From an optimization exercise on the open Yosys and OpenROAD flow, aimed at a short achievable clock period, few clock cycles per item and low power; shortcuts taken in it are not production practice.
RTL that was checked went through simulation tests only; none was proved equivalent to the original.
Some runs may be left out. An edit can pass the tests and still lose a function that they never use.
Only the layout flow was run in runs 4 to 8; the RTL was not checked for function there.

--- flow/design.v: outline only ---
// module PID_controller: 1579 lines
// module pid_fa: 4 lines
// module pid_ha: 4 lines
module PID_controller #(
    parameter W = 16,
    parameter signed MAX_VAL = 32767,
    parameter signed MIN_VAL = -32768
)(
    input logic clk,
    input logic reset_n,
    input  logic signed [W-1:0] s_axi_tdata,
    input  logic s_axi_tvalid,
    output logic s_axi_tready,
    input  logic signed [W-1:0] Kp, Ki, Kd,
    input  logic signed [W-1:0] setpoint,
    output logic [W-1:0] m_axi_tdata,
    output logic m_axi_tvalid,
    input  logic m_axi_tready
);
  // ...
==> flow/run.sh <==
#!/bin/bash
# synth_recipe.tcl (not shown) runs the flow's synth.tcl, then flattens the netlist and writes it again
# the make line also repeats each setting of config.mk as NAME=value (left out here)
make -C /OpenROAD-flow-scripts/flow DESIGN_CONFIG=/design/flow/config.mk WORK_HOME=/design/flow/orfs CLKGATE_MAP_FILE= SYNTH_SCRIPT=/design/flow/synth_recipe.tcl finish
==> flow/config.mk <==
export PLATFORM = sky130hd
export DESIGN_NAME = PID_controller
export DESIGN_NICKNAME = PID_controller
export VERILOG_FILES = /design/flow/design.v
export SDC_FILE = /design/flow/constraint.sdc
export NUM_CORES = 4
export LEC_CHECK = 0
export CAP_MARGIN = 20
export CORE_MARGIN = 2
export CORE_UTILIZATION = 40
export CTS_CLUSTER_DIAMETER = 70
export CTS_CLUSTER_SIZE = 25
export SETUP_SLACK_MARGIN = 3.7
export SLEW_MARGIN = 20
export SYNTH_HIERARCHICAL = 1
export SYNTH_MINIMUM_KEEP_SIZE = 0
==> flow/constraint.sdc <==
create_clock -name core_clock -period 7.5 [get_ports {clk}]
set_input_delay 1.5000 -clock core_clock [delete_from_list [all_inputs] [get_ports {clk}]]
set_output_delay 1.5000 -clock core_clock [all_outputs]
set_load 0.01 [all_outputs]
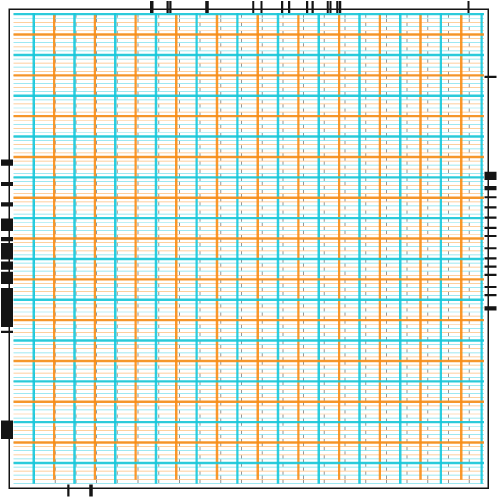
run_1/power_grid.png
Drawn at 1.5 px/um. Pins as bars on the die edge. Tap cells in gray.
| net | color |
|---|---|
| VDD | orange |
| VSS | cyan |
tap cells: 1287
met5 straps: 23
met4 straps: 23
Die H: 318 um
Chip Width: 318 um

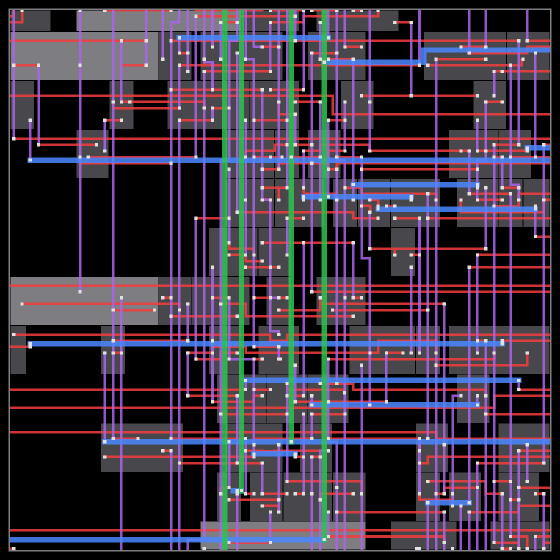
run_1/detail.png
Region (144, 80) to (174, 110) um. Cells in gray, sequential cells in the stronger gray; small squares are vias.
| layer | color |
|---|---|
| metal 4 | green |
| metal 3 | blue |
| metal 1 | red |
| metal 2 | purple |
most frequent: nand2_1 (9), a21oi_1 (6), o21ai_1 (5)
sequential cells in the window: 3
cells with their middle in the window: 58

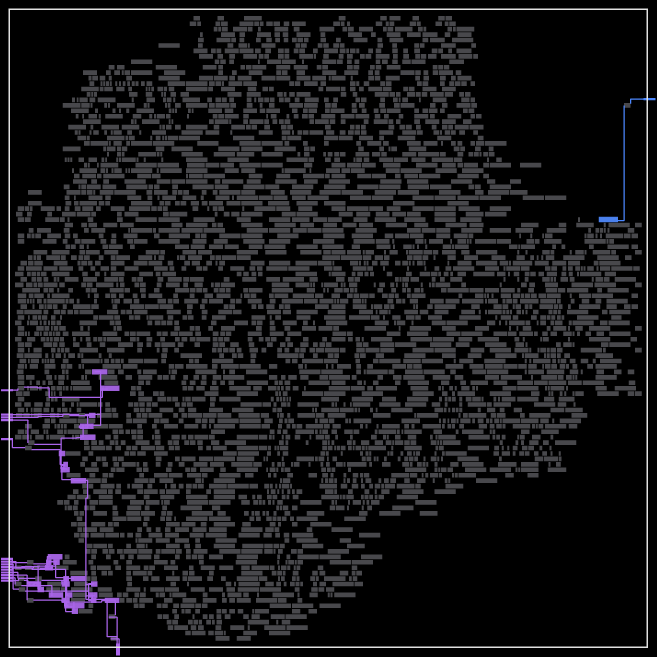
run_1/io_fan.png
Drawn at 2 px/um.
| port | color | bits | direction | end cells | buffers | wire |
|---|---|---|---|---|---|---|
| `Ki` | purple | 16 | input | 38 | 16 | 847 um |
| `s_axi_tready` | blue | 1 | output | 1 | 1 | 70.9 um |
Port Buffers: 101
Top Ports: 102

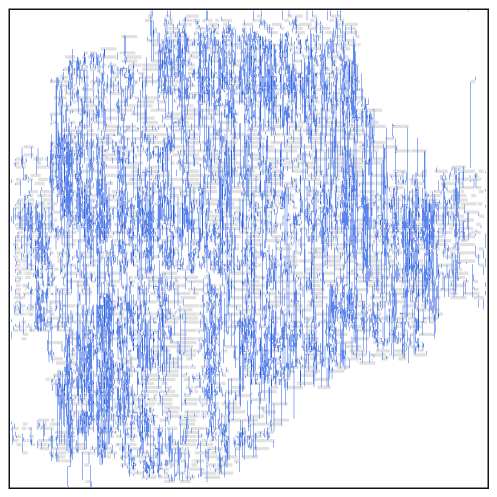
run_1/layer_met2.png
Drawn at 1.5 px/um. Cells faint in the background.
share of all routed wire: 46%
longest straight run: 95.9 um
wire length on this layer: 46.8 mm
nets with wire on the layer: 3397
main direction: vertical

==> impl_metrics.csv, run 1 <==
group,metric,value,unit
worst_setup_path,critPathRequiredTime,7.97,ns
worst_setup_path,crit_path_end_kind,"flop",
yosys,synth_edf_count,346,
min_path,min_path_cells,0,
final_layout,seqCellArea,13700,sq um
final_layout,num-nets-final,4128,
sta,tightest_slew,1.06,ns
final_layout,drive_above_1_share,8.42,%
floorplanning,rows,115,
route,vias,25700,
yosys,synth_cell_types,75,
worst_setup_path,critPathLaunchType,"flop",
route,vias_per_cell,5.47,
sta,slew_violations,0,
clocking,clockBufferDepth,3,
clocking,clockRootBuffer,"clkbuf_16",
route,drt-pass1-iter-count,6,
clocking,cts_tree,"yes",
final_layout,fillCellCount,9033,
worst_setup_path,crit_chain,"fa_1 -> ha_2 -> fa_2 -> nand4b_1 -> a311oi_4 -> o21ai_2 -> xor2_4 -> mux2i_4 -> buf_4 -> nand3_4 -> o21ai_1 -> mux2_2",
clocking,cts_buffers,39,
final_layout,multi_input_area,24700,sq um
clocking,clock_latency,0.62,ns
final_layout,area_growth,11.5,%
clocking,cts-hold-fix-buffers,0,
placed_design,place.gp.congestion,0.895,
worst_setup_path,rrSetupSlack,3.67,ns
route,wl,101000,um
route,drtIter0Drc,2525,
floorplanning,dieArea,101000,sq um
yosys,ys.flop_type,"edfxtp_1",
global_routing,grt_util_all_layers,19.6,%
yosys,synthCells,3378,
run_status,outcome,"complete, no violations",
worst_setup_path,reg2reg_depth,12,
worst_setup_path,arrival,4.29,ns
yosys,syn_area,39500,sq um
sta,slew_headroom,29.2,%
worst_setup_path,cp_max_fo,8,
global_routing,antenna_found_initial,6,
yosys,ys_async_sr_fraction,15.0,%
global_routing,first_global_vias,25900,
floorplanning,start_util,40.3,%
Testbench counts for the RTL of run 1, summed over its fixed seeds: cycles 2,432, items 2,400.
run 1: routing by layer:
| metal | vias to the layer above | wire length [um] | share of wire [%] | global-route usage [%] |
|---|---|---|---|---|
| met5 | - | 27 | 0.027 | 0 |
| met4 | 4 | 2400 | 2.4 | 4.80 |
| met3 | 145 | 6140 | 6.1 | 2.54 |
| met2 | 888 | 46800 | 46 | 31.2 |
| met1 | 12900 | 45700 | 45 | 28.4 |
| li1 | 11700 | - | - | - |
run 1: cells by family (layout without fill, tap and decap cells):
group	after synthesis	after routing	synth area share, %
DFF	492	492	34.6
AOI/OAI and AO/OA	757	757	13.1
buffers and inverters	435	438	4.14
xor gates and xnor gates	591	591	13.1
other	1	27	0.00949
adders and majority gates	667	667	29.3
and+or+nand+nor	419	420	5.23
muxes	16	16	0.472
run 1: cells in the final DEF, fill, tap and decap left out, types with 43 or more instances in the layout:
| cell | Yosys | layout |
|---|---|---|
| clkdlybuf4s50_1 | 0 | 96 |
| fa_1 | 431 | 424 |
| xnor2_1 | 512 | 510 |
| nor2_1 | 61 | 60 |
| inv_1 | 169 | 166 |
| ha_1 | 236 | 225 |
| nand2_1 | 164 | 163 |
| edfxtp_1 | 346 | 346 |
| a22oi_1 | 384 | 384 |
| buf_4 | 0 | 80 |
| xor2_1 | 79 | 78 |
| o21ai_0 | 150 | 128 |
| clkbuf_16 | 0 | 43 |
| dfxtp_1 | 72 | 55 |
| a21oi_1 | 68 | 66 |
| dfrtp_1 | 73 | 60 |
run 1: synthesized netlist by cell type, types with 33 or more instances:
library cell	count	share of area (%)
nand2b_1	33	0.52
nor2_1	61	0.58
dfxtp_1	72	3.6
xor2_1	79	1.8
clkbuf_1	235	2.2
a21oi_1	68	0.86
a22oi_1	384	7.3
inv_1	169	1.6
edfxtp_1	346	26
xnor2_1	512	11
ha_1	236	7.5
dfrtp_1	73	4.6
o21ai_0	150	1.9
a21o_1	34	0.65
nand2_1	164	1.6
fa_1	431	22
run 1: timing repair:
action                     CTS  global route
gates resized for setup     19           123
gates cloned                 1             4
setup endpoints to repair  113           110
buffers inserted            33            17
pin swaps                   13            35
run 1: critical path, delay by kind of cell, from the launching register on:
| family | cells | cell delay [ns] |
|---|---|---|
| buf+inv | 1 | 0.19 |
| flops | 1 | 0.41 |
| simple gates | 2 | 0.46 |
| compound gates | 3 | 0.78 |
| fa+ha+maj | 3 | 1.06 |
| mux | 2 | 0.53 |
| xor+xnor | 1 | 0.26 |
run 1: cell type report:
class                      count  share of cell area (%)
multi-input combinational   2477                    56.1
sequential                   492                    31.1
timing repair buffer         196                    4.28
tap                         1287                    3.65
clock buffer                  42                    2.29
inverter                     171                    1.49
clock inverter                29                    1.05
antenna                        1                 0.00568
run 1: per-stage QoR:
| stage | cells | setup slack (ns) | hold WS [ns] | util [%] | area [sq um] |
|---|---|---|---|---|---|
| floorplan | 3403 | 3.71 | 0.400 | - | 39600 |
| global placement | 4566 | 2.65 | 0.413 | 42.3 | 41600 |
| detailed placement | 4568 | 2.49 | 0.405 | 42.4 | 41600 |
| CTS | 4673 | 3.70 | 0.425 | 44.3 | 43400 |
| global route | 4694 | 3.53 | 0.445 | 44.9 | 44100 |
| finish | 4695 | 3.67 | 0.425 | 44.9 | 44100 |
==> run 2, diff against run 1 <==
--- a/flow/config.mk
+++ b/flow/config.mk
@@ -8,7 +8,8 @@
 export CAP_MARGIN = 20
 export CORE_MARGIN = 2
-export CORE_UTILIZATION = 40
+export CORE_UTILIZATION = 65
 export CTS_CLUSTER_DIAMETER = 70
 export CTS_CLUSTER_SIZE = 25
+export PLACE_DENSITY = 0.85
 export SETUP_SLACK_MARGIN = 3.7
 export SLEW_MARGIN = 20
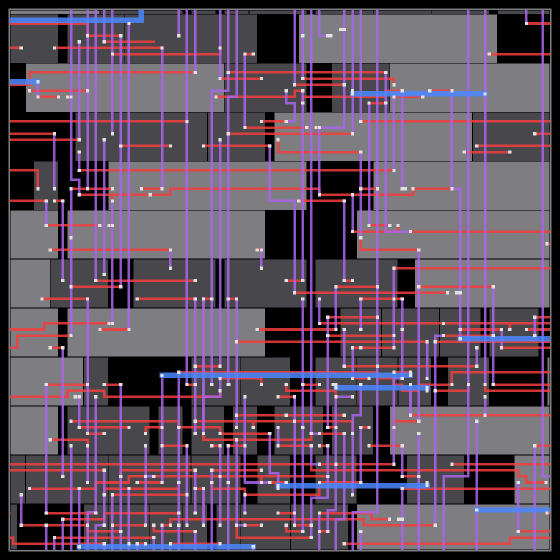
run_2/detail.png
Region (110, 60) to (140, 90) um. Cells in gray, sequential cells in the stronger gray; small squares are vias.
| layer | color |
|---|---|
| metal 1 | red |
| metal 2 | purple |
| metal 3 | blue |
sequential cells in the window: 12
most frequent: edfxtp_1 (11), ha_1 (7)
cells with their middle in the window: 54

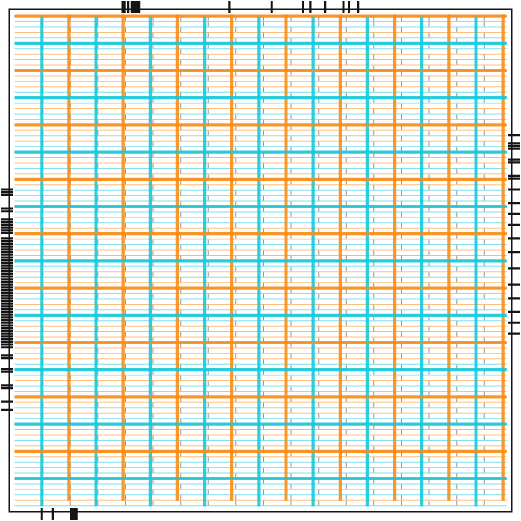
run_2/power_grid.png
Drawn at 2 px/um. Pins as bars on the die edge. Tap cells in gray.
| net | color |
|---|---|
| VDD | orange |
| VSS | cyan |
tap cells: 782
met4 straps: 18

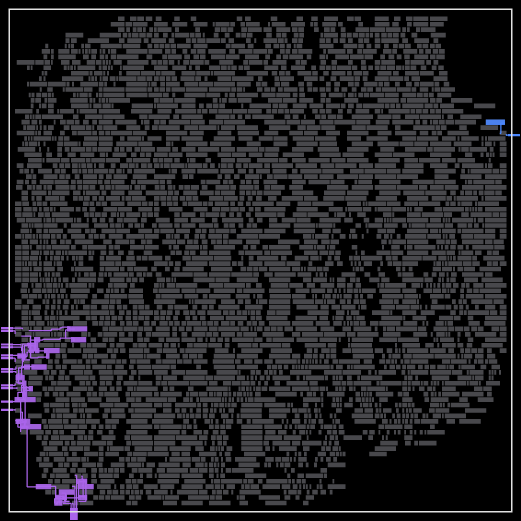
run_2/io_fan.png
Drawn at 2 px/um.
| port | color | bits | direction | end cells | buffers | wire |
|---|---|---|---|---|---|---|
| `s_axi_tready` | blue | 1 | output | 1 | 1 | 9.20 um |
| `Ki` | purple | 16 | input | 38 | 16 | 510 um |

==> run 2 against run 1 <==
Still clean on timing, DRC and antenna; clock-buffer cell count down 3; global-route usage up 13 points; maximum frequency down 0.34%; clock skew down 0.0099 ns; die area down 38%; flip-flop and latch count unchanged; critical path type unchanged; highest routed layer unchanged.
==> impl_metrics.csv, run 2 <==
group,metric,value,unit
run_status,outcome,"complete, no violations",
clocking,cts-hold-fix-buffers,0,
placed_design,place.gp.congestion,0.947,
route,dr.max_layer_used,"met5",
yosys,synth_area_leaders,"edfxtp_1 26%, fa_1 22%, xnor2_1 11%",
placed_design,dp_cells,4056,
route,drt-pass1-iter-count,6,
worst_setup_path,critPathRequiredTime,7.86,ns
min_path,min_path_cells,0,
clocking,clockRootBuffer,"clkbuf_16",
route,vias,27200,
placed_design,io_buffers,101,
yosys,ys_async_sr_fraction,15.0,%
route,drtIter0Drc,3219,
floorplanning,rows,90,
final_layout,final_cells,4152,
yosys,synthCells,3378,
worst_setup_path,arrival,4.20,ns
worst_setup_path,rrSetupSlack,3.66,ns
route,drt-met1-wl,38600,um
worst_setup_path,crit_chain,"fa_1 -> inv_1 -> ha_1 -> nand3_1 -> nand4b_1 -> a311oi_2 -> o21ai_2 -> xor2_4 -> mux2i_4 -> buf_6 -> nand4_1 -> o211a_1",
worst_setup_path,reg2reg_depth,12,
floorplanning,num_io_pins,102,
final_layout,fin_util,71.0,%
placed_design,pre_cts_ws,2.67,ns
final_layout,num-nets-final,4093,
yosys,synth_most_common_cell,"xnor2_1",
yosys,synth_compound_area_share,13.1,%
global_routing,antenna_found_initial,1,
yosys,synth-xor-area-share,13.1,%
final_layout,area_growth,8.22,%
final_layout,diodes,0,
yosys,synth_cell_types,75,
route,wl_met3,9960,um
final_layout,final_cell_mix,"512 x xnor2_1, 427 x fa_1, 384 x a22oi_1, 346 x edfxtp_1, 234 x ha_1",
yosys,netlist.area_leader.share,26.3,%
floorplanning,dieArea,62800,sq um
route,vias_per_cell,6.56,
yosys,synth_area_leader_cell,"edfxtp_1",
global_routing,first_global_vias,28300,
final_layout,drive_above_1_share,7.21,%
[run 2: changes by cell type in the layout (fill, tap and decap cells not counted), sizes merged]
cell and change:
buf -29, clkbuf -6, clkdlybuf4s50 +2, clkinv -2
dlymetal6s2s -2, bufinv -1, clkinvlp +1, diode -1
[run 2: worst reg2reg max path: cells and delay by family, from the launching register on]
family	cells	cell delay (ns)
compound gates	3	0.82
xor+xnor	1	0.28
fa+ha+maj	2	0.91
buf+inv	2	0.27
flops	1	0.43
mux	1	0.41
simple gates	3	0.53
[run 2: final cells by class]
cell class / count / area [sq um]
fill: 4039 / 17500
clock buffer: 39 / 933
sequential: 492 / 13700
multi-input combinational: 2477 / 24600
clock inverter: 27 / 344
timing repair buffer: 164 / 1550
inverter: 171 / 653
tap: 782 / 978
[run 2: cell families after synthesis]
logic type               after synthesis
XOR/XNOR                             591
AO/OA/AOI/OAI                        757
AND/OR/NAND/NOR                      419
other                                  1
flip-flops                           492
adder cells (fa/ha/maj)              667
buffers and inverters                435
multiplexers                          16
[run 2: metrics by stage]
stage               instance area [sq um]  hold slack [ns]
floorplan                           39600            0.400
global placement                    40900            0.409
detailed placement                  40900            0.418
CTS                                 42400            0.442
global route                        42800            0.452
finish                              42800            0.443
[run 2: what timing repair did]
action / in CTS / in global routing
pin swaps: 9 / 25
setup endpoints to repair: 95 / 112
buffers inserted: 15 / 12
cloned: 2 / 0
gates resized for setup: 31 / 67
[run 2: per-layer routing]
layer	up-vias	global-route usage (%)
met3	286	6.13
li1	11700	-
met1	13600	43.2
met4	2	13.7
met2	1681	52.3
met5	-	0
run_2/layer_met2.png
Drawn at 2 px/um. Cells faint in the background.
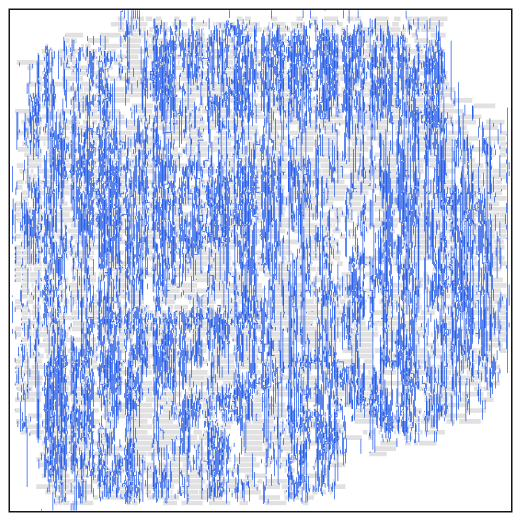

==> run 3, diff against run 2 <==
--- a/flow/config.mk
+++ b/flow/config.mk
@@ -8,8 +8,8 @@
 export CAP_MARGIN = 20
 export CORE_MARGIN = 2
-export CORE_UTILIZATION = 65
+export CORE_UTILIZATION = 55
 export CTS_CLUSTER_DIAMETER = 70
 export CTS_CLUSTER_SIZE = 25
-export PLACE_DENSITY = 0.85
+export PLACE_DENSITY = 0.75
 export SETUP_SLACK_MARGIN = 3.7
 export SLEW_MARGIN = 20
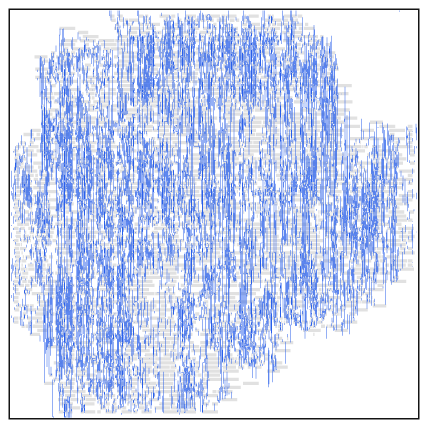
run_3/layer_met2.png
Drawn at 1.5 px/um. Cells faint in the background.
main direction: vertical
wire length on this layer: 44.8 mm
met2 GRT Util: 41.7%
Vias: 26500
final WL: 96000 um

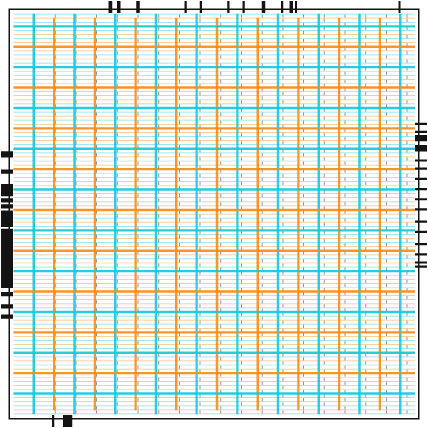
run_3/power_grid.png
Drawn at 1.5 px/um. Pins as bars on the die edge. Tap cells in gray.
| net | color |
|---|---|
| VDD | orange |
| VSS | cyan |
met1 rails: 99
met4 straps: 19
signal pins: 102
Chip Width: 272 um
Die H: 272 um

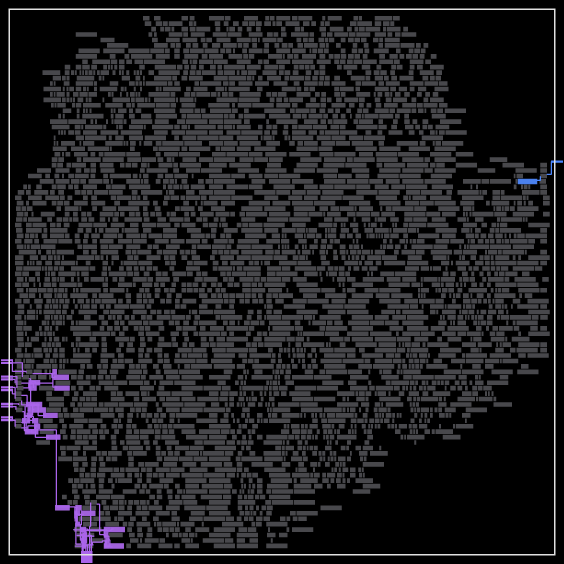
run_3/io_fan.png
Drawn at 2 px/um.
| port | color | bits | direction | end cells | buffers | wire |
|---|---|---|---|---|---|---|
| `Ki` | purple | 16 | input | 38 | 16 | 567 um |
| `s_axi_tready` | blue | 1 | output | 1 | 1 | 13.6 um |

==> run 3 against run 2 <==
Area after synthesis unchanged; clock skew decreased by 0.0051 ns; sequential share of layout area fell by 0.25 points; synthesized cell count did not move; utilization shrank 11 points; clock-buffer cell count stayed put; routed wire length fell by 4.6%; non-clock buffer count rose by 13; critical endpoint is now m_axi_tdata[7]; highest routed layer unchanged.
==> impl_metrics.csv, run 3 <==
group,metric,value,unit
final_layout,multi_input_area,24500,sq um
worst_setup_path,arrival,4.13,ns
final_layout,area_growth,9.03,%
final_layout,drive_above_1_share,7.13,%
global_routing,grt_max_degree,122,
final_layout,final_area,43100,sq um
worst_setup_path,reg2reg_depth,13,
route,drcViolationCount,0,
route,vias_per_cell,6.11,
worst_setup_path,rrSetupSlack,3.69,ns
clocking,clockRootBuffer,"clkbuf_16",
yosys,synth_most_common_cell,"xnor2_1",
yosys,synth_cell_types,75,
final_layout,fin_util,60.4,%
floorplanning,num_io_pins,102,
final_layout,diodes,0,
worst_setup_path,crit_chain,"fa_1 -> inv_1 -> ha_1 -> nand3_1 -> nor2_1 -> a311oi_4 -> nor4_2 -> o211ai_1 -> a211o_1 -> a31o_4 -> nand3_4 -> o21ai_1 -> mux2_2",
final_layout,final_cell_mix,"512 x xnor2_1, 428 x fa_1, 384 x a22oi_1, 346 x edfxtp_1, 234 x ha_1",
worst_setup_path,critPathRequiredTime,7.82,ns
yosys,synthCells,3378,
placed_design,io_buffers,101,
final_layout,layout_commonest_cell,"xnor2_1",
yosys,synth_area_leader_cell,"edfxtp_1",
sta,holdWs,0.448,ns
yosys,netlist.area_leader.share,26.3,%
run_status,outcome,"complete, no violations",
final_layout,seqCellArea,13700,sq um
placed_design,pre_cts_ws,2.73,ns
floorplanning,rows,98,
final_layout,fillCellCount,5668,
yosys,avgSynthCellArea,11.7,sq um
placed_design,place.gp.congestion,0.904,
placed_design,dp_cells,4233,
yosys,synth_area_leaders,"edfxtp_1 26%, fa_1 22%, xnor2_1 11%",
final_layout,final_cells,4332,
floorplanning,dieArea,74000,sq um
placed_design,dpl_cell_area,41200,sq um
global_routing,antenna_found_initial,2,
route,drt-pass1-iter-count,6,
route,drtIter0Drc,2718,
final_layout,num-nets-final,4106,
yosys,ys_async_sr_fraction,15.0,%
min_path,min_path_cells,0,
job,maxCapViolCount,0,
global_routing,first_global_vias,27100,
[run 3: logic make-up after synthesis]
group,count (synthesis),share of synthesized area [%]
mux,16,0.472
fa+ha+maj,667,29.3
compound gates,757,13.1
other cells,1,0.00949
flops,492,34.6
buf+inv,435,4.14
simple gates,419,5.23
xor+xnor,591,13.1
[run 3: area by class of cell]
cell class,count,area share (%)
clock buffers,39,2.19
well taps,950,2.76
multi-input cells,2477,56.9
clock inverters,26,0.883
inverters,171,1.51
repair buffers,177,3.88
flip-flops and latches,492,31.9
[run 3: layer usage]
layer	track usage (%)	vias up	part of all wire [%]
met1	36.5	13200	41
met5	0	-	0.028
li1	-	11700	-
met4	8.46	4	3.2
met2	41.7	1332	47
met3	4.73	211	9.1
[run 3: timing repair]
item	4_1_cts	5_1_grt
hold buffers	0	0
gates resized for setup	25	65
buffers inserted	19	12
setup endpoints to repair	85	78
gates cloned	1	1
pin swaps	9	26
[run 3: critical path, delay by kind of cell, from the launching register on]
family | cells | cell delay, ns
AOI/OAI and AO/OA | 5 | 1.02
adders and majority gates | 2 | 1.00
and+or+nand+nor | 4 | 0.74
DFF | 1 | 0.47
muxes | 1 | 0.27
buffers and inverters | 1 | 0.08
run_3/detail.png
Region (121, 67) to (151, 97) um. Cells in gray, sequential cells in the stronger gray; small squares are vias.
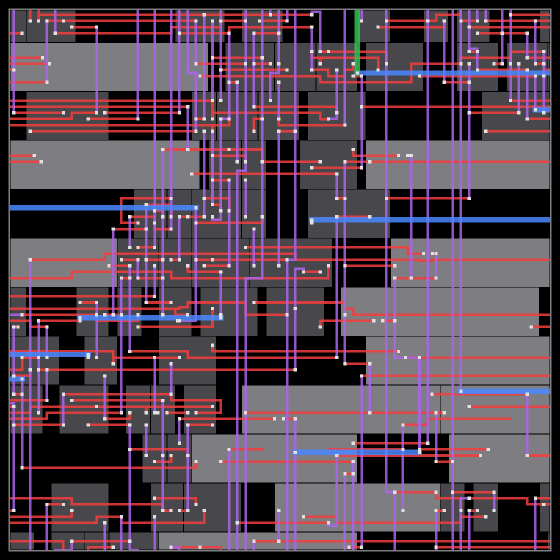

==> run 4, diff against run 3 <==
--- a/flow/design.v
+++ b/flow/design.v
@@ -256,12 +256,12 @@
   wire fs199, fc200;
   pid_fa u_fs199 (.a(ppp73), .b(ppp91), .c(ppp109), .s(fs199), .co(fc200));
-  wire fs201, fc202;
-  pid_fa u_fs201 (.a(ppp127), .b(ppp145), .c(1'b1), .s(fs201), .co(fc202));
+  wire fs201 = ~(ppp127 ^ ppp145);
+  wire fc202 = ppp127 | ppp145;
   wire fs203, fc204;
   pid_fa u_fs203 (.a(ppp38), .b(ppp56), .c(ppp74), .s(fs203), .co(fc204));
   wire fs205, fc206;
   pid_fa u_fs205 (.a(ppp92), .b(ppp110), .c(ppp128), .s(fs205), .co(fc206));
-  wire hs207, hc208;
-  pid_ha u_hs207 (.a(ppp146), .b(1'b1), .s(hs207), .co(hc208));
+  wire hs207 = ~ppp146;
+  wire hc208 = ppp146;
   wire fs209, fc210;
   pid_fa u_fs209 (.a(pppn40), .b(ppp57), .c(ppp75), .s(fs209), .co(fc210));
@@ -334,6 +334,6 @@
   wire fs277, fc278;
   pid_fa u_fs277 (.a(fc210), .b(fc212), .c(fs213), .s(fs277), .co(fc278));
-  wire fs279, fc280;
-  pid_fa u_fs279 (.a(hs215), .b(ppp148), .c(1'b1), .s(fs279), .co(fc280));
+  wire fs279 = ~(hs215 ^ ppp148);
+  wire fc280 = hs215 | ppp148;
   wire fs281, fc282;
   pid_fa u_fs281 (.a(fc214), .b(hc216), .c(fs217), .s(fs281), .co(fc282));
@@ -342,6 +342,6 @@
   wire fs285, fc286;
   pid_fa u_fs285 (.a(fc218), .b(hs219), .c(ppp114), .s(fs285), .co(fc286));
-  wire fs287, fc288;
-  pid_fa u_fs287 (.a(ppp132), .b(ppp150), .c(1'b1), .s(fs287), .co(fc288));
+  wire fs287 = ~(ppp132 ^ ppp150);
+  wire fc288 = ppp132 | ppp150;
   wire fs289, fc290;
   pid_fa u_fs289 (.a(hc220), .b(pppn80), .c(ppp97), .s(fs289), .co(fc290));
@@ -350,6 +350,6 @@
   wire fs293, fc294;
   pid_fa u_fs293 (.a(ppp98), .b(ppp116), .c(ppp134), .s(fs293), .co(fc294));
-  wire hs295, hc296;
-  pid_ha u_hs295 (.a(ppp152), .b(1'b1), .s(hs295), .co(hc296));
+  wire hs295 = ~ppp152;
+  wire hc296 = ppp152;
   wire fs297, fc298;
   pid_fa u_fs297 (.a(pppn100), .b(ppp117), .c(ppp135), .s(fs297), .co(fc298));
@@ -458,14 +458,14 @@
   wire fs401, fc402;
   pid_fa u_fs401 (.a(fc344), .b(fs345), .c(ppp153), .s(fs401), .co(fc402));
-  wire fs403, fc404;
-  pid_fa u_fs403 (.a(fc346), .b(fs347), .c(1'b1), .s(fs403), .co(fc404));
+  wire fs403 = ~(fc346 ^ fs347);
+  wire fc404 = fc346 | fs347;
   wire fs405, fc406;
   pid_fa u_fs405 (.a(fc348), .b(fs349), .c(ppp155), .s(fs405), .co(fc406));
-  wire fs407, fc408;
-  pid_fa u_fs407 (.a(fc350), .b(hs351), .c(1'b1), .s(fs407), .co(fc408));
+  wire fs407 = ~(fc350 ^ hs351);
+  wire fc408 = fc350 | hs351;
   wire fs409, fc410;
   pid_fa u_fs409 (.a(hc352), .b(pppn140), .c(ppp157), .s(fs409), .co(fc410));
-  wire hs411, hc412;
-  pid_ha u_hs411 (.a(ppp158), .b(1'b1), .s(hs411), .co(hc412));
+  wire hs411 = ~ppp158;
+  wire hc412 = ppp158;
   wire ipp413 = (ki_one[0] & e1[0]) ^ ki_neg[0];
   wire ipp414 = ((ki_one[0] & e1[1]) | (ki_two[0] & e1[0])) ^ ki_neg[0];
@@ -668,12 +668,12 @@
   wire fs611, fc612;
   pid_fa u_fs611 (.a(ipp485), .b(ipp503), .c(ipp521), .s(fs611), .co(fc612));
-  wire fs613, fc614;
-  pid_fa u_fs613 (.a(ipp539), .b(ipp557), .c(1'b1), .s(fs613), .co(fc614));
+  wire fs613 = ~(ipp539 ^ ipp557);
+  wire fc614 = ipp539 | ipp557;
   wire fs615, fc616;
   pid_fa u_fs615 (.a(ipp450), .b(ipp468), .c(ipp486), .s(fs615), .co(fc616));
   wire fs617, fc618;
   pid_fa u_fs617 (.a(ipp504), .b(ipp522), .c(ipp540), .s(fs617), .co(fc618));
-  wire hs619, hc620;
-  pid_ha u_hs619 (.a(ipp558), .b(1'b1), .s(hs619), .co(hc620));
+  wire hs619 = ~ipp558;
+  wire hc620 = ipp558;
   wire fs621, fc622;
   pid_fa u_fs621 (.a(ippn452), .b(ipp469), .c(ipp487), .s(fs621), .co(fc622));
@@ -746,6 +746,6 @@
   wire fs689, fc690;
   pid_fa u_fs689 (.a(fc622), .b(fc624), .c(fs625), .s(fs689), .co(fc690));
-  wire fs691, fc692;
-  pid_fa u_fs691 (.a(hs627), .b(ipp560), .c(1'b1), .s(fs691), .co(fc692));
+  wire fs691 = ~(hs627 ^ ipp560);
+  wire fc692 = hs627 | ipp560;
   wire fs693, fc694;
   pid_fa u_fs693 (.a(fc626), .b(hc628), .c(fs629), .s(fs693), .co(fc694));
@@ -754,6 +754,6 @@
   wire fs697, fc698;
   pid_fa u_fs697 (.a(fc630), .b(hs631), .c(ipp526), .s(fs697), .co(fc698));
-  wire fs699, fc700;
-  pid_fa u_fs699 (.a(ipp544), .b(ipp562), .c(1'b1), .s(fs699), .co(fc700));
+  wire fs699 = ~(ipp544 ^ ipp562);
+  wire fc700 = ipp544 | ipp562;
   wire fs701, fc702;
   pid_fa u_fs701 (.a(hc632), .b(ippn492), .c(ipp509), .s(fs701), .co(fc702));
@@ -762,6 +762,6 @@
   wire fs705, fc706;
   pid_fa u_fs705 (.a(ipp510), .b(ipp528), .c(ipp546), .s(fs705), .co(fc706));
-  wire hs707, hc708;
-  pid_ha u_hs707 (.a(ipp564), .b(1'b1), .s(hs707), .co(hc708));
+  wire hs707 = ~ipp564;
+  wire hc708 = ipp564;
   wire fs709, fc710;
   pid_fa u_fs709 (.a(ippn512), .b(ipp529), .c(ipp547), .s(fs709), .co(fc710));
@@ -870,14 +870,14 @@
   wire fs813, fc814;
   pid_fa u_fs813 (.a(fc756), .b(fs757), .c(ipp565), .s(fs813), .co(fc814));
-  wire fs815, fc816;
-  pid_fa u_fs815 (.a(fc758), .b(fs759), .c(1'b1), .s(fs815), .co(fc816));
+  wire fs815 = ~(fc758 ^ fs759);
+  wire fc816 = fc758 | fs759;
   wire fs817, fc818;
   pid_fa u_fs817 (.a(fc760), .b(fs761), .c(ipp567), .s(fs817), .co(fc818));
-  wire fs819, fc820;
-  pid_fa u_fs819 (.a(fc762), .b(hs763), .c(1'b1), .s(fs819), .co(fc820));
+  wire fs819 = ~(fc762 ^ hs763);
+  wire fc820 = fc762 | hs763;
   wire fs821, fc822;
   pid_fa u_fs821 (.a(hc764), .b(ippn552), .c(ipp569), .s(fs821), .co(fc822));
-  wire hs823, hc824;
-  pid_ha u_hs823 (.a(ipp570), .b(1'b1), .s(hs823), .co(hc824));
+  wire hs823 = ~ipp570;
+  wire hc824 = ipp570;
   wire dpp825 = (kd_one[0] & df[0]) ^ kd_neg[0];
   wire dpp826 = ((kd_one[0] & df[1]) | (kd_two[0] & df[0])) ^ kd_neg[0];
@@ -1080,12 +1080,12 @@
   wire fs1023, fc1024;
   pid_fa u_fs1023 (.a(dpp897), .b(dpp915), .c(dpp933), .s(fs1023), .co(fc1024));
-  wire fs1025, fc1026;
-  pid_fa u_fs1025 (.a(dpp951), .b(dpp969), .c(1'b1), .s(fs1025), .co(fc1026));
+  wire fs1025 = ~(dpp951 ^ dpp969);
+  wire fc1026 = dpp951 | dpp969;
   wire fs1027, fc1028;
   pid_fa u_fs1027 (.a(dpp862), .b(dpp880), .c(dpp898), .s(fs1027), .co(fc1028));
   wire fs1029, fc1030;
   pid_fa u_fs1029 (.a(dpp916), .b(dpp934), .c(dpp952), .s(fs1029), .co(fc1030));
-  wire hs1031, hc1032;
-  pid_ha u_hs1031 (.a(dpp970), .b(1'b1), .s(hs1031), .co(hc1032));
+  wire hs1031 = ~dpp970;
+  wire hc1032 = dpp970;
   wire fs1033, fc1034;
   pid_fa u_fs1033 (.a(dppn864), .b(dpp881), .c(dpp899), .s(fs1033), .co(fc1034));
@@ -1158,6 +1158,6 @@
   wire fs1101, fc1102;
   pid_fa u_fs1101 (.a(fc1034), .b(fc1036), .c(fs1037), .s(fs1101), .co(fc1102));
-  wire fs1103, fc1104;
-  pid_fa u_fs1103 (.a(hs1039), .b(dpp972), .c(1'b1), .s(fs1103), .co(fc1104));
+  wire fs1103 = ~(hs1039 ^ dpp972);
+  wire fc1104 = hs1039 | dpp972;
   wire fs1105, fc1106;
   pid_fa u_fs1105 (.a(fc1038), .b(hc1040), .c(fs1041), .s(fs1105), .co(fc1106));
@@ -1166,6 +1166,6 @@
   wire fs1109, fc1110;
   pid_fa u_fs1109 (.a(fc1042), .b(hs1043), .c(dpp938), .s(fs1109), .co(fc1110));
-  wire fs1111, fc1112;
-  pid_fa u_fs1111 (.a(dpp956), .b(dpp974), .c(1'b1), .s(fs1111), .co(fc1112));
+  wire fs1111 = ~(dpp956 ^ dpp974);
+  wire fc1112 = dpp956 | dpp974;
   wire fs1113, fc1114;
   pid_fa u_fs1113 (.a(hc1044), .b(dppn904), .c(dpp921), .s(fs1113), .co(fc1114));
@@ -1174,6 +1174,6 @@
   wire fs1117, fc1118;
   pid_fa u_fs1117 (.a(dpp922), .b(dpp940), .c(dpp958), .s(fs1117), .co(fc1118));
-  wire hs1119, hc1120;
-  pid_ha u_hs1119 (.a(dpp976), .b(1'b1), .s(hs1119), .co(hc1120));
+  wire hs1119 = ~dpp976;
+  wire hc1120 = dpp976;
   wire fs1121, fc1122;
   pid_fa u_fs1121 (.a(dppn924), .b(dpp941), .c(dpp959), .s(fs1121), .co(fc1122));
@@ -1282,14 +1282,14 @@
   wire fs1225, fc1226;
   pid_fa u_fs1225 (.a(fc1168), .b(fs1169), .c(dpp977), .s(fs1225), .co(fc1226));
-  wire fs1227, fc1228;
-  pid_fa u_fs1227 (.a(fc1170), .b(fs1171), .c(1'b1), .s(fs1227), .co(fc1228));
+  wire fs1227 = ~(fc1170 ^ fs1171);
+  wire fc1228 = fc1170 | fs1171;
   wire fs1229, fc1230;
   pid_fa u_fs1229 (.a(fc1172), .b(fs1173), .c(dpp979), .s(fs1229), .co(fc1230));
-  wire fs1231, fc1232;
-  pid_fa u_fs1231 (.a(fc1174), .b(hs1175), .c(1'b1), .s(fs1231), .co(fc1232));
+  wire fs1231 = ~(fc1174 ^ hs1175);
+  wire fc1232 = fc1174 | hs1175;
   wire fs1233, fc1234;
   pid_fa u_fs1233 (.a(hc1176), .b(dppn964), .c(dpp981), .s(fs1233), .co(fc1234));
-  wire hs1235, hc1236;
-  pid_ha u_hs1235 (.a(dpp982), .b(1'b1), .s(hs1235), .co(hc1236));
+  wire hs1235 = ~dpp982;
+  wire hc1236 = dpp982;
   assign pS_d = {1'b1, hc412, fc410, fc408, fc406, fc404, fc402, fc400, fc398, fc396, fc394, fc392, fc390, fc388, fc386, fc384, fc382, fc380, fc378, fc376, fc374, fc372, fc370, fc368, fc366, fc364, fc362, fc360, fc358, hc356, hc354, hs353, ppp2, ppp1};
   assign pC_d = {1'b0, pppn160, hs411, fs409, fs407, fs405, fs403, fs401, fs399, fs397, fs395, fs393, fs391, fs389, fs387, fs385, fs383, fs381, fs379, fs377, fs375, fs373, fs371, fs369, fs367, fs365, fs363, fs361, fs359, fs357, hs355, kp_neg[1], 1'b0, kp_neg[0]};
--- a/flow/config.mk
+++ b/flow/config.mk
@@ -8,8 +8,7 @@
 export CAP_MARGIN = 20
 export CORE_MARGIN = 2
-export CORE_UTILIZATION = 55
+export CORE_UTILIZATION = 40
 export CTS_CLUSTER_DIAMETER = 70
 export CTS_CLUSTER_SIZE = 25
-export PLACE_DENSITY = 0.75
 export SETUP_SLACK_MARGIN = 3.7
 export SLEW_MARGIN = 20
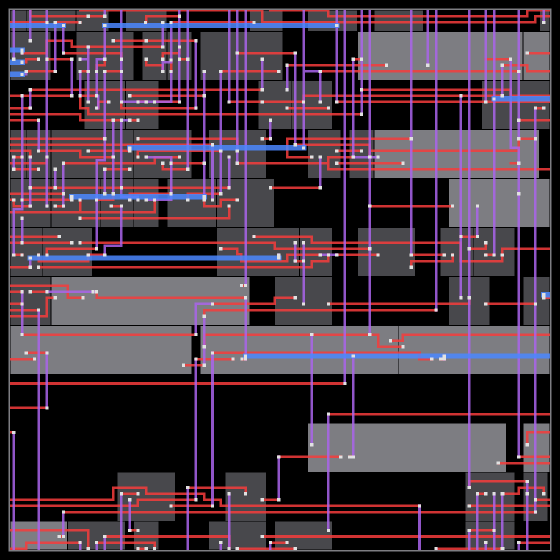
run_4/detail.png
Region (144, 80) to (174, 110) um. Cells in gray, sequential cells in the stronger gray; small squares are vias.
| layer | color |
|---|---|
| metal 2 | purple |
| metal 3 | blue |
| metal 1 | red |
cells with their middle in the window: 49
sequential cells in the window: 8
most frequent: xnor2_1 (5), edfxtp_1 (5)

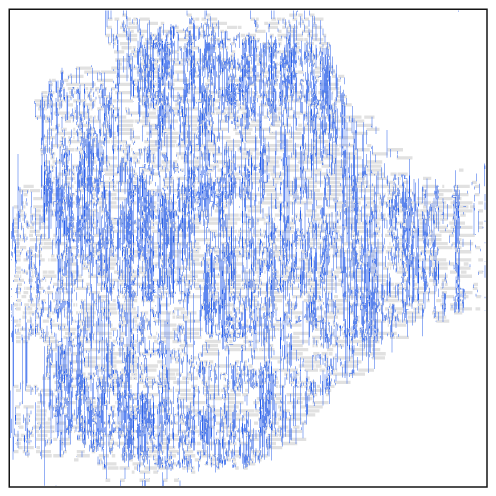
run_4/layer_met2.png
Drawn at 1.5 px/um. Cells faint in the background.
wire length on this layer: 48.0 mm
nets with wire on the layer: 3294
longest straight run: 104 um
main direction: vertical
share of all routed wire: 46%
final WL: 104000 um
met2 GRT Util: 32.8%

==> run 4 against run 3 <==
Area after synthesis down 0.47%; clock-buffer cell count up 6; first-iteration DRC count down 20%; highest routed layer is now met4; sequential share of layout area down 0.80 points.
==> impl_metrics.csv, run 4 <==
group,metric,value,unit
final_layout,layout_commonest_cell,"xnor2_1",
yosys,yosys.area_share.simple,4.58,%
floorplanning,die_y,318,um
route,vias,25700,
yosys,synth_area_leader_cell,"edfxtp_1",
route,drcViolationCount,0,
final_layout,drive_above_1_share,9.08,%
global_routing,grt_max_degree,120,
floorplanning,fp.dieW,318,um
yosys,synth_top_family_by_area,"adder cells",
worst_setup_path,reg2reg_depth,13,
yosys,ys_async_sr_fraction,15.1,%
run_status,outcome,"complete, no violations",
placed_design,io_buffers,101,
clocking,clockBufferDepth,3,
final_layout,num-nets-final,4077,
placed_design,pre_cts_ws,2.91,ns
yosys,synth_area_leaders,"edfxtp_1 26%, fa_1 21%, xnor2_1 11%",
global_routing,antenna_found_initial,0,
yosys,synthCells,3379,
worst_setup_path,rrSetupSlack,3.46,ns
floorplanning,num_io_pins,102,
yosys,yosys.area_share.adder,28.9,%
floorplanning,rows,115,
yosys,netlist.area_leader.share,26.2,%
final_layout,final_cell_mix,"487 x xnor2_1, 409 x fa_1, 384 x a22oi_1, 343 x edfxtp_1, 236 x ha_1",
clocking,clockRootBuffer,"clkbuf_16",
worst_setup_path,critPathRequiredTime,8.02,ns
min_path,min_path_cells,0,
final_layout,area_growth,11.7,%
final_layout,fillCellCount,8972,
global_routing,first_global_vias,26800,
floorplanning,dieArea,101000,sq um
yosys,synth_compound_area_share,13.1,%
worst_setup_path,arrival,4.55,ns
yosys,synth_cell_types,82,
route,drt-pass1-iter-count,5,
route,drtIter0Drc,2163,
clocking,cts_sinks,489,
yosys,ys_warn_count,7,
worst_setup_path,crit_type,"reg -> reg",
job,maxCapViolCount,0,
route,vias_per_cell,5.51,
yosys,synth_mux_area_share,0.795,%
final_layout,diodes,0,
yosys,synth_most_common_cell,"xnor2_1",
placed_design,place.gp.congestion,0.858,
sta,fin_crit_sh,53.8,%
yosys,synth-xor-area-share,13.3,%
yosys,avgSynthCellArea,11.6,sq um
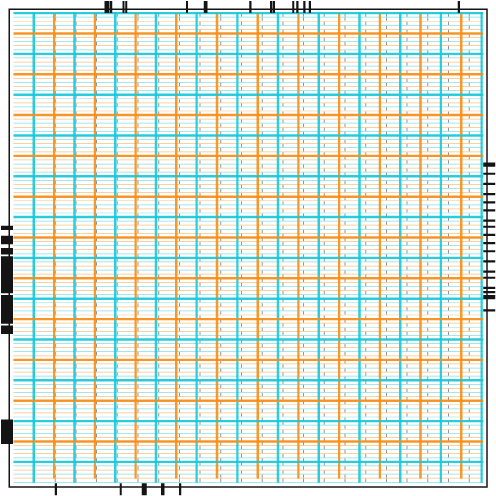
run_4/power_grid.png
Drawn at 1.5 px/um. Pins as bars on the die edge. Tap cells in gray.
| net | color |
|---|---|
| VSS | cyan |
| VDD | orange |
rows: 115
met1 rails: 116
met5 straps: 23

## run 4: changes by cell type after synthesis, moves of 6 or more
cell and delta:
a21o_1 +14, fa_1 -15, ha_1 +6, inv_1 +56, nand2_1 -10, nor2_1 -9, nor3_1 -13, nor4_1 -6
o21a_1 -7, o21ai_0 -14, o21ai_1 -6, o21ai_2 +11, xnor2_1 -23, xor2_1 +25
## run 4: repair_timing
item | in CTS | in global routing
hold buffers | 0 | 0
pin swaps | 16 | 29
hold endpoints to repair | 0 | 0
setup endpoints to repair | 95 | 110
buffers inserted | 17 | 13
resized for setup | 71 | 104
gates cloned | 6 | 1
## run 4: cell families after synthesis
kind of cell	Yosys count
adder cells (fa/ha/maj)	658
buffers and inverters	492
XOR/XNOR	595
flip-flops	489
AND/OR/NAND/NOR	367
other	1
multiplexers	26
AO/OA/AOI/OAI	751
## run 4: layout make-up
cell class / count / area [sq um] / share of cell area [%]
Sequential cell: 489 / 13700 / 31.1
Multi-Input combinational cell: 2402 / 24400 / 55.5
Clock inverter: 35 / 543 / 1.24
Tap cell: 1287 / 1610 / 3.66
Inverter: 226 / 857 / 1.95
Clock buffer: 45 / 1100 / 2.51
Timing Repair Buffer: 173 / 1760 / 4.00
## run 4: per-stage QoR
stage          instance area (sq um)  util [%]  std cells  hold slack, ns
2_1_floorplan                  39400         -       3380           0.400
3_3_place_gp                   41300      42.1       4540           0.425
3_5_place_dp                   41300      42.1       4540           0.420
4_1_cts                        43400      44.3       4643           0.438
5_1_grt                        43900      44.8       4657           0.454
6_report                       43900      44.8       4657           0.438
## run 4: per-layer routing
| layer | wire, um | vias to the layer above | track usage, % |
|---|---|---|---|
| met1 | 46400 | 13000 | 28.8 |
| met5 | 0 | - | 0 |
| met4 | 3200 | 0 | 6.96 |
| met2 | 48000 | 958 | 32.8 |
| met3 | 6270 | 155 | 2.79 |
| li1 | - | 11600 | - |
## run 4: worst max-delay path: stages (launching register included)
cell and delay (ns):
edfxtp_1 0.42, fa_1 0.58, ha_2 0.19, inv_2 0.04, fa_1 0.48, nor2_2 0.15, nand3_2 0.10, nor4b_4 0.33
nand3_1 0.11, or4_4 0.56, mux2i_4 0.19, nand3_4 0.21, buf_12 0.26, mux2_4 0.29
run_4/io_fan.png
Drawn at 2 px/um.
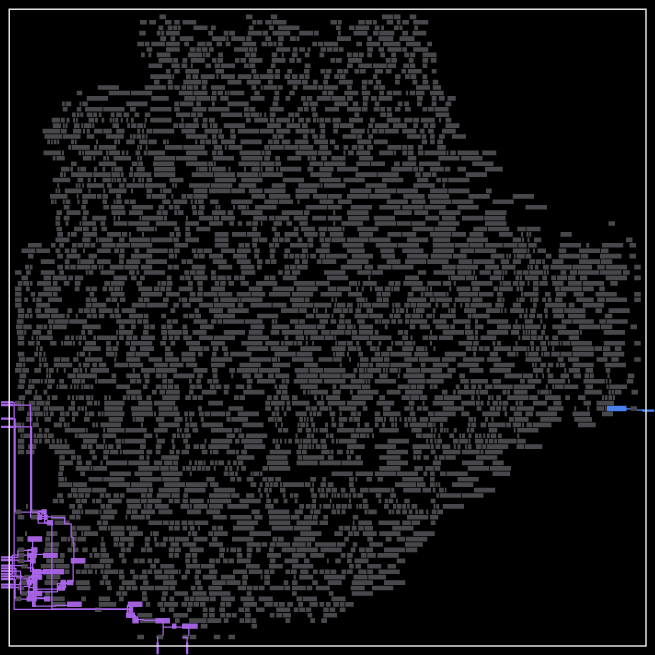

## Run 5: large edit since run 4, in outline
flow/design.v: 1588 -> 1659 lines; modules unchanged: 2
  PID_controller: edited, 1579 -> 1650 lines
--- a/flow/config.mk
+++ b/flow/config.mk
@@ -9,6 +9,4 @@
 export CORE_MARGIN = 2
 export CORE_UTILIZATION = 40
-export CTS_CLUSTER_DIAMETER = 70
-export CTS_CLUSTER_SIZE = 25
 export SETUP_SLACK_MARGIN = 3.7
 export SLEW_MARGIN = 20
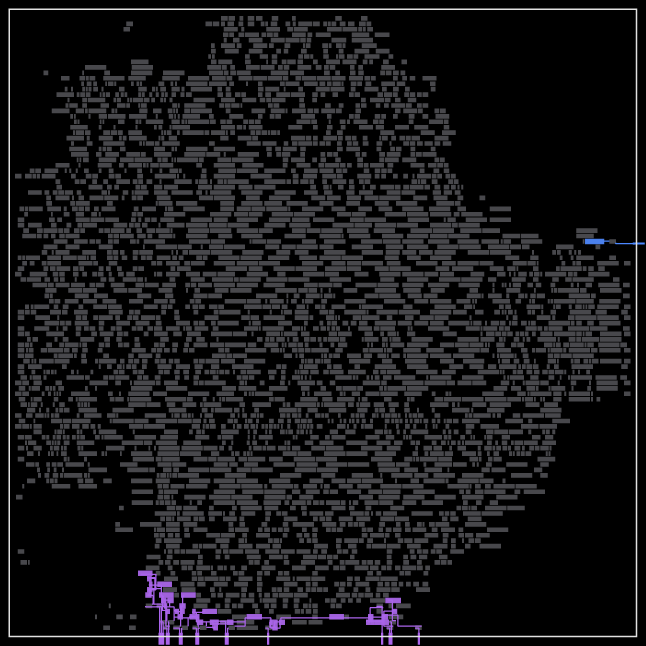
run_5/io_fan.png
Drawn at 2 px/um.
| port | color | bits | direction | end cells | buffers | wire |
|---|---|---|---|---|---|---|
| `s_axi_tready` | blue | 1 | output | 1 | 1 | 12.4 um |
| `Ki` | purple | 16 | input | 38 | 16 | 560 um |

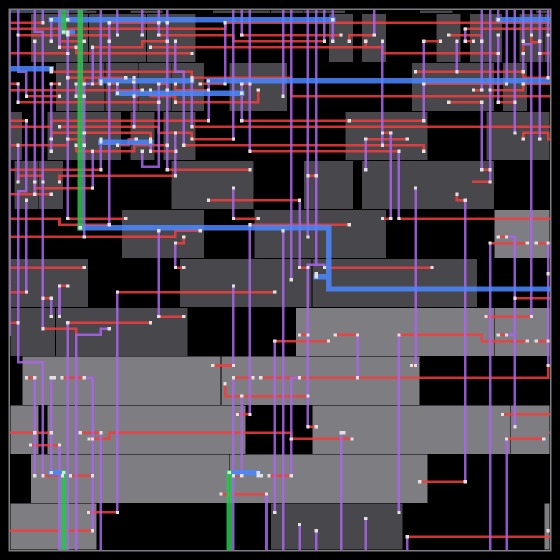
run_5/detail.png
Region (141, 79) to (171, 109) um. Cells in gray, sequential cells in the stronger gray; small squares are vias.
| layer | color |
|---|---|
| metal 4 | green |
| metal 1 | red |
| metal 2 | purple |
| metal 3 | blue |
cells with their middle in the window: 41
most frequent: edfxtp_1 (7), nand2_1 (6)
sequential cells in the window: 7

==> run 5 against run 4 <==
Area after synthesis shrank 2.9%; synthesized cell count shrank 5.3%; worst hold slack gained 0.0014 ns; setup slack gained 0.14 ns; still clean; global-route usage shrank 0.50 points.
==> impl_metrics.csv, run 5 <==
group,metric,value,unit
run_status,outcome,"complete, no violations",
floorplanning,dieArea,97900,sq um
sta,fin_crit_sh,52.0,%
yosys,synth_area_leaders,"edfxtp_1 26%, fa_1 24%, xnor2_1 11%",
route,wl,97300,um
route,drtIter0Drc,2206,
route,vias_per_cell,5.49,
final_layout,layout_commonest_cell,"xnor2_1",
worst_setup_path,crit_type,"reg -> reg",
final_layout,num-nets-final,3926,
yosys,synth_compound_area_share,12.4,%
final_layout,drive_above_1_share,8.01,%
global_routing,antenna_found_initial,2,
global_routing,first_global_vias,25300,
placed_design,pre_cts_ws,2.63,ns
worst_setup_path,rrSetupSlack,3.60,ns
clocking,clockBufferDepth,3,
placed_design,place.gp.congestion,0.849,
yosys,yosys.area_share.simple,4.54,%
worst_setup_path,cpMostUsedCell,"fa_1",
final_layout,area_growth,12.0,%
yosys,ys_warn_count,7,
clocking,clockRootBuffer,"clkbuf_16",
route,drcViolationCount,0,
worst_setup_path,crit_chain,"fa_1 -> ha_2 -> inv_2 -> fa_1 -> or4b_4 -> nor4b_4 -> nand4_1 -> nor3_4 -> buf_6 -> nand3_4 -> mux2_8 -> mux2_4",
clocking,cts_sinks,475,
floorplanning,fp.dieW,313,um
yosys,synth_area_leader_cell,"edfxtp_1",
final_layout,diodes,0,
floorplanning,die_y,313,um
clocking,cts-hold-fix-buffers,0,
yosys,synth_cell_types,68,
route,drt-pass1-iter-count,5,
yosys,synth-xor-area-share,12.9,%
job,maxCapViolCount,0,
yosys,netlist.area_leader.share,25.9,%
floorplanning,num_io_pins,102,
worst_setup_path,arrival,4.42,ns
min_path,min_path_cells,0,
floorplanning,rows,113,
yosys,avgSynthCellArea,11.9,sq um
yosys,yosys.area_share.adder,31.0,%
worst_setup_path,cp_slowest_cell,"fa_1",
yosys,synth_mux_area_share,0.347,%
worst_setup_path,reg2reg_depth,12,
route,vias,24600,
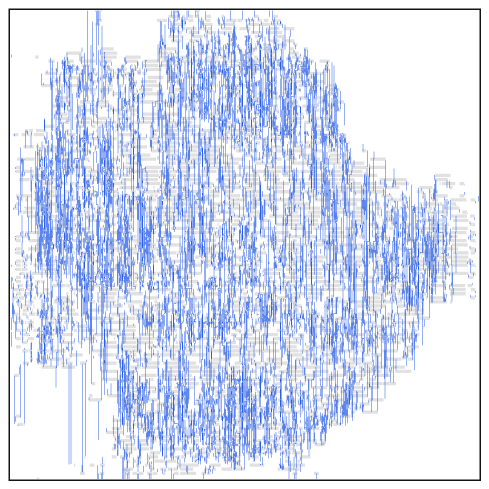
run_5/layer_met2.png
Drawn at 1.5 px/um. Cells faint in the background.
longest straight run: 99.6 um
nets with wire on the layer: 3268

==> run 5: changes by cell type after synthesis, moves of 11 or more <==
cell,previous run,this run
a21o_1,48,11
a21oi_1,69,54
buf_1,25,44
clkbuf_1,238,223
edfxtp_1,343,329
fa_1,416,462
ha_1,242,206
inv_1,225,162
nand2_1,154,140
o21ai_0,136,158
o21ai_2,11,0
xor2_1,104,63
==> run 5: area by class of cell <==
cell class / instances / share of cell area [%]
timing repair inverter: 1 / 0.0176
sequential: 475 / 30.9
clock inverter: 39 / 1.35
multi-input combinational: 2328 / 55.8
tap: 1265 / 3.70
timing repair buffer: 149 / 3.34
clock buffer: 65 / 3.40
inverter: 164 / 1.49
==> run 5: critical path, delay by kind of cell (launching register included) <==
family / cells / cell delay [ns]
buffers and inverters: 2 / 0.19
DFF: 1 / 0.40
muxes: 2 / 0.73
adders and majority gates: 3 / 1.20
and+or+nand+nor: 5 / 1.26
==> run 5: routing by layer <==
layer / vias to the layer above / global-route usage, % / share of wire [%]
met5: - / 0 / 0
met4: 0 / 5.87 / 2.8
met3: 151 / 2.12 / 5.6
met2: 846 / 33.1 / 48
met1: 12600 / 28.0 / 44
li1: 11000 / - / -
==> run 5: cells by family (layout without fill, tap and decap cells) <==
family	after synthesis	after routing
AOI/OAI and AO/OA	696	696
other	1	27
DFF	475	475
adders and majority gates	668	668
and+or+nand+nor	352	356
xor gates and xnor gates	562	562
muxes	12	19
buffers and inverters	435	418
==> run 5: stage by stage <==
step | instances | util [%] | instance area, sq um | hold slack, ns
after global placement | 4353 | 42.3 | 40100 | 0.420
after floorplan | 3227 | - | 38300 | 0.400
after detailed placement | 4353 | 42.3 | 40100 | 0.432
after global routing | 4486 | 45.1 | 42700 | 0.460
final | 4486 | 45.1 | 42700 | 0.439
after CTS | 4474 | 44.8 | 42500 | 0.447
==> run 5: repair_timing <==
item,4_1_cts,5_1_grt
endpoints found under the setup margin,77,141
buffers inserted,8,8
pin swaps,25,19
gates resized for setup,66,73
cloned,9,4
run_5/power_grid.png
Drawn at 1.5 px/um. Pins as bars on the die edge. Tap cells in gray.
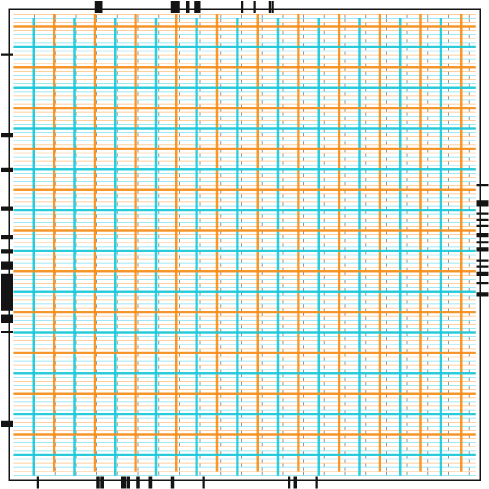

==> run 6, diff against run 5 <==
--- a/flow/design.v
+++ b/flow/design.v
@@ -1625,5 +1625,5 @@
   end
   wire pop = vo & m_axi_tready;
-  wire vs_next = vs ? ~pop : (fire & vo & ~pop);
+  wire vs_next = vo & ~pop & (vs | fire);
   always_ff @(posedge clk or negedge reset_n) begin
     if (!reset_n) begin
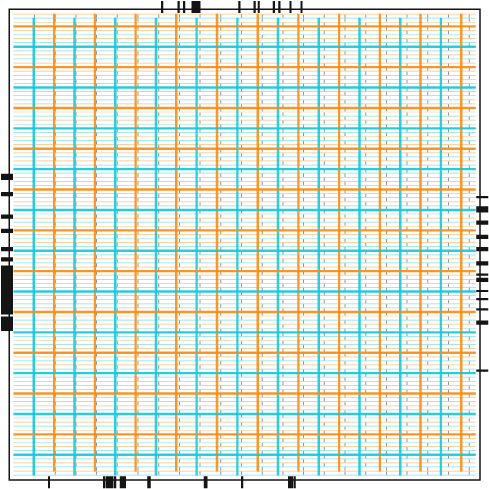
run_6/power_grid.png
Drawn at 1.5 px/um. Pins as bars on the die edge. Tap cells in gray.
| net | color |
|---|---|
| VSS | cyan |
| VDD | orange |
met4 straps: 22
rows: 113
met5 straps: 22
tap cells: 1265
Die H: 313 um
Chip Width: 313 um
Core ar.: 94700 sq um

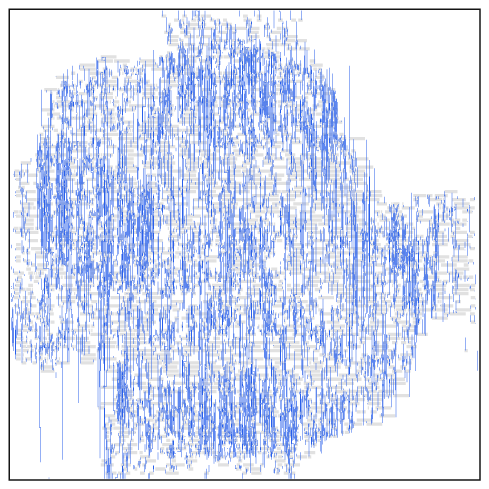
run_6/layer_met2.png
Drawn at 1.5 px/um. Cells faint in the background.
wire length on this layer: 45.5 mm
longest straight run: 116 um
share of all routed wire: 48%
Vias: 24000
met2 GRT Util: 32.1%
final WL: 94300 um

==> run 6 against run 5 <==
First-iteration DRC count shrank 9.3%; area after synthesis is essentially flat; worst hold slack lost 0.017 ns; setup slack lost 0.022 ns; register-to-register slack lost 0.02 ns; maximum frequency shrank 0.56%; global-route usage shrank 0.57 points; utilization shrank 0.19 points; clock-buffer cell count grew 11; synthesized cell count shrank 2.4%; critical path type unchanged; largest cell class unchanged.
==> impl_metrics.csv, run 6 <==
group,metric,value,unit
clocking,clockRootBuffer,"clkbuf_16",
worst_setup_path,cpMostUsedCell,"a21oi_2",
floorplanning,num_io_pins,102,
final_layout,layout_commonest_cell,"xnor2_1",
min_path,min_path_cells,0,
worst_setup_path,crit_type,"reg -> reg",
worst_setup_path,reg2reg_depth,17,
worst_setup_path,crit_family,"compound AO/OA/AOI/OAI gates",
final_layout,area_growth,11.6,%
min_path,min_path_type,"reg -> reg",
sta,fin_crit_sh,52.3,%
clocking,clockBufferDepth,3,
yosys,synth_most_common_cell,"xnor2_1",
worst_setup_path,cp_slowest_cell,"fa_1",
run_status,outcome,"complete, no violations",
sta,report.final.setup_viol,0,
route,drt-pass1-iter-count,6,
placed_design,pre_cts_ws,2.94,ns
yosys,ys_warn_count,7,
yosys,synth_cell_types,73,
worst_setup_path,path_buf_inv,5,
final_layout,final_cells,4421,
final_layout,diodes,0,
yosys,synth_area_leaders,"edfxtp_1 26%, fa_1 24%, xnor2_1 11%",
placed_design,dp_hpwl,67800,um
global_routing,antenna_found_initial,0,
route,drcViolationCount,0,
placed_design,place.gp.congestion,0.916,
worst_setup_path,path_depth,17,
job,maxCapViolCount,0,
yosys,synth_edf_count,329,
final_layout,drive_above_1_share,9.32,%
route,vias_per_cell,5.42,
sta,holdWs,0.423,ns
worst_setup_path,rrSetupSlack,3.58,ns
floorplanning,dieArea,97800,sq um
route,drtIter0Drc,2001,
placed_design,dp_cells,4283,
floorplanning,rows,113,
yosys,netlist.area_leader.share,25.9,%
worst_setup_path,arrival,4.43,ns
yosys,avgSynthCellArea,12.2,sq um
sta,tightest_slew,1.10,ns
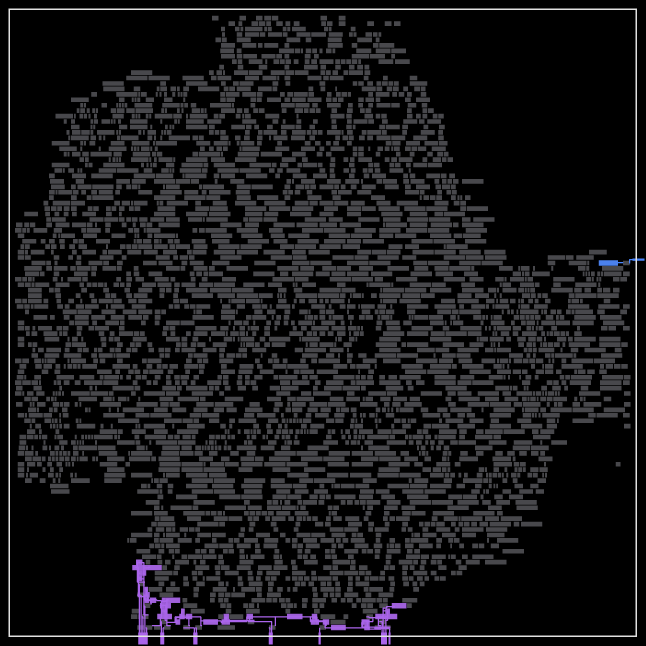
run_6/io_fan.png
Drawn at 2 px/um.
| port | color | bits | direction | end cells | buffers | wire |
|---|---|---|---|---|---|---|
| `Ki` | purple | 16 | input | 38 | 16 | 570 um |
| `s_axi_tready` | blue | 1 | output | 1 | 1 | 7.20 um |

==> run 6: final cells by class <==
| cell class | instances | share of cell area (%) |
|---|---|---|
| clock buffers | 76 | 3.61 |
| clock inverters | 28 | 0.632 |
| inverters | 166 | 1.48 |
| multi-input cells | 2250 | 55.8 |
| flip-flops and latches | 475 | 31.1 |
| well taps | 1265 | 3.72 |
| repair buffers | 161 | 3.72 |
==> run 6: metal layers <==
| layer | track usage [%] | up-vias | wire length [um] |
|---|---|---|---|
| met1 | 27.1 | 12300 | 41100 |
| met3 | 2.24 | 140 | 5210 |
| met2 | 32.1 | 753 | 45500 |
| met4 | 5.70 | 0 | 2550 |
| met5 | 0 | - | 0 |
| li1 | - | 10800 | - |
==> run 6: worst register-to-register path: cells and delay by family (launching register included) <==
kind	cells	cell delay, ns
DFF	1	0.39
AOI/OAI and AO/OA	7	1.23
muxes	1	0.30
adders and majority gates	3	1.18
and+or+nand+nor	1	0.03
buffers and inverters	5	0.69
==> run 6: kinds of logic after synthesis <==
family / count (synthesis) / synth area share [%]
fa+ha+maj: 668 / 31.0
compound gates: 644 / 11.9
xor+xnor: 559 / 12.8
flops: 475 / 34.5
buf+inv: 427 / 4.23
simple gates: 295 / 3.85
mux: 56 / 1.66
other cells: 1 / 0.00983
==> run 6: through the flow <==
step | utilization (%) | instance area [sq um]
2_1_floorplan | - | 38300
3_3_place_gp | 42.3 | 40100
3_5_place_dp | 42.3 | 40100
4_1_cts | 44.6 | 42200
5_1_grt | 44.9 | 42600
6_report | 44.9 | 42600
==> run 6: what timing repair did <==
item,CTS,global route
pin swaps,11,18
hold buffers,0,0
gates cloned,2,2
endpoints found under the setup margin,89,115
resized for setup,36,74
setup buffers,22,8
run_6/detail.png
Region (141, 79) to (171, 109) um. Cells in gray, sequential cells in the stronger gray; small squares are vias.
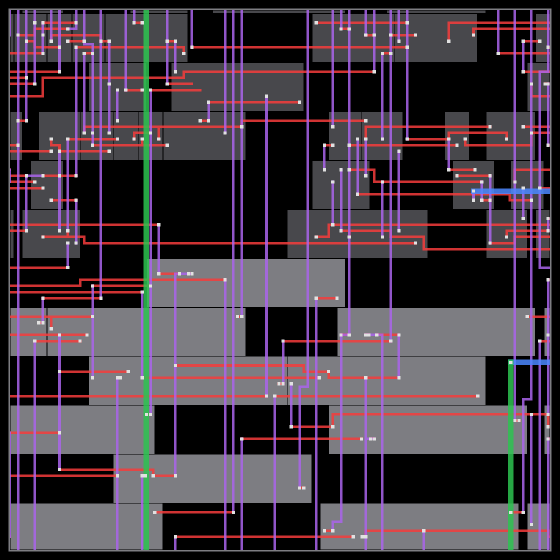

--- run 7: outline of the changes from run 6 ---
flow/design.v: 1659 -> 1675 lines; modules unchanged: 2
  PID_controller: edited, 1650 -> 1666 lines
--- a/flow/config.mk
+++ b/flow/config.mk
@@ -9,4 +9,6 @@
 export CORE_MARGIN = 2
 export CORE_UTILIZATION = 40
+export CTS_CLUSTER_DIAMETER = 70
+export CTS_CLUSTER_SIZE = 25
 export SETUP_SLACK_MARGIN = 3.7
 export SLEW_MARGIN = 20
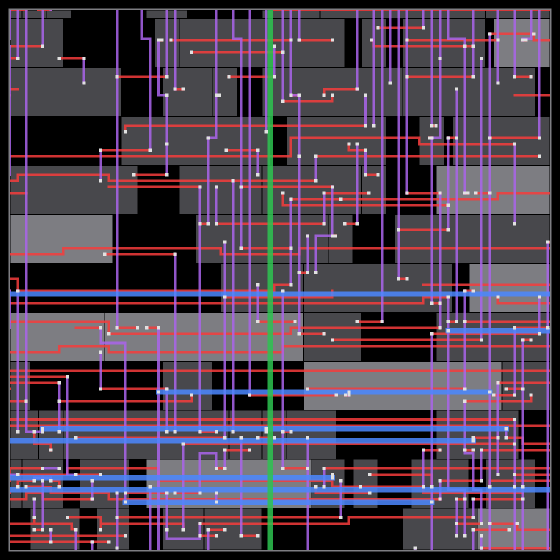
run_7/detail.png
Region (147, 82) to (177, 112) um. Cells in gray, sequential cells in the stronger gray; small squares are vias.
| layer | color |
|---|---|
| metal 2 | purple |
| metal 3 | blue |
| metal 4 | green |
| metal 1 | red |
most frequent: inv_1 (7), ha_1 (5)
cells with their middle in the window: 50
sequential cells in the window: 6

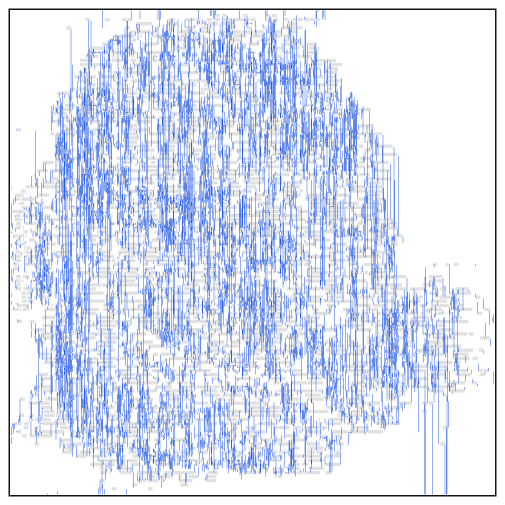
run_7/layer_met2.png
Drawn at 1.5 px/um. Cells faint in the background.
wire length on this layer: 46.1 mm
nets with wire on the layer: 3535
main direction: vertical

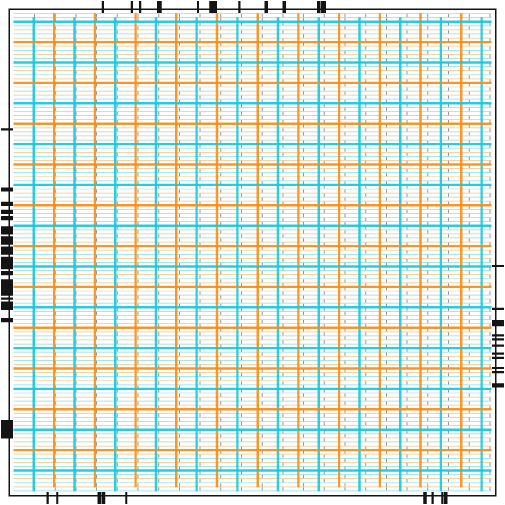
run_7/power_grid.png
Drawn at 1.5 px/um. Pins as bars on the die edge. Tap cells in gray.
| net | color |
|---|---|
| VDD | orange |
| VSS | cyan |
met1 rails: 118
met4 straps: 23
signal pins: 102
Die H: 323 um
Core ar.: 101000 sq um
Chip Width: 323 um

==> run 7 against run 6 <==
Critical path type unchanged; worst hold slack better by 0.066 ns; die area up 6.8%; final cell count up 10%; non-clock buffer count down 6; global-route usage down 0.52 points; area after synthesis up 6.9%.
==> impl_metrics.csv, run 7 <==
group,metric,value,unit
run_status,outcome,"complete, no violations",
yosys,synth_cell_types,74,
worst_setup_path,rrSetupSlack,3.67,ns
route,drcViolationCount,0,
route,drtIter0Drc,1992,
floorplanning,num_io_pins,102,
yosys,synth_area_leader_cell,"edfxtp_1",
yosys,avgSynthCellArea,11.6,sq um
yosys,synth_edf_count,332,
route,vias,25800,
yosys,netlist.area_leader.share,24.4,%
final_layout,layout_commonest_cell,"xnor2_1",
sta,fin_crit_sh,51.0,%
placed_design,place.gp.congestion,0.878,
yosys,yosys.area_share.simple,4.13,%
final_layout,drive_above_1_share,7.34,%
yosys,synth_most_common_cell,"xnor2_1",
yosys,synth_mux_area_share,0.779,%
floorplanning,dieArea,105000,sq um
worst_setup_path,arrival,4.36,ns
clocking,clockBufferDepth,3,
yosys,synth_compound_area_share,12.3,%
min_path,min_path_cells,2,
yosys,synth_top_family_by_area,"adder cells",
worst_setup_path,crit_path_end_kind,"flop",
sta,timing.setup.tns,0,ns
floorplanning,rows,117,
sta,tightest_slew,1.11,ns
yosys,yosys.area_share.adder,28.7,%
job,maxCapViolCount,0,
clocking,cts-hold-fix-buffers,0,
global_routing,antenna_found_initial,1,
placed_design,io_buffers,101,
yosys,synth_area_leaders,"edfxtp_1 24%, fa_1 20%, xnor2_1 11%",
yosys,synth-xor-area-share,13.1,%
sta,report.final.setup_viol,0,
route,vias_per_cell,5.29,
final_layout,area_growth,10.7,%
route,drt-pass1-iter-count,6,
worst_setup_path,crit_type,"reg -> reg",
sta,slew_headroom,26.0,%
clocking,clockRootBuffer,"clkbuf_16",
route,wl,98100,um
min_path,min_path_type,"reg -> reg",
worst_setup_path,critPathLaunchType,"flop",
sta,holdWs,0.489,ns
placed_design,dp_hpwl,74700,um
yosys,ys_warn_count,7,
sta,final.min_clock_period,3.83,ns
worst_setup_path,reg2reg_depth,14,
## run 7: metal layers
| metal | vias to the layer above | track usage, % | wire (um) |
|---|---|---|---|
| li1 | 12100 | - | - |
| met1 | 13000 | 26.6 | 44600 |
| met2 | 667 | 30.9 | 46100 |
| met3 | 108 | 2.74 | 5170 |
| met4 | 0 | 4.42 | 2280 |
| met5 | - | 0 | 0 |
## run 7: what timing repair did
item,4_1_cts,5_1_grt
resized for setup,33,91
gates cloned,2,3
pin swaps,15,25
endpoints found under the setup margin,135,83
buffers inserted,14,15
## run 7: worst max-delay path, stage by stage (launching register included)
cell     delay (ns)
dfrtp_1        0.44
ha_2           0.22
fa_1           0.57
ha_2           0.18
inv_2          0.04
fa_2           0.44
nor2_2         0.12
nand3_1        0.09
nor4b_2        0.30
nand3_2        0.20
a311o_1        0.34
a21o_4         0.27
buf_12         0.17
nor3b_4        0.20
xor2_1         0.15
## run 7: final cells by class
class	instances	area, sq um	area share, %
tap	1368	1710	3.79
sequential	550	14700	32.6
timing repair buffer	155	1560	3.46
clock buffer	46	1110	2.45
clock inverter	30	419	0.928
multi-input combinational	2468	24600	54.5
inverter	264	1010	2.24
antenna	1	2.50	0.00554
## run 7: cells by family (layout without fill, tap and decap cells)
kind of cell	after synthesis	after routing
compound gates	760	760
fa+ha+maj	687	687
xor+xnor	607	607
flops	550	550
buf+inv	515	495
simple gates	360	360
mux	28	28
other cells	1	27
## run 7: stage by stage
stage	util (%)	worst slack [ns]	cell area, sq um	cells
finish	44.5	3.67	45200	4882
global route	44.5	3.50	45200	4882
CTS	44.0	3.71	44600	4863
detailed placement	42.2	2.47	42800	4771
global placement	42.2	2.53	42800	4771
floorplan	-	3.73	40900	3533
run_7/io_fan.png
Drawn at 2 px/um.
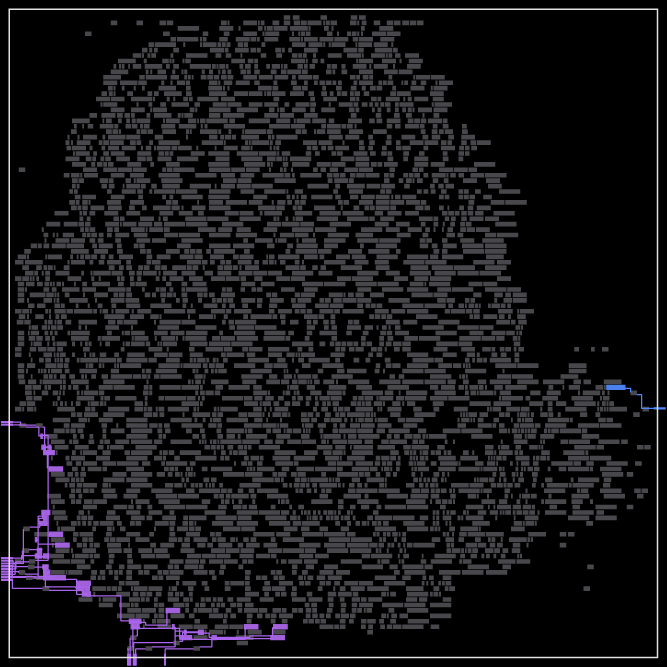

==> run 8, diff against run 7 <==
--- a/flow/config.mk
+++ b/flow/config.mk
@@ -11,5 +11,5 @@
 export CTS_CLUSTER_DIAMETER = 70
 export CTS_CLUSTER_SIZE = 25
-export SETUP_SLACK_MARGIN = 3.7
+export SETUP_SLACK_MARGIN = 4.1
 export SLEW_MARGIN = 20
 export SYNTH_HIERARCHICAL = 1
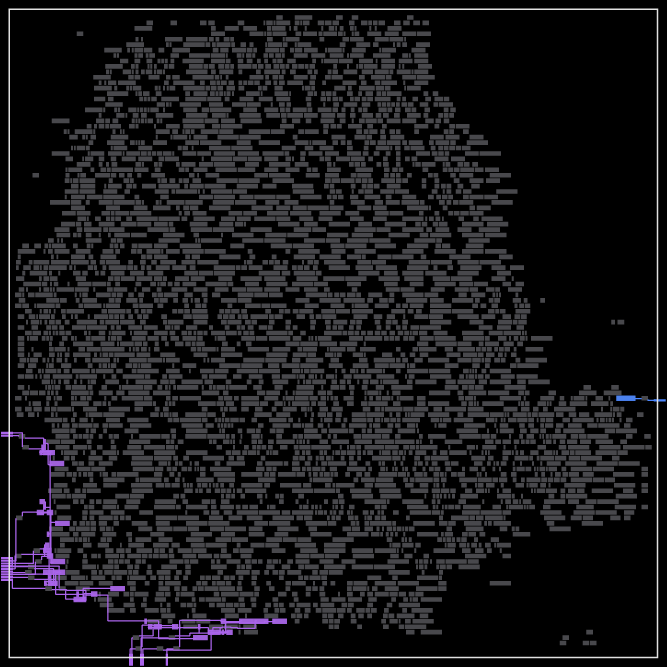
run_8/io_fan.png
Drawn at 2 px/um.
| port | color | bits | direction | end cells | buffers | wire |
|---|---|---|---|---|---|---|
| `Ki` | purple | 16 | input | 47 | 16 | 926 um |
| `s_axi_tready` | blue | 1 | output | 1 | 1 | 7.30 um |

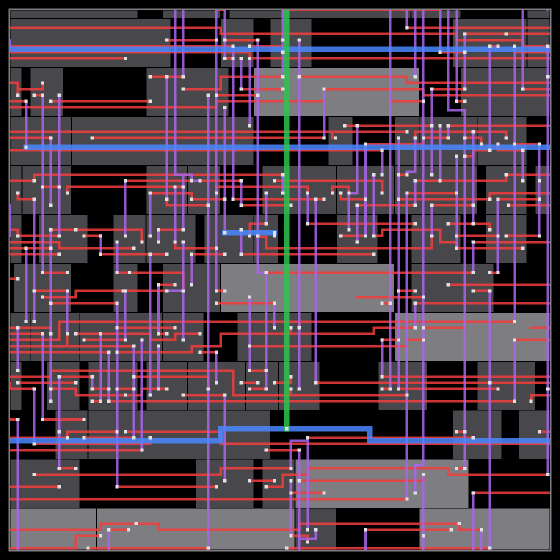
run_8/detail.png
Region (147, 82) to (177, 112) um. Cells in gray, sequential cells in the stronger gray; small squares are vias.
| layer | color |
|---|---|
| metal 1 | red |
| metal 2 | purple |
| metal 3 | blue |
| metal 4 | green |
sequential cells in the window: 6
cells with their middle in the window: 58
most frequent: ha_1 (5), a21o_1 (4)

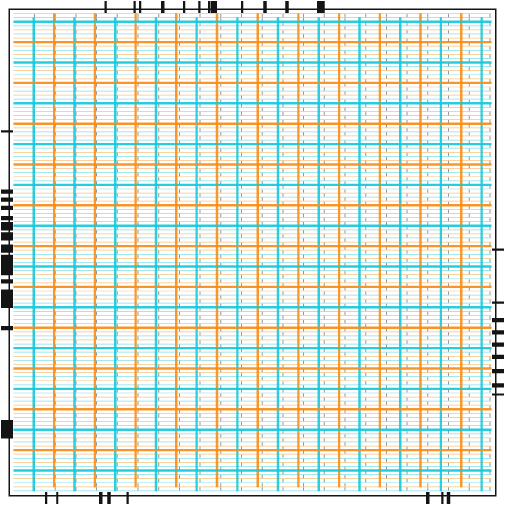
run_8/power_grid.png
Drawn at 1.5 px/um. Pins as bars on the die edge. Tap cells in gray.
| net | color |
|---|---|
| VDD | orange |
| VSS | cyan |
rows: 117
met1 rails: 118
tap cells: 1368
met4 straps: 23
signal pins: 102

==> run 8 against run 7 <==
Still clean on timing, DRC and antenna; sequential share of layout area is 1.7 points lower; register-to-register slack hardly changed; flip-flop and latch count stayed put; largest cell class unchanged.
==> impl_metrics.csv, run 8 <==
group,metric,value,unit
worst_setup_path,arrival,4.38,ns
yosys,synth_area_leader_cell,"edfxtp_1",
yosys,synth_cell_types,74,
min_path,min_path_type,"reg -> reg",
route,vias_per_cell,5.36,
yosys,avgSynthCellArea,11.6,sq um
yosys,synth_most_common_cell,"xnor2_1",
yosys,synth_compound_area_share,12.3,%
placed_design,io_buffers,101,
run_status,outcome,"complete, no violations",
worst_setup_path,crit_type,"reg -> reg",
route,drtIter0Drc,2246,
route,vias,26800,
yosys,synth_area_leaders,"edfxtp_1 24%, fa_1 20%, xnor2_1 11%",
yosys,ys_warn_count,7,
final_layout,seqCellArea,14700,sq um
placed_design,place.gp.congestion,0.843,
final_layout,layout_commonest_cell,"xnor2_1",
route,drt-pass1-iter-count,6,
yosys,synth-xor-area-share,13.1,%
worst_setup_path,critPathLaunchType,"flop",
final_layout,area_growth,17.0,%
sta,final.min_clock_period,3.83,ns
final_layout,drive_above_1_share,15.9,%
job,maxCapViolCount,0,
yosys,yosys.area_share.adder,28.7,%
floorplanning,dieArea,105000,sq um
yosys,synth_top_family_by_area,"adder cells",
route,wl,106000,um
worst_setup_path,rrSetupSlack,3.67,ns
sta,tightest_slew,1.04,ns
global_routing,antenna_found_initial,2,
yosys,yosys.area_share.simple,4.13,%
yosys,synth_mux_area_share,0.779,%
sta,fin_crit_sh,51.1,%
floorplanning,num_io_pins,102,
final_layout,multi_input_area,25700,sq um
route,drtAntennaViolNets,0,
clocking,clockRootBuffer,"clkbuf_16",
yosys,synth_edf_count,332,
clocking,clockBufferDepth,3,
yosys,netlist.area_leader.share,24.4,%
clocking,cts-hold-fix-buffers,0,
worst_setup_path,reg2reg_depth,15,
sta,slew_headroom,30.9,%
floorplanning,rows,117,
route,drcViolationCount,0,
-- run 8: area by class of cell --
class,instances,area share [%]
antenna,1,0.00524
clock buffer,44,2.26
clock inverter,33,0.944
inverter,264,2.23
multi-input combinational,2470,53.8
sequential,550,30.9
tap,1368,3.59
timing repair buffer,263,6.17
timing repair inverter,3,0.0472
-- run 8: logic make-up (layout without fill, tap and decap cells) --
| group | after synthesis | in the layout |
|---|---|---|
| compound gates | 760 | 760 |
| fa+ha+maj | 687 | 687 |
| xor+xnor | 607 | 607 |
| flops | 550 | 550 |
| buf+inv | 515 | 607 |
| simple gates | 360 | 361 |
| mux | 28 | 29 |
| other cells | 1 | 27 |
-- run 8: stage by stage --
stage	hold slack (ns)	setup WS, ns	instance area, sq um	util, %	instances
floorplan	0.406	3.81	41000	-	3533
global placement	0.460	3.00	42800	42.2	4769
detailed placement	0.473	2.95	42800	42.2	4769
CTS	0.490	3.72	46300	45.6	4939
global route	0.503	3.57	47700	47.0	4995
finish	0.485	3.67	47700	47.0	4996
-- run 8: repair_timing --
| action | in CTS | in global routing |
|---|---|---|
| cloned | 10 | 9 |
| gates resized for setup | 235 | 202 |
| pin swaps | 67 | 86 |
| endpoints found under the setup margin | 179 | 156 |
| setup buffers | 83 | 46 |
| hold endpoints to repair | 0 | 0 |
-- run 8: routing by layer --
metal / track usage (%) / up-vias / wire, um
met1: 27.7 / 13300 / 45500
met2: 32.4 / 986 / 50400
met5: 0 / - / 13
met3: 3.32 / 177 / 7290
li1: - / 12300 / -
met4: 5.49 / 2 / 3140
-- run 8: worst max-delay path, stage by stage (launching register included) --
cell and delay (ns):
dfrtp_1 0.41, ha_1 0.33, fa_1 0.54, ha_2 0.18, inv_2 0.04, fa_2 0.43
nor2_1 0.11, nand3_1 0.10, nor4b_2 0.25, nand3_2 0.20, a311o_1 0.34, a21o_4 0.29
buf_6 0.15, buf_16 0.14, nor3b_2 0.15, a21o_1 0.10
run_8/layer_met2.png
Drawn at 1.5 px/um. Cells faint in the background.
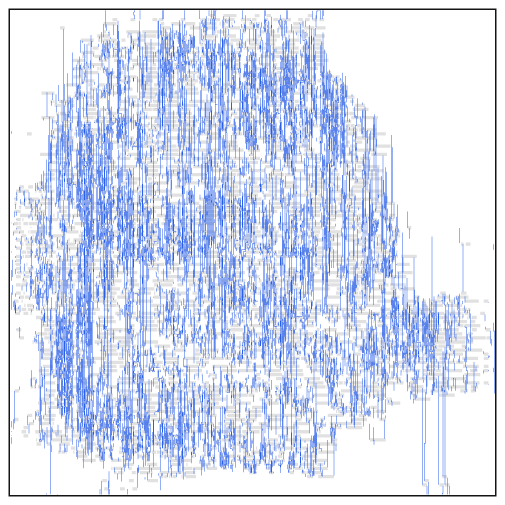

==> run 9, diff against run 8 <==
--- a/flow/design.v
+++ b/flow/design.v
@@ -1385,6 +1385,5 @@
     else if (adv) vB <= vA;
   end
-  logic [33:0] pdx_d, pdy_d, pdx, pdy, ib;
-  logic [15:0] pdl;
+  logic [33:0] pdx_d, pdy_d, pdx, pdy, ibc, pd, ib;
   wire hs100001, hc100002;
   pid_ha u_hs100001 (.a(pS[0]), .b(pC[0]), .s(hs100001), .co(hc100002));
@@ -1521,10 +1520,8 @@
   assign pdx_d = {fc100130, fc100128, fc100126, fc100124, fc100122, fc100120, fc100118, fc100116, fc100114, fc100112, fc100110, fc100108, fc100106, fc100104, fc100102, fc100100, fc100098, fc100096, fc100094, fc100092, fc100090, fc100088, fc100086, fc100084, fc100082, fc100080, fc100078, fc100076, fc100074, fc100072, fc100070, fc100068, hc100066, hs100065};
   assign pdy_d = {fs100131, fs100129, fs100127, fs100125, fs100123, fs100121, fs100119, fs100117, fs100115, fs100113, fs100111, fs100109, fs100107, fs100105, fs100103, fs100101, fs100099, fs100097, fs100095, fs100093, fs100091, fs100089, fs100087, fs100085, fs100083, fs100081, fs100079, fs100077, fs100075, fs100073, fs100071, fs100069, fs100067, dC[0]};
-  wire [15:0] pdl_d = {1'b0, pdx_d[14:0]} + {1'b0, pdy_d[14:0]};
   always_ff @(posedge clk) begin
     if (adv) begin
       pdx <= pdx_d; pdy <= pdy_d;
-      pdl <= pdl_d;
-      ib <= iS + iC;
+      ibc <= iS + iC;
     end
   end
@@ -1533,84 +1530,18 @@
     else if (adv) vC <= vB;
   end
+  logic vC2;
+  always_ff @(posedge clk) begin
+    if (adv) begin
+      pd <= pdx + pdy;
+      ib <= ibc;
+    end
+  end
+  always_ff @(posedge clk or negedge reset_n) begin
+    if (!reset_n) vC2 <= 1'b0;
+    else if (adv) vC2 <= vC;
+  end
   logic [33:0] acc;
-  logic [33:0] ux, uy;      
-  wire hs200001, hc200002;
-  pid_ha u_hs200001 (.a(acc[15]), .b(pdl[15]), .s(hs200001), .co(hc200002));
-  wire hs200003, hc200004;
-  pid_ha u_hs200003 (.a(acc[16]), .b(pdx[16]), .s(hs200003), .co(hc200004));
-  wire hs200005, hc200006;
-  pid_ha u_hs200005 (.a(acc[17]), .b(pdx[17]), .s(hs200005), .co(hc200006));
-  wire hs200007, hc200008;
-  pid_ha u_hs200007 (.a(acc[18]), .b(pdx[18]), .s(hs200007), .co(hc200008));
-  wire hs200009, hc200010;
-  pid_ha u_hs200009 (.a(acc[19]), .b(pdx[19]), .s(hs200009), .co(hc200010));
-  wire hs200011, hc200012;
-  pid_ha u_hs200011 (.a(acc[20]), .b(pdx[20]), .s(hs200011), .co(hc200012));
-  wire hs200013, hc200014;
-  pid_ha u_hs200013 (.a(acc[21]), .b(pdx[21]), .s(hs200013), .co(hc200014));
-  wire hs200015, hc200016;
-  pid_ha u_hs200015 (.a(acc[22]), .b(pdx[22]), .s(hs200015), .co(hc200016));
-  wire hs200017, hc200018;
-  pid_ha u_hs200017 (.a(acc[23]), .b(pdx[23]), .s(hs200017), .co(hc200018));
-  wire hs200019, hc200020;
-  pid_ha u_hs200019 (.a(acc[24]), .b(pdx[24]), .s(hs200019), .co(hc200020));
-  wire hs200021, hc200022;
-  pid_ha u_hs200021 (.a(acc[25]), .b(pdx[25]), .s(hs200021), .co(hc200022));
-  wire hs200023, hc200024;
-  pid_ha u_hs200023 (.a(acc[26]), .b(pdx[26]), .s(hs200023), .co(hc200024));
-  wire hs200025, hc200026;
-  pid_ha u_hs200025 (.a(acc[27]), .b(pdx[27]), .s(hs200025), .co(hc200026));
-  wire hs200027, hc200028;
-  pid_ha u_hs200027 (.a(acc[28]), .b(pdx[28]), .s(hs200027), .co(hc200028));
-  wire hs200029, hc200030;
-  pid_ha u_hs200029 (.a(acc[29]), .b(pdx[29]), .s(hs200029), .co(hc200030));
-  wire hs200031, hc200032;
-  pid_ha u_hs200031 (.a(acc[30]), .b(pdx[30]), .s(hs200031), .co(hc200032));
-  wire hs200033, hc200034;
-  pid_ha u_hs200033 (.a(acc[31]), .b(pdx[31]), .s(hs200033), .co(hc200034));
-  wire hs200035, hc200036;
-  pid_ha u_hs200035 (.a(acc[32]), .b(pdx[32]), .s(hs200035), .co(hc200036));
-  wire hs200037, hc200038;
-  pid_ha u_hs200037 (.a(acc[33]), .b(pdx[33]), .s(hs200037), .co(hc200038));
-  wire hs200039, hc200040;
-  pid_ha u_hs200039 (.a(hs200001), .b(pdx[15]), .s(hs200039), .co(hc200040));
-  wire fs200041, fc200042;
-  pid_fa u_fs200041 (.a(hc200002), .b(hs200003), .c(pdy[16]), .s(fs200041), .co(fc200042));
-  wire fs200043, fc200044;
-  pid_fa u_fs200043 (.a(hc200004), .b(hs200005), .c(pdy[17]), .s(fs200043), .co(fc200044));
-  wire fs200045, fc200046;
-  pid_fa u_fs200045 (.a(hc200006), .b(hs200007), .c(pdy[18]), .s(fs200045), .co(fc200046));
-  wire fs200047, fc200048;
-  pid_fa u_fs200047 (.a(hc200008), .b(hs200009), .c(pdy[19]), .s(fs200047), .co(fc200048));
-  wire fs200049, fc200050;
-  pid_fa u_fs200049 (.a(hc200010), .b(hs200011), .c(pdy[20]), .s(fs200049), .co(fc200050));
-  wire fs200051, fc200052;
-  pid_fa u_fs200051 (.a(hc200012), .b(hs200013), .c(pdy[21]), .s(fs200051), .co(fc200052));
-  wire fs200053, fc200054;
-  pid_fa u_fs200053 (.a(hc200014), .b(hs200015), .c(pdy[22]), .s(fs200053), .co(fc200054));
-  wire fs200055, fc200056;
-  pid_fa u_fs200055 (.a(hc200016), .b(hs200017), .c(pdy[23]), .s(fs200055), .co(fc200056));
-  wire fs200057, fc200058;
-  pid_fa u_fs200057 (.a(hc200018), .b(hs200019), .c(pdy[24]), .s(fs200057), .co(fc200058));
-  wire fs200059, fc200060;
-  pid_fa u_fs200059 (.a(hc200020), .b(hs200021), .c(pdy[25]), .s(fs200059), .co(fc200060));
-  wire fs200061, fc200062;
-  pid_fa u_fs200061 (.a(hc200022), .b(hs200023), .c(pdy[26]), .s(fs200061), .co(fc200062));
-  wire fs200063, fc200064;
-  pid_fa u_fs200063 (.a(hc200024), .b(hs200025), .c(pdy[27]), .s(fs200063), .co(fc200064));
-  wire fs200065, fc200066;
-  pid_fa u_fs200065 (.a(hc200026), .b(hs200027), .c(pdy[28]), .s(fs200065), .co(fc200066));
-  wire fs200067, fc200068;
-  pid_fa u_fs200067 (.a(hc200028), .b(hs200029), .c(pdy[29]), .s(fs200067), .co(fc200068));
-  wire fs200069, fc200070;
-  pid_fa u_fs200069 (.a(hc200030), .b(hs200031), .c(pdy[30]), .s(fs200069), .co(fc200070));
-  wire fs200071, fc200072;
-  pid_fa u_fs200071 (.a(hc200032), .b(hs200033), .c(pdy[31]), .s(fs200071), .co(fc200072));
-  wire fs200073, fc200074;
-  pid_fa u_fs200073 (.a(hc200034), .b(hs200035), .c(pdy[32]), .s(fs200073), .co(fc200074));
-  wire fs200075, fc200076;
-  pid_fa u_fs200075 (.a(hc200036), .b(hs200037), .c(pdy[33]), .s(fs200075), .co(fc200076));
-  assign ux = {fc200074, fc200072, fc200070, fc200068, fc200066, fc200064, fc200062, fc200060, fc200058, fc200056, fc200054, fc200052, fc200050, fc200048, fc200046, fc200044, fc200042, hc200040, hs200039, acc[14], acc[13], acc[12], acc[11], acc[10], acc[9], acc[8], acc[7], acc[6], acc[5], acc[4], acc[3], acc[2], acc[1], acc[0]};
-  assign uy = {fs200075, fs200073, fs200071, fs200069, fs200067, fs200065, fs200063, fs200061, fs200059, fs200057, fs200055, fs200053, fs200051, fs200049, fs200047, fs200045, fs200043, fs200041, pdy[15], pdl[14], pdl[13], pdl[12], pdl[11], pdl[10], pdl[9], pdl[8], pdl[7], pdl[6], pdl[5], pdl[4], pdl[3], pdl[2], pdl[1], pdl[0]};
+  wire [33:0] ux = acc;      
+  wire [33:0] uy = pd;
   wire [16:0] lo_sum = {1'b0, ux[15:0]} + {1'b0, uy[15:0]};
   wire [15:0] s_lo = lo_sum[15:0];                                    
@@ -1635,5 +1566,5 @@
   wire [15:0] out_new = in_range ? s_lo : (s_neg ? 16'h8000 : 16'h7fff);
   wire [33:0] acc_inc = acc + ib;
-  wire fire = adv & vC;
+  wire fire = adv & vC2;
   always_ff @(posedge clk or negedge reset_n) begin
     if (!reset_n) acc <= '0;
--- a/flow/config.mk
+++ b/flow/config.mk
@@ -8,8 +8,9 @@
 export CAP_MARGIN = 20
 export CORE_MARGIN = 2
-export CORE_UTILIZATION = 40
+export CORE_UTILIZATION = 55
 export CTS_CLUSTER_DIAMETER = 70
 export CTS_CLUSTER_SIZE = 25
-export SETUP_SLACK_MARGIN = 4.1
+export PLACE_DENSITY = 0.75
+export SETUP_SLACK_MARGIN = 4.3
 export SLEW_MARGIN = 20
 export SYNTH_HIERARCHICAL = 1
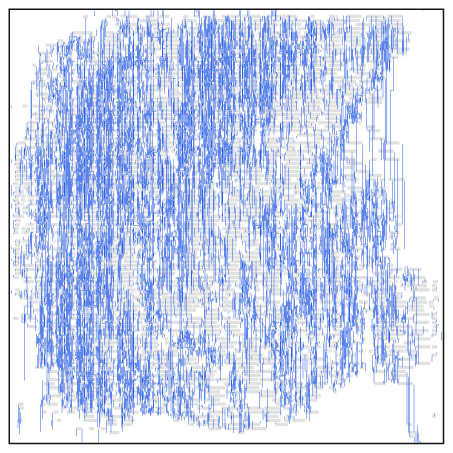
run_9/layer_met2.png
Drawn at 1.5 px/um. Cells faint in the background.
wire length on this layer: 52.9 mm
share of all routed wire: 47%
main direction: vertical
met2 GRT Util: 42.0%
Vias: 30300
final WL: 112000 um

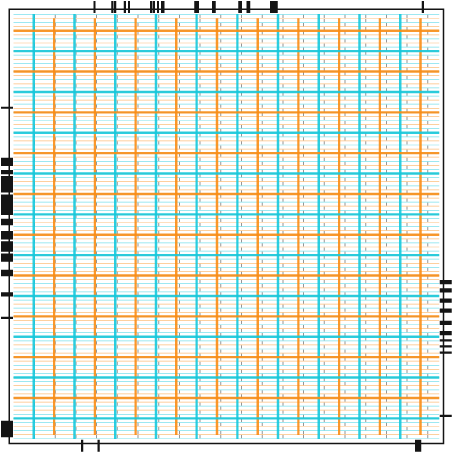
run_9/power_grid.png
Drawn at 1.5 px/um. Pins as bars on the die edge. Tap cells in gray.
| net | color |
|---|---|
| VDD | orange |
| VSS | cyan |
tap cells: 1060
met4 straps: 20
signal pins: 102
met5 straps: 20
rows: 104
Die H: 289 um
Chip Width: 289 um

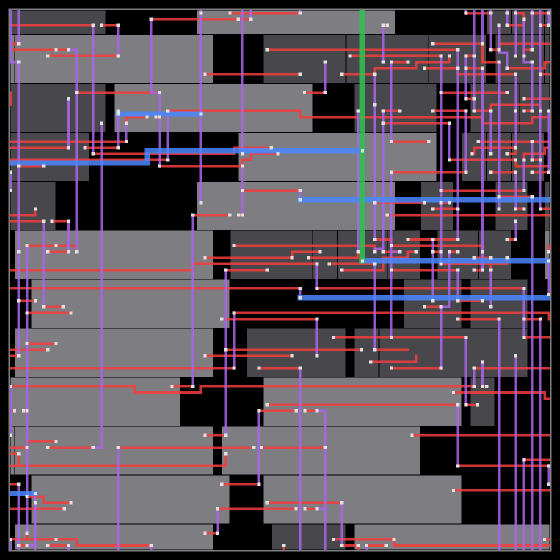
run_9/detail.png
Region (129, 72) to (159, 102) um. Cells in gray, sequential cells in the stronger gray; small squares are vias.
| layer | color |
|---|---|
| metal 2 | purple |
| metal 3 | blue |
| metal 4 | green |
| metal 1 | red |
most frequent: edfxtp_1 (15), inv_1 (4), ha_1 (4)
cells with their middle in the window: 42
sequential cells in the window: 15

==> run 9 against run 8 <==
Still clean; synthesized cell count rose by 9.4%; via count rose by 13%; register-to-register slack improved by 0.43 ns; utilization rose by 17 points; die area fell by 20%; critical endpoint is now dC[14]; highest routed layer is now met4.
==> impl_metrics.csv, run 9 <==
group,metric,value,unit
placed_design,place.gp.congestion,0.920,
sta,slew_headroom,37.4,%
worst_setup_path,crit_type,"reg -> reg",
yosys,synth_area_leader_cell,"edfxtp_1",
route,vias_per_cell,6.04,
worst_setup_path,rrSetupSlack,4.10,ns
route,drtAntennaViolNets,0,
sta,tightest_slew,0.939,ns
worst_setup_path,path_depth,8,
sta,fin_crit_sh,45.4,%
final_layout,area_growth,15.7,%
final_layout,diodes,0,
route,drtIter0Drc,3081,
run_status,outcome,"complete, no violations",
clocking,clockRootBuffer,"clkbuf_16",
final_layout,fin_util,64.2,%
yosys,netlist.area_leader.share,27.9,%
floorplanning,dieArea,83300,sq um
worst_setup_path,cpPeakStageDelay,0.62,ns
route,drcViolationCount,0,
worst_setup_path,path_buf_inv,2,
worst_setup_path,cp_slowest_cell,"fa_2",
worst_setup_path,crit_chain,"inv_4 -> buf_6 -> o22ai_4 -> xnor2_2 -> fa_2 -> fa_2 -> fa_2 -> fa_1",
clocking,cts-hold-fix-buffers,0,
Testbench counts for the RTL of run 9, summed over its fixed seeds: cycles 2,440, items 2,400.
run 9: repair_timing:
item                       4_1_cts  5_1_grt
pin swaps                      112      148
resized for setup              305      252
setup endpoints to repair      274      172
cloned                          14        9
buffers inserted                96       43
hold endpoints to repair         0        0
run 9: layer usage:
metal	vias to the layer above	part of all wire (%)	wire, um	track usage (%)
met5	-	0	0	0
met4	0	4.3	4840	8.89
met3	328	9.4	10500	4.53
met2	1489	47	52900	42.0
li1	13600	-	-	-
met1	14900	39	44000	35.2
run 9: per-stage QoR:
step / hold slack (ns) / std cells / worst slack [ns]
after CTS: 0.421 / 4969 / 4.19
after detailed placement: 0.405 / 4785 / 3.25
after floorplan: 0.400 / 3863 / 4.17
after global routing: 0.430 / 5021 / 4.08
after global placement: 0.401 / 4784 / 3.35
final: 0.414 / 5021 / 4.10
run 9: worst register-to-register path: cells and delay by family, from the launching register on:
kind / cells / cell delay (ns)
AO/OA/AOI/OAI: 1 / 0.07
XOR/XNOR: 1 / 0.17
adder cells (fa/ha/maj): 4 / 2.08
buffers and inverters: 2 / 0.29
flip-flops: 1 / 0.56
run 9: final cells by class:
cell class	instances	area (sq um)	area share (%)
timing repair inverter	6	47.5	0.0923
multi-input combinational	2705	27400	53.1
tap	1060	1330	2.58
clock inverter	28	315	0.612
sequential	633	17300	33.5
inverter	266	1100	2.13
timing repair buffer	277	2970	5.77
clock buffer	46	1110	2.15
run 9: logic make-up after synthesis:
| family | share of synthesized area (%) |
|---|---|
| other | 0.00842 |
| muxes | 0.421 |
| buffers and inverters | 4.68 |
| and+or+nand+nor | 5.53 |
| xor gates and xnor gates | 12.1 |
| adders and majority gates | 25.5 |
| DFF | 38.6 |
| AOI/OAI and AO/OA | 13.2 |
run_9/io_fan.png
Drawn at 2 px/um.
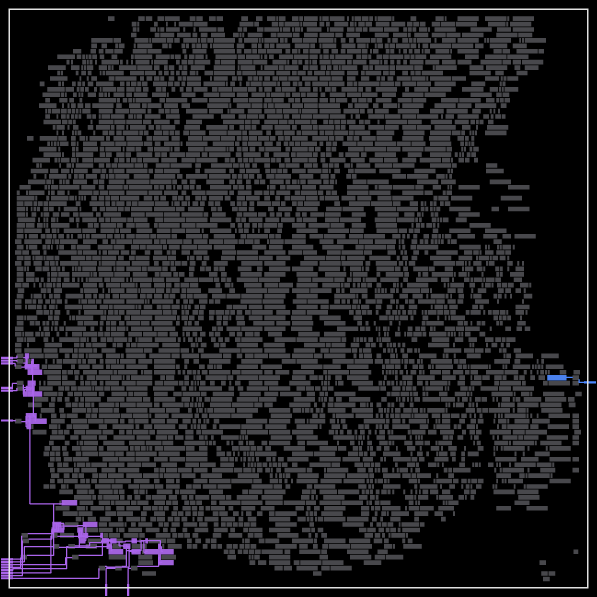

==> run 10, diff against run 9 <==
--- a/flow/config.mk
+++ b/flow/config.mk
@@ -12,5 +12,5 @@
 export CTS_CLUSTER_SIZE = 25
 export PLACE_DENSITY = 0.75
-export SETUP_SLACK_MARGIN = 4.3
+export SETUP_SLACK_MARGIN = 4.0
 export SLEW_MARGIN = 20
 export SYNTH_HIERARCHICAL = 1
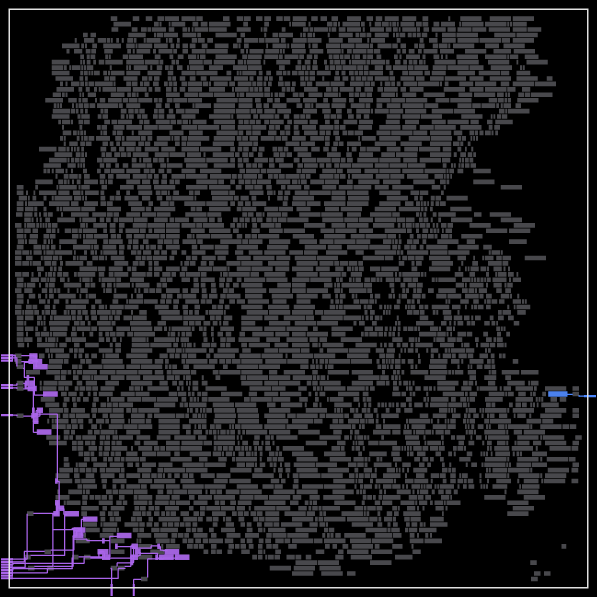
run_10/io_fan.png
Drawn at 2 px/um.
| port | color | bits | direction | end cells | buffers | wire |
|---|---|---|---|---|---|---|
| `Ki` | purple | 16 | input | 47 | 16 | 838 um |
| `s_axi_tready` | blue | 1 | output | 1 | 1 | 6.60 um |

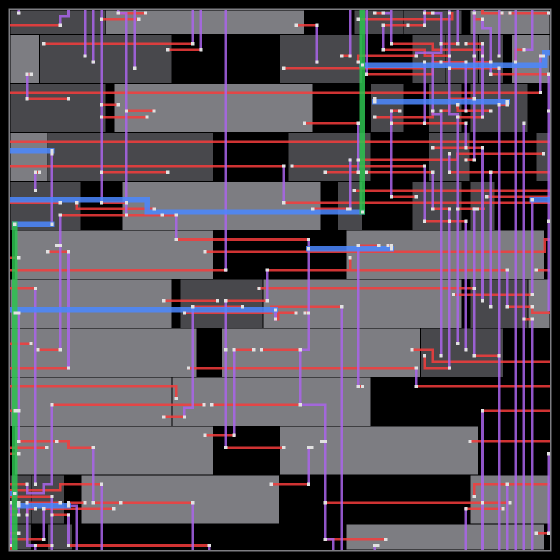
run_10/detail.png
Region (129, 72) to (159, 102) um. Cells in gray, sequential cells in the stronger gray; small squares are vias.
| layer | color |
|---|---|
| metal 4 | green |
| metal 3 | blue |
| metal 2 | purple |
| metal 1 | red |
sequential cells in the window: 14
cells with their middle in the window: 36
most frequent: edfxtp_1 (14), ha_1 (4)

==> run 10 against run 9 <==
Still clean; maximum frequency shrank 0.49%; die area is the same; sequential share of layout area grew 2.1 points; final cell count shrank 2.4%; routed wire length shrank 13%; critical path depth grew 2; area after synthesis is the same; critical path type unchanged; critical endpoint is now m_axi_tdata[15]; highest routed layer unchanged.
==> impl_metrics.csv, run 10 <==
group,metric,value,unit
run_status,outcome,"complete, no violations",
clocking,cts-hold-fix-buffers,0,
worst_setup_path,cp_slowest_cell,"a211o_4",
route,vias,28600,
worst_setup_path,path_buf_inv,0,
clocking,clockRootBuffer,"clkbuf_16",
yosys,ys_warn_count,7,
final_layout,area_growth,8.54,%
sta,fin_crit_sh,45.6,%
yosys,ys_seq_area_share,38.6,%
yosys,yosys.area_share.adder,25.5,%
yosys,netlist.area_leader.share,27.9,%
route,drtIter0Drc,2444,
worst_setup_path,crit_chain,"ha_1 -> fa_1 -> nand4b_1 -> a41oi_2 -> o211ai_2 -> a21boi_0 -> o31ai_2 -> mux2i_1 -> a211o_4 -> a31o_2",
worst_setup_path,rrSetupSlack,4.08,ns
route,vias_per_cell,5.83,
floorplanning,dieArea,83300,sq um
yosys,synth_mux_area_share,0.421,%
yosys,synth_area_leader_cell,"edfxtp_1",
clocking,cts_buffers,43,
yosys,synth_edf_count,414,
floorplanning,num_io_pins,102,
worst_setup_path,crit_type,"reg -> reg",
sta,skew,0.0439,ns
route,drcViolationCount,0,
route,wl,97800,um
global_routing,grt_util_all_layers,23.6,%
placed_design,dp_cells,4782,
placed_design,dpl_cell_area,46100,sq um
floorplanning,start_util,55.5,%
sta,tightest_slew,0.918,ns
yosys,synth_compound_area_share,13.2,%
yosys,synth-xor-area-share,12.1,%
floorplanning,fp.dieW,289,um
sta,holdWs,0.423,ns
final_layout,fin_util,60.2,%
final_layout,final_cells,4900,
placed_design,place.gp.congestion,0.913,
sta,finalWorstSetupSlack,4.08,ns
yosys,synth_top_family_by_area,"adder cells",
yosys,yosys.area_share.simple,5.53,%
yosys,synth_cell_types,90,
worst_setup_path,path_depth,10,
placed_design,pre_cts_ws,3.31,ns
floorplanning,die_y,289,um
sta,slew_headroom,38.8,%
worst_setup_path,cpPeakStageDelay,0.46,ns
route,drtAntennaViolNets,0,
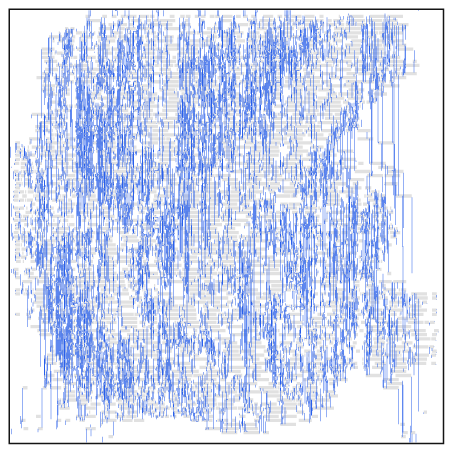
run_10/layer_met2.png
Drawn at 1.5 px/um. Cells faint in the background.
main direction: vertical
nets with wire on the layer: 3792
wire length on this layer: 45.8 mm

run 10: cell counts after synthesis:
Identical to the previous run, type by type.
run 10: cells by family (layout without fill, tap and decap cells):
kind of cell | after synthesis | after routing
adders and majority gates | 667 | 667
AOI/OAI and AO/OA | 856 | 858
buffers and inverters | 528 | 502
xor gates and xnor gates | 615 | 615
muxes | 14 | 14
and+or+nand+nor | 524 | 524
DFF | 633 | 633
other | 1 | 27
run 10: per-layer routing:
layer  vias up  GRT usage, %  part of all wire [%]
li1      13300             -                     -
met4         0          6.26                   2.4
met1     14100          33.6                    44
met3       173          3.66                   7.2
met2      1026          37.9                    47
met5         -             0                     0
run 10: what timing repair did:
action,CTS,global route
buffers inserted,4,30
gates resized for setup,12,60
pin swaps,1,9
gates cloned,1,1
endpoints found under the setup margin,106,99
run 10: layout make-up:
cell class / instances / area, sq um / share of cell area, %
flip-flops and latches: 633 / 17200 / 35.6
repair buffers: 156 / 1550 / 3.20
clock inverters: 34 / 518 / 1.07
multi-input cells: 2704 / 25600 / 52.9
diodes: 1 / 2.50 / 0.00518
inverters: 266 / 1040 / 2.16
well taps: 1060 / 1330 / 2.74
clock buffers: 46 / 1130 / 2.34
==> run 11, diff against run 10 <==
--- a/flow/config.mk
+++ b/flow/config.mk
@@ -10,5 +10,5 @@
 export CORE_UTILIZATION = 55
 export CTS_CLUSTER_DIAMETER = 70
-export CTS_CLUSTER_SIZE = 25
+export CTS_CLUSTER_SIZE = 30
 export PLACE_DENSITY = 0.75
 export SETUP_SLACK_MARGIN = 4.0
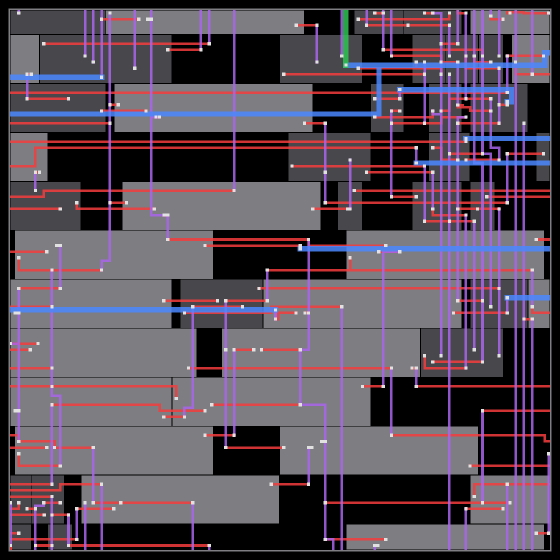
run_11/detail.png
Region (129, 72) to (159, 102) um. Cells in gray, sequential cells in the stronger gray; small squares are vias.
| layer | color |
|---|---|
| metal 4 | green |
| metal 1 | red |
| metal 3 | blue |
| metal 2 | purple |
sequential cells in the window: 14
cells with their middle in the window: 35
most frequent: edfxtp_1 (14), ha_1 (4)

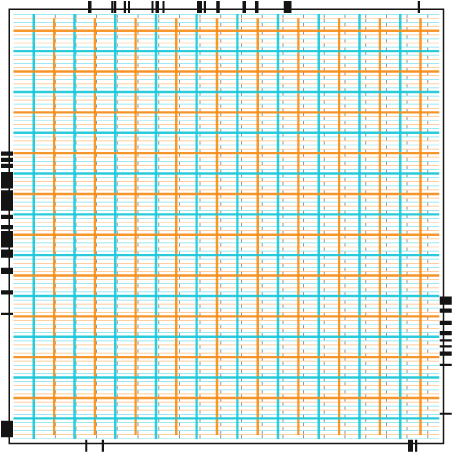
run_11/power_grid.png
Drawn at 1.5 px/um. Pins as bars on the die edge. Tap cells in gray.
| net | color |
|---|---|
| VSS | cyan |
| VDD | orange |
met4 straps: 20
signal pins: 102
Core ar.: 80300 sq um

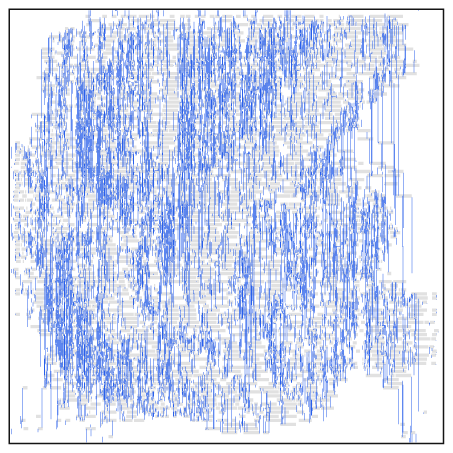
run_11/layer_met2.png
Drawn at 1.5 px/um. Cells faint in the background.
main direction: vertical
nets with wire on the layer: 3785
share of all routed wire: 47%
Vias: 28600
final WL: 97700 um
met2 GRT Util: 37.8%

==> run 11 against run 10 <==
Highest routed layer unchanged; clock skew shrank 0.012 ns; non-clock buffer count fell by 7; sequential share of layout area grew 0.090 points; still clean; global-route usage barely moved; flip-flop and latch count unchanged; die area did not move.
==> impl_metrics.csv, run 11 <==
group,metric,value,unit
run_status,outcome,"complete, no violations",
sta,hold_violations,0,
placed_design,dpl_cell_area,46100,sq um
route,vias_per_cell,5.85,
yosys,netlist.area_leader.share,27.9,%
sta,fin_crit_sh,45.8,%
floorplanning,start_util,55.5,%
clocking,clockRootBuffer,"clkbuf_16",
sta,holdWs,0.421,ns
sta,slew_headroom,37.5,%
route,drcViolationCount,0,
worst_setup_path,rrSetupSlack,4.09,ns
placed_design,dp_hpwl,73900,um
yosys,synth_cell_types,90,
floorplanning,dieArea,83300,sq um
yosys,ys_seq_area_share,38.6,%
yosys,avgSynthCellArea,11.6,sq um
global_routing,grt_util_all_layers,23.6,%
yosys,ys_warn_count,7,
floorplanning,fp.dieW,289,um
clocking,clockBufferDepth,3,
yosys,synth_edf_count,414,
final_layout,area_growth,8.27,%
final_layout,fin_util,60.1,%
yosys,synth_area_leader_cell,"edfxtp_1",
worst_setup_path,cp_max_fo,4,
sta,tightest_slew,0.937,ns
placed_design,place.gp.congestion,0.913,
route,drtAntennaViolNets,0,
clocking,cts_buffers,42,
## run 11: cell counts after synthesis
No cell type changed its count.
## run 11: critical path, stage by stage
cell and delay [ns]:
clkdlybuf4s50_1 0.45, inv_1 0.04, ha_1 0.20, fa_2 0.36
nor2b_2 0.15, o21ai_2 0.08, a21boi_2 0.17, o21ai_2 0.08
a21boi_2 0.27, o21ai_1 0.17, a21oi_2 0.20, nor3_1 0.07
o31ai_1 0.19
## run 11: layout make-up
| type | instances | area, sq um |
|---|---|---|
| diodes | 1 | 2.50 |
| clock buffers | 43 | 1080 |
| clock inverters | 35 | 510 |
| fillers | 6316 | 32100 |
| inverters | 266 | 1040 |
| multi-input cells | 2704 | 25600 |
| flip-flops and latches | 633 | 17200 |
| well taps | 1060 | 1330 |
| repair buffers | 149 | 1480 |
## run 11: what timing repair did
action,CTS,global route
gates cloned,1,1
pin swaps,1,13
resized for setup,11,60
setup endpoints to repair,101,93
setup buffers,6,21
hold buffers,0,0
## run 11: per-layer routing
metal	share of wire (%)	vias to the layer above	global-route usage [%]
met5	0	-	0
met4	2.5	0	6.19
met3	7.4	173	3.72
met2	47	1026	37.8
met1	44	14100	33.7
li1	-	13300	-
## run 11: logic make-up after synthesis
logic type,share of synthesized area (%)
buffers and inverters,4.68
adders and majority gates,25.5
AOI/OAI and AO/OA,13.2
other,0.00842
and+or+nand+nor,5.53
muxes,0.421
DFF,38.6
xor gates and xnor gates,12.1
## run 11: through the flow
step	std cells	setup WS [ns]
2_1_floorplan	3863	4.05
5_1_grt	4890	3.92
4_1_cts	4867	4.01
3_3_place_gp	4782	3.31
3_5_place_dp	4782	3.31
6_report	4891	4.06

[separate check: timing with driven ports]
Ports are ideal in the flow. The routed layouts listed here were re-timed in OpenROAD. Step 1 (the two cells are an assumption about what drives the block):
set clk [get_ports {clk}]
set_driving_cell -lib_cell sky130_fd_sc_hd__clkbuf_16 $clk
set_driving_cell -lib_cell sky130_fd_sc_hd__buf_2 [delete_from_list [all_inputs] $clk]
Step 2 also shifts input and output timing later by t, the mid clock arrival at the registers, as if the neighbouring blocks saw the same clock. Three values: no drivers, after step 1, after step 2; two values: the first two.
| run | t, ns | slack for setup (ns) | worst data-port slew with drivers (ns) |
|---|---|---|---|
| run 1 | 0.672 | 3.671 / 3.671 / 3.099 | 0.09 |
| run 2 | 0.641 | 3.658 / 3.658 / 3.126 | 0.07 |
| run 3 | 0.639 | 3.690 / 3.690 / 3.182 | 0.07 |
| run 4 | 0.699 | 3.463 / 3.463 / 3.286 | 0.11 |
| run 5 | 0.690 | 3.599 / 3.599 / 3.335 | 0.06 |
| run 6 | 0.682 | 3.577 / 3.577 / 3.222 | 0.05 |
| run 7 | 0.665 | 3.672 / 3.672 / 3.182 | 0.12 |
| run 8 | 0.663 | 3.669 / 3.669 / 3.557 | 0.09 |
| run 9 | 0.665 | 4.096 / 4.096 / 3.740 | 0.08 |
| run 10 | 0.668 | 4.080 / 4.080 / 3.462 | 0.08 |
| run 11 | 0.669 | 4.062 / 4.088 / 3.435 | 0.08 |
After both steps every run listed still meets setup and hold. The setup slack of run 11, which loses most, moves by +0.026 ns with the drivers and by -0.627 ns with both steps.
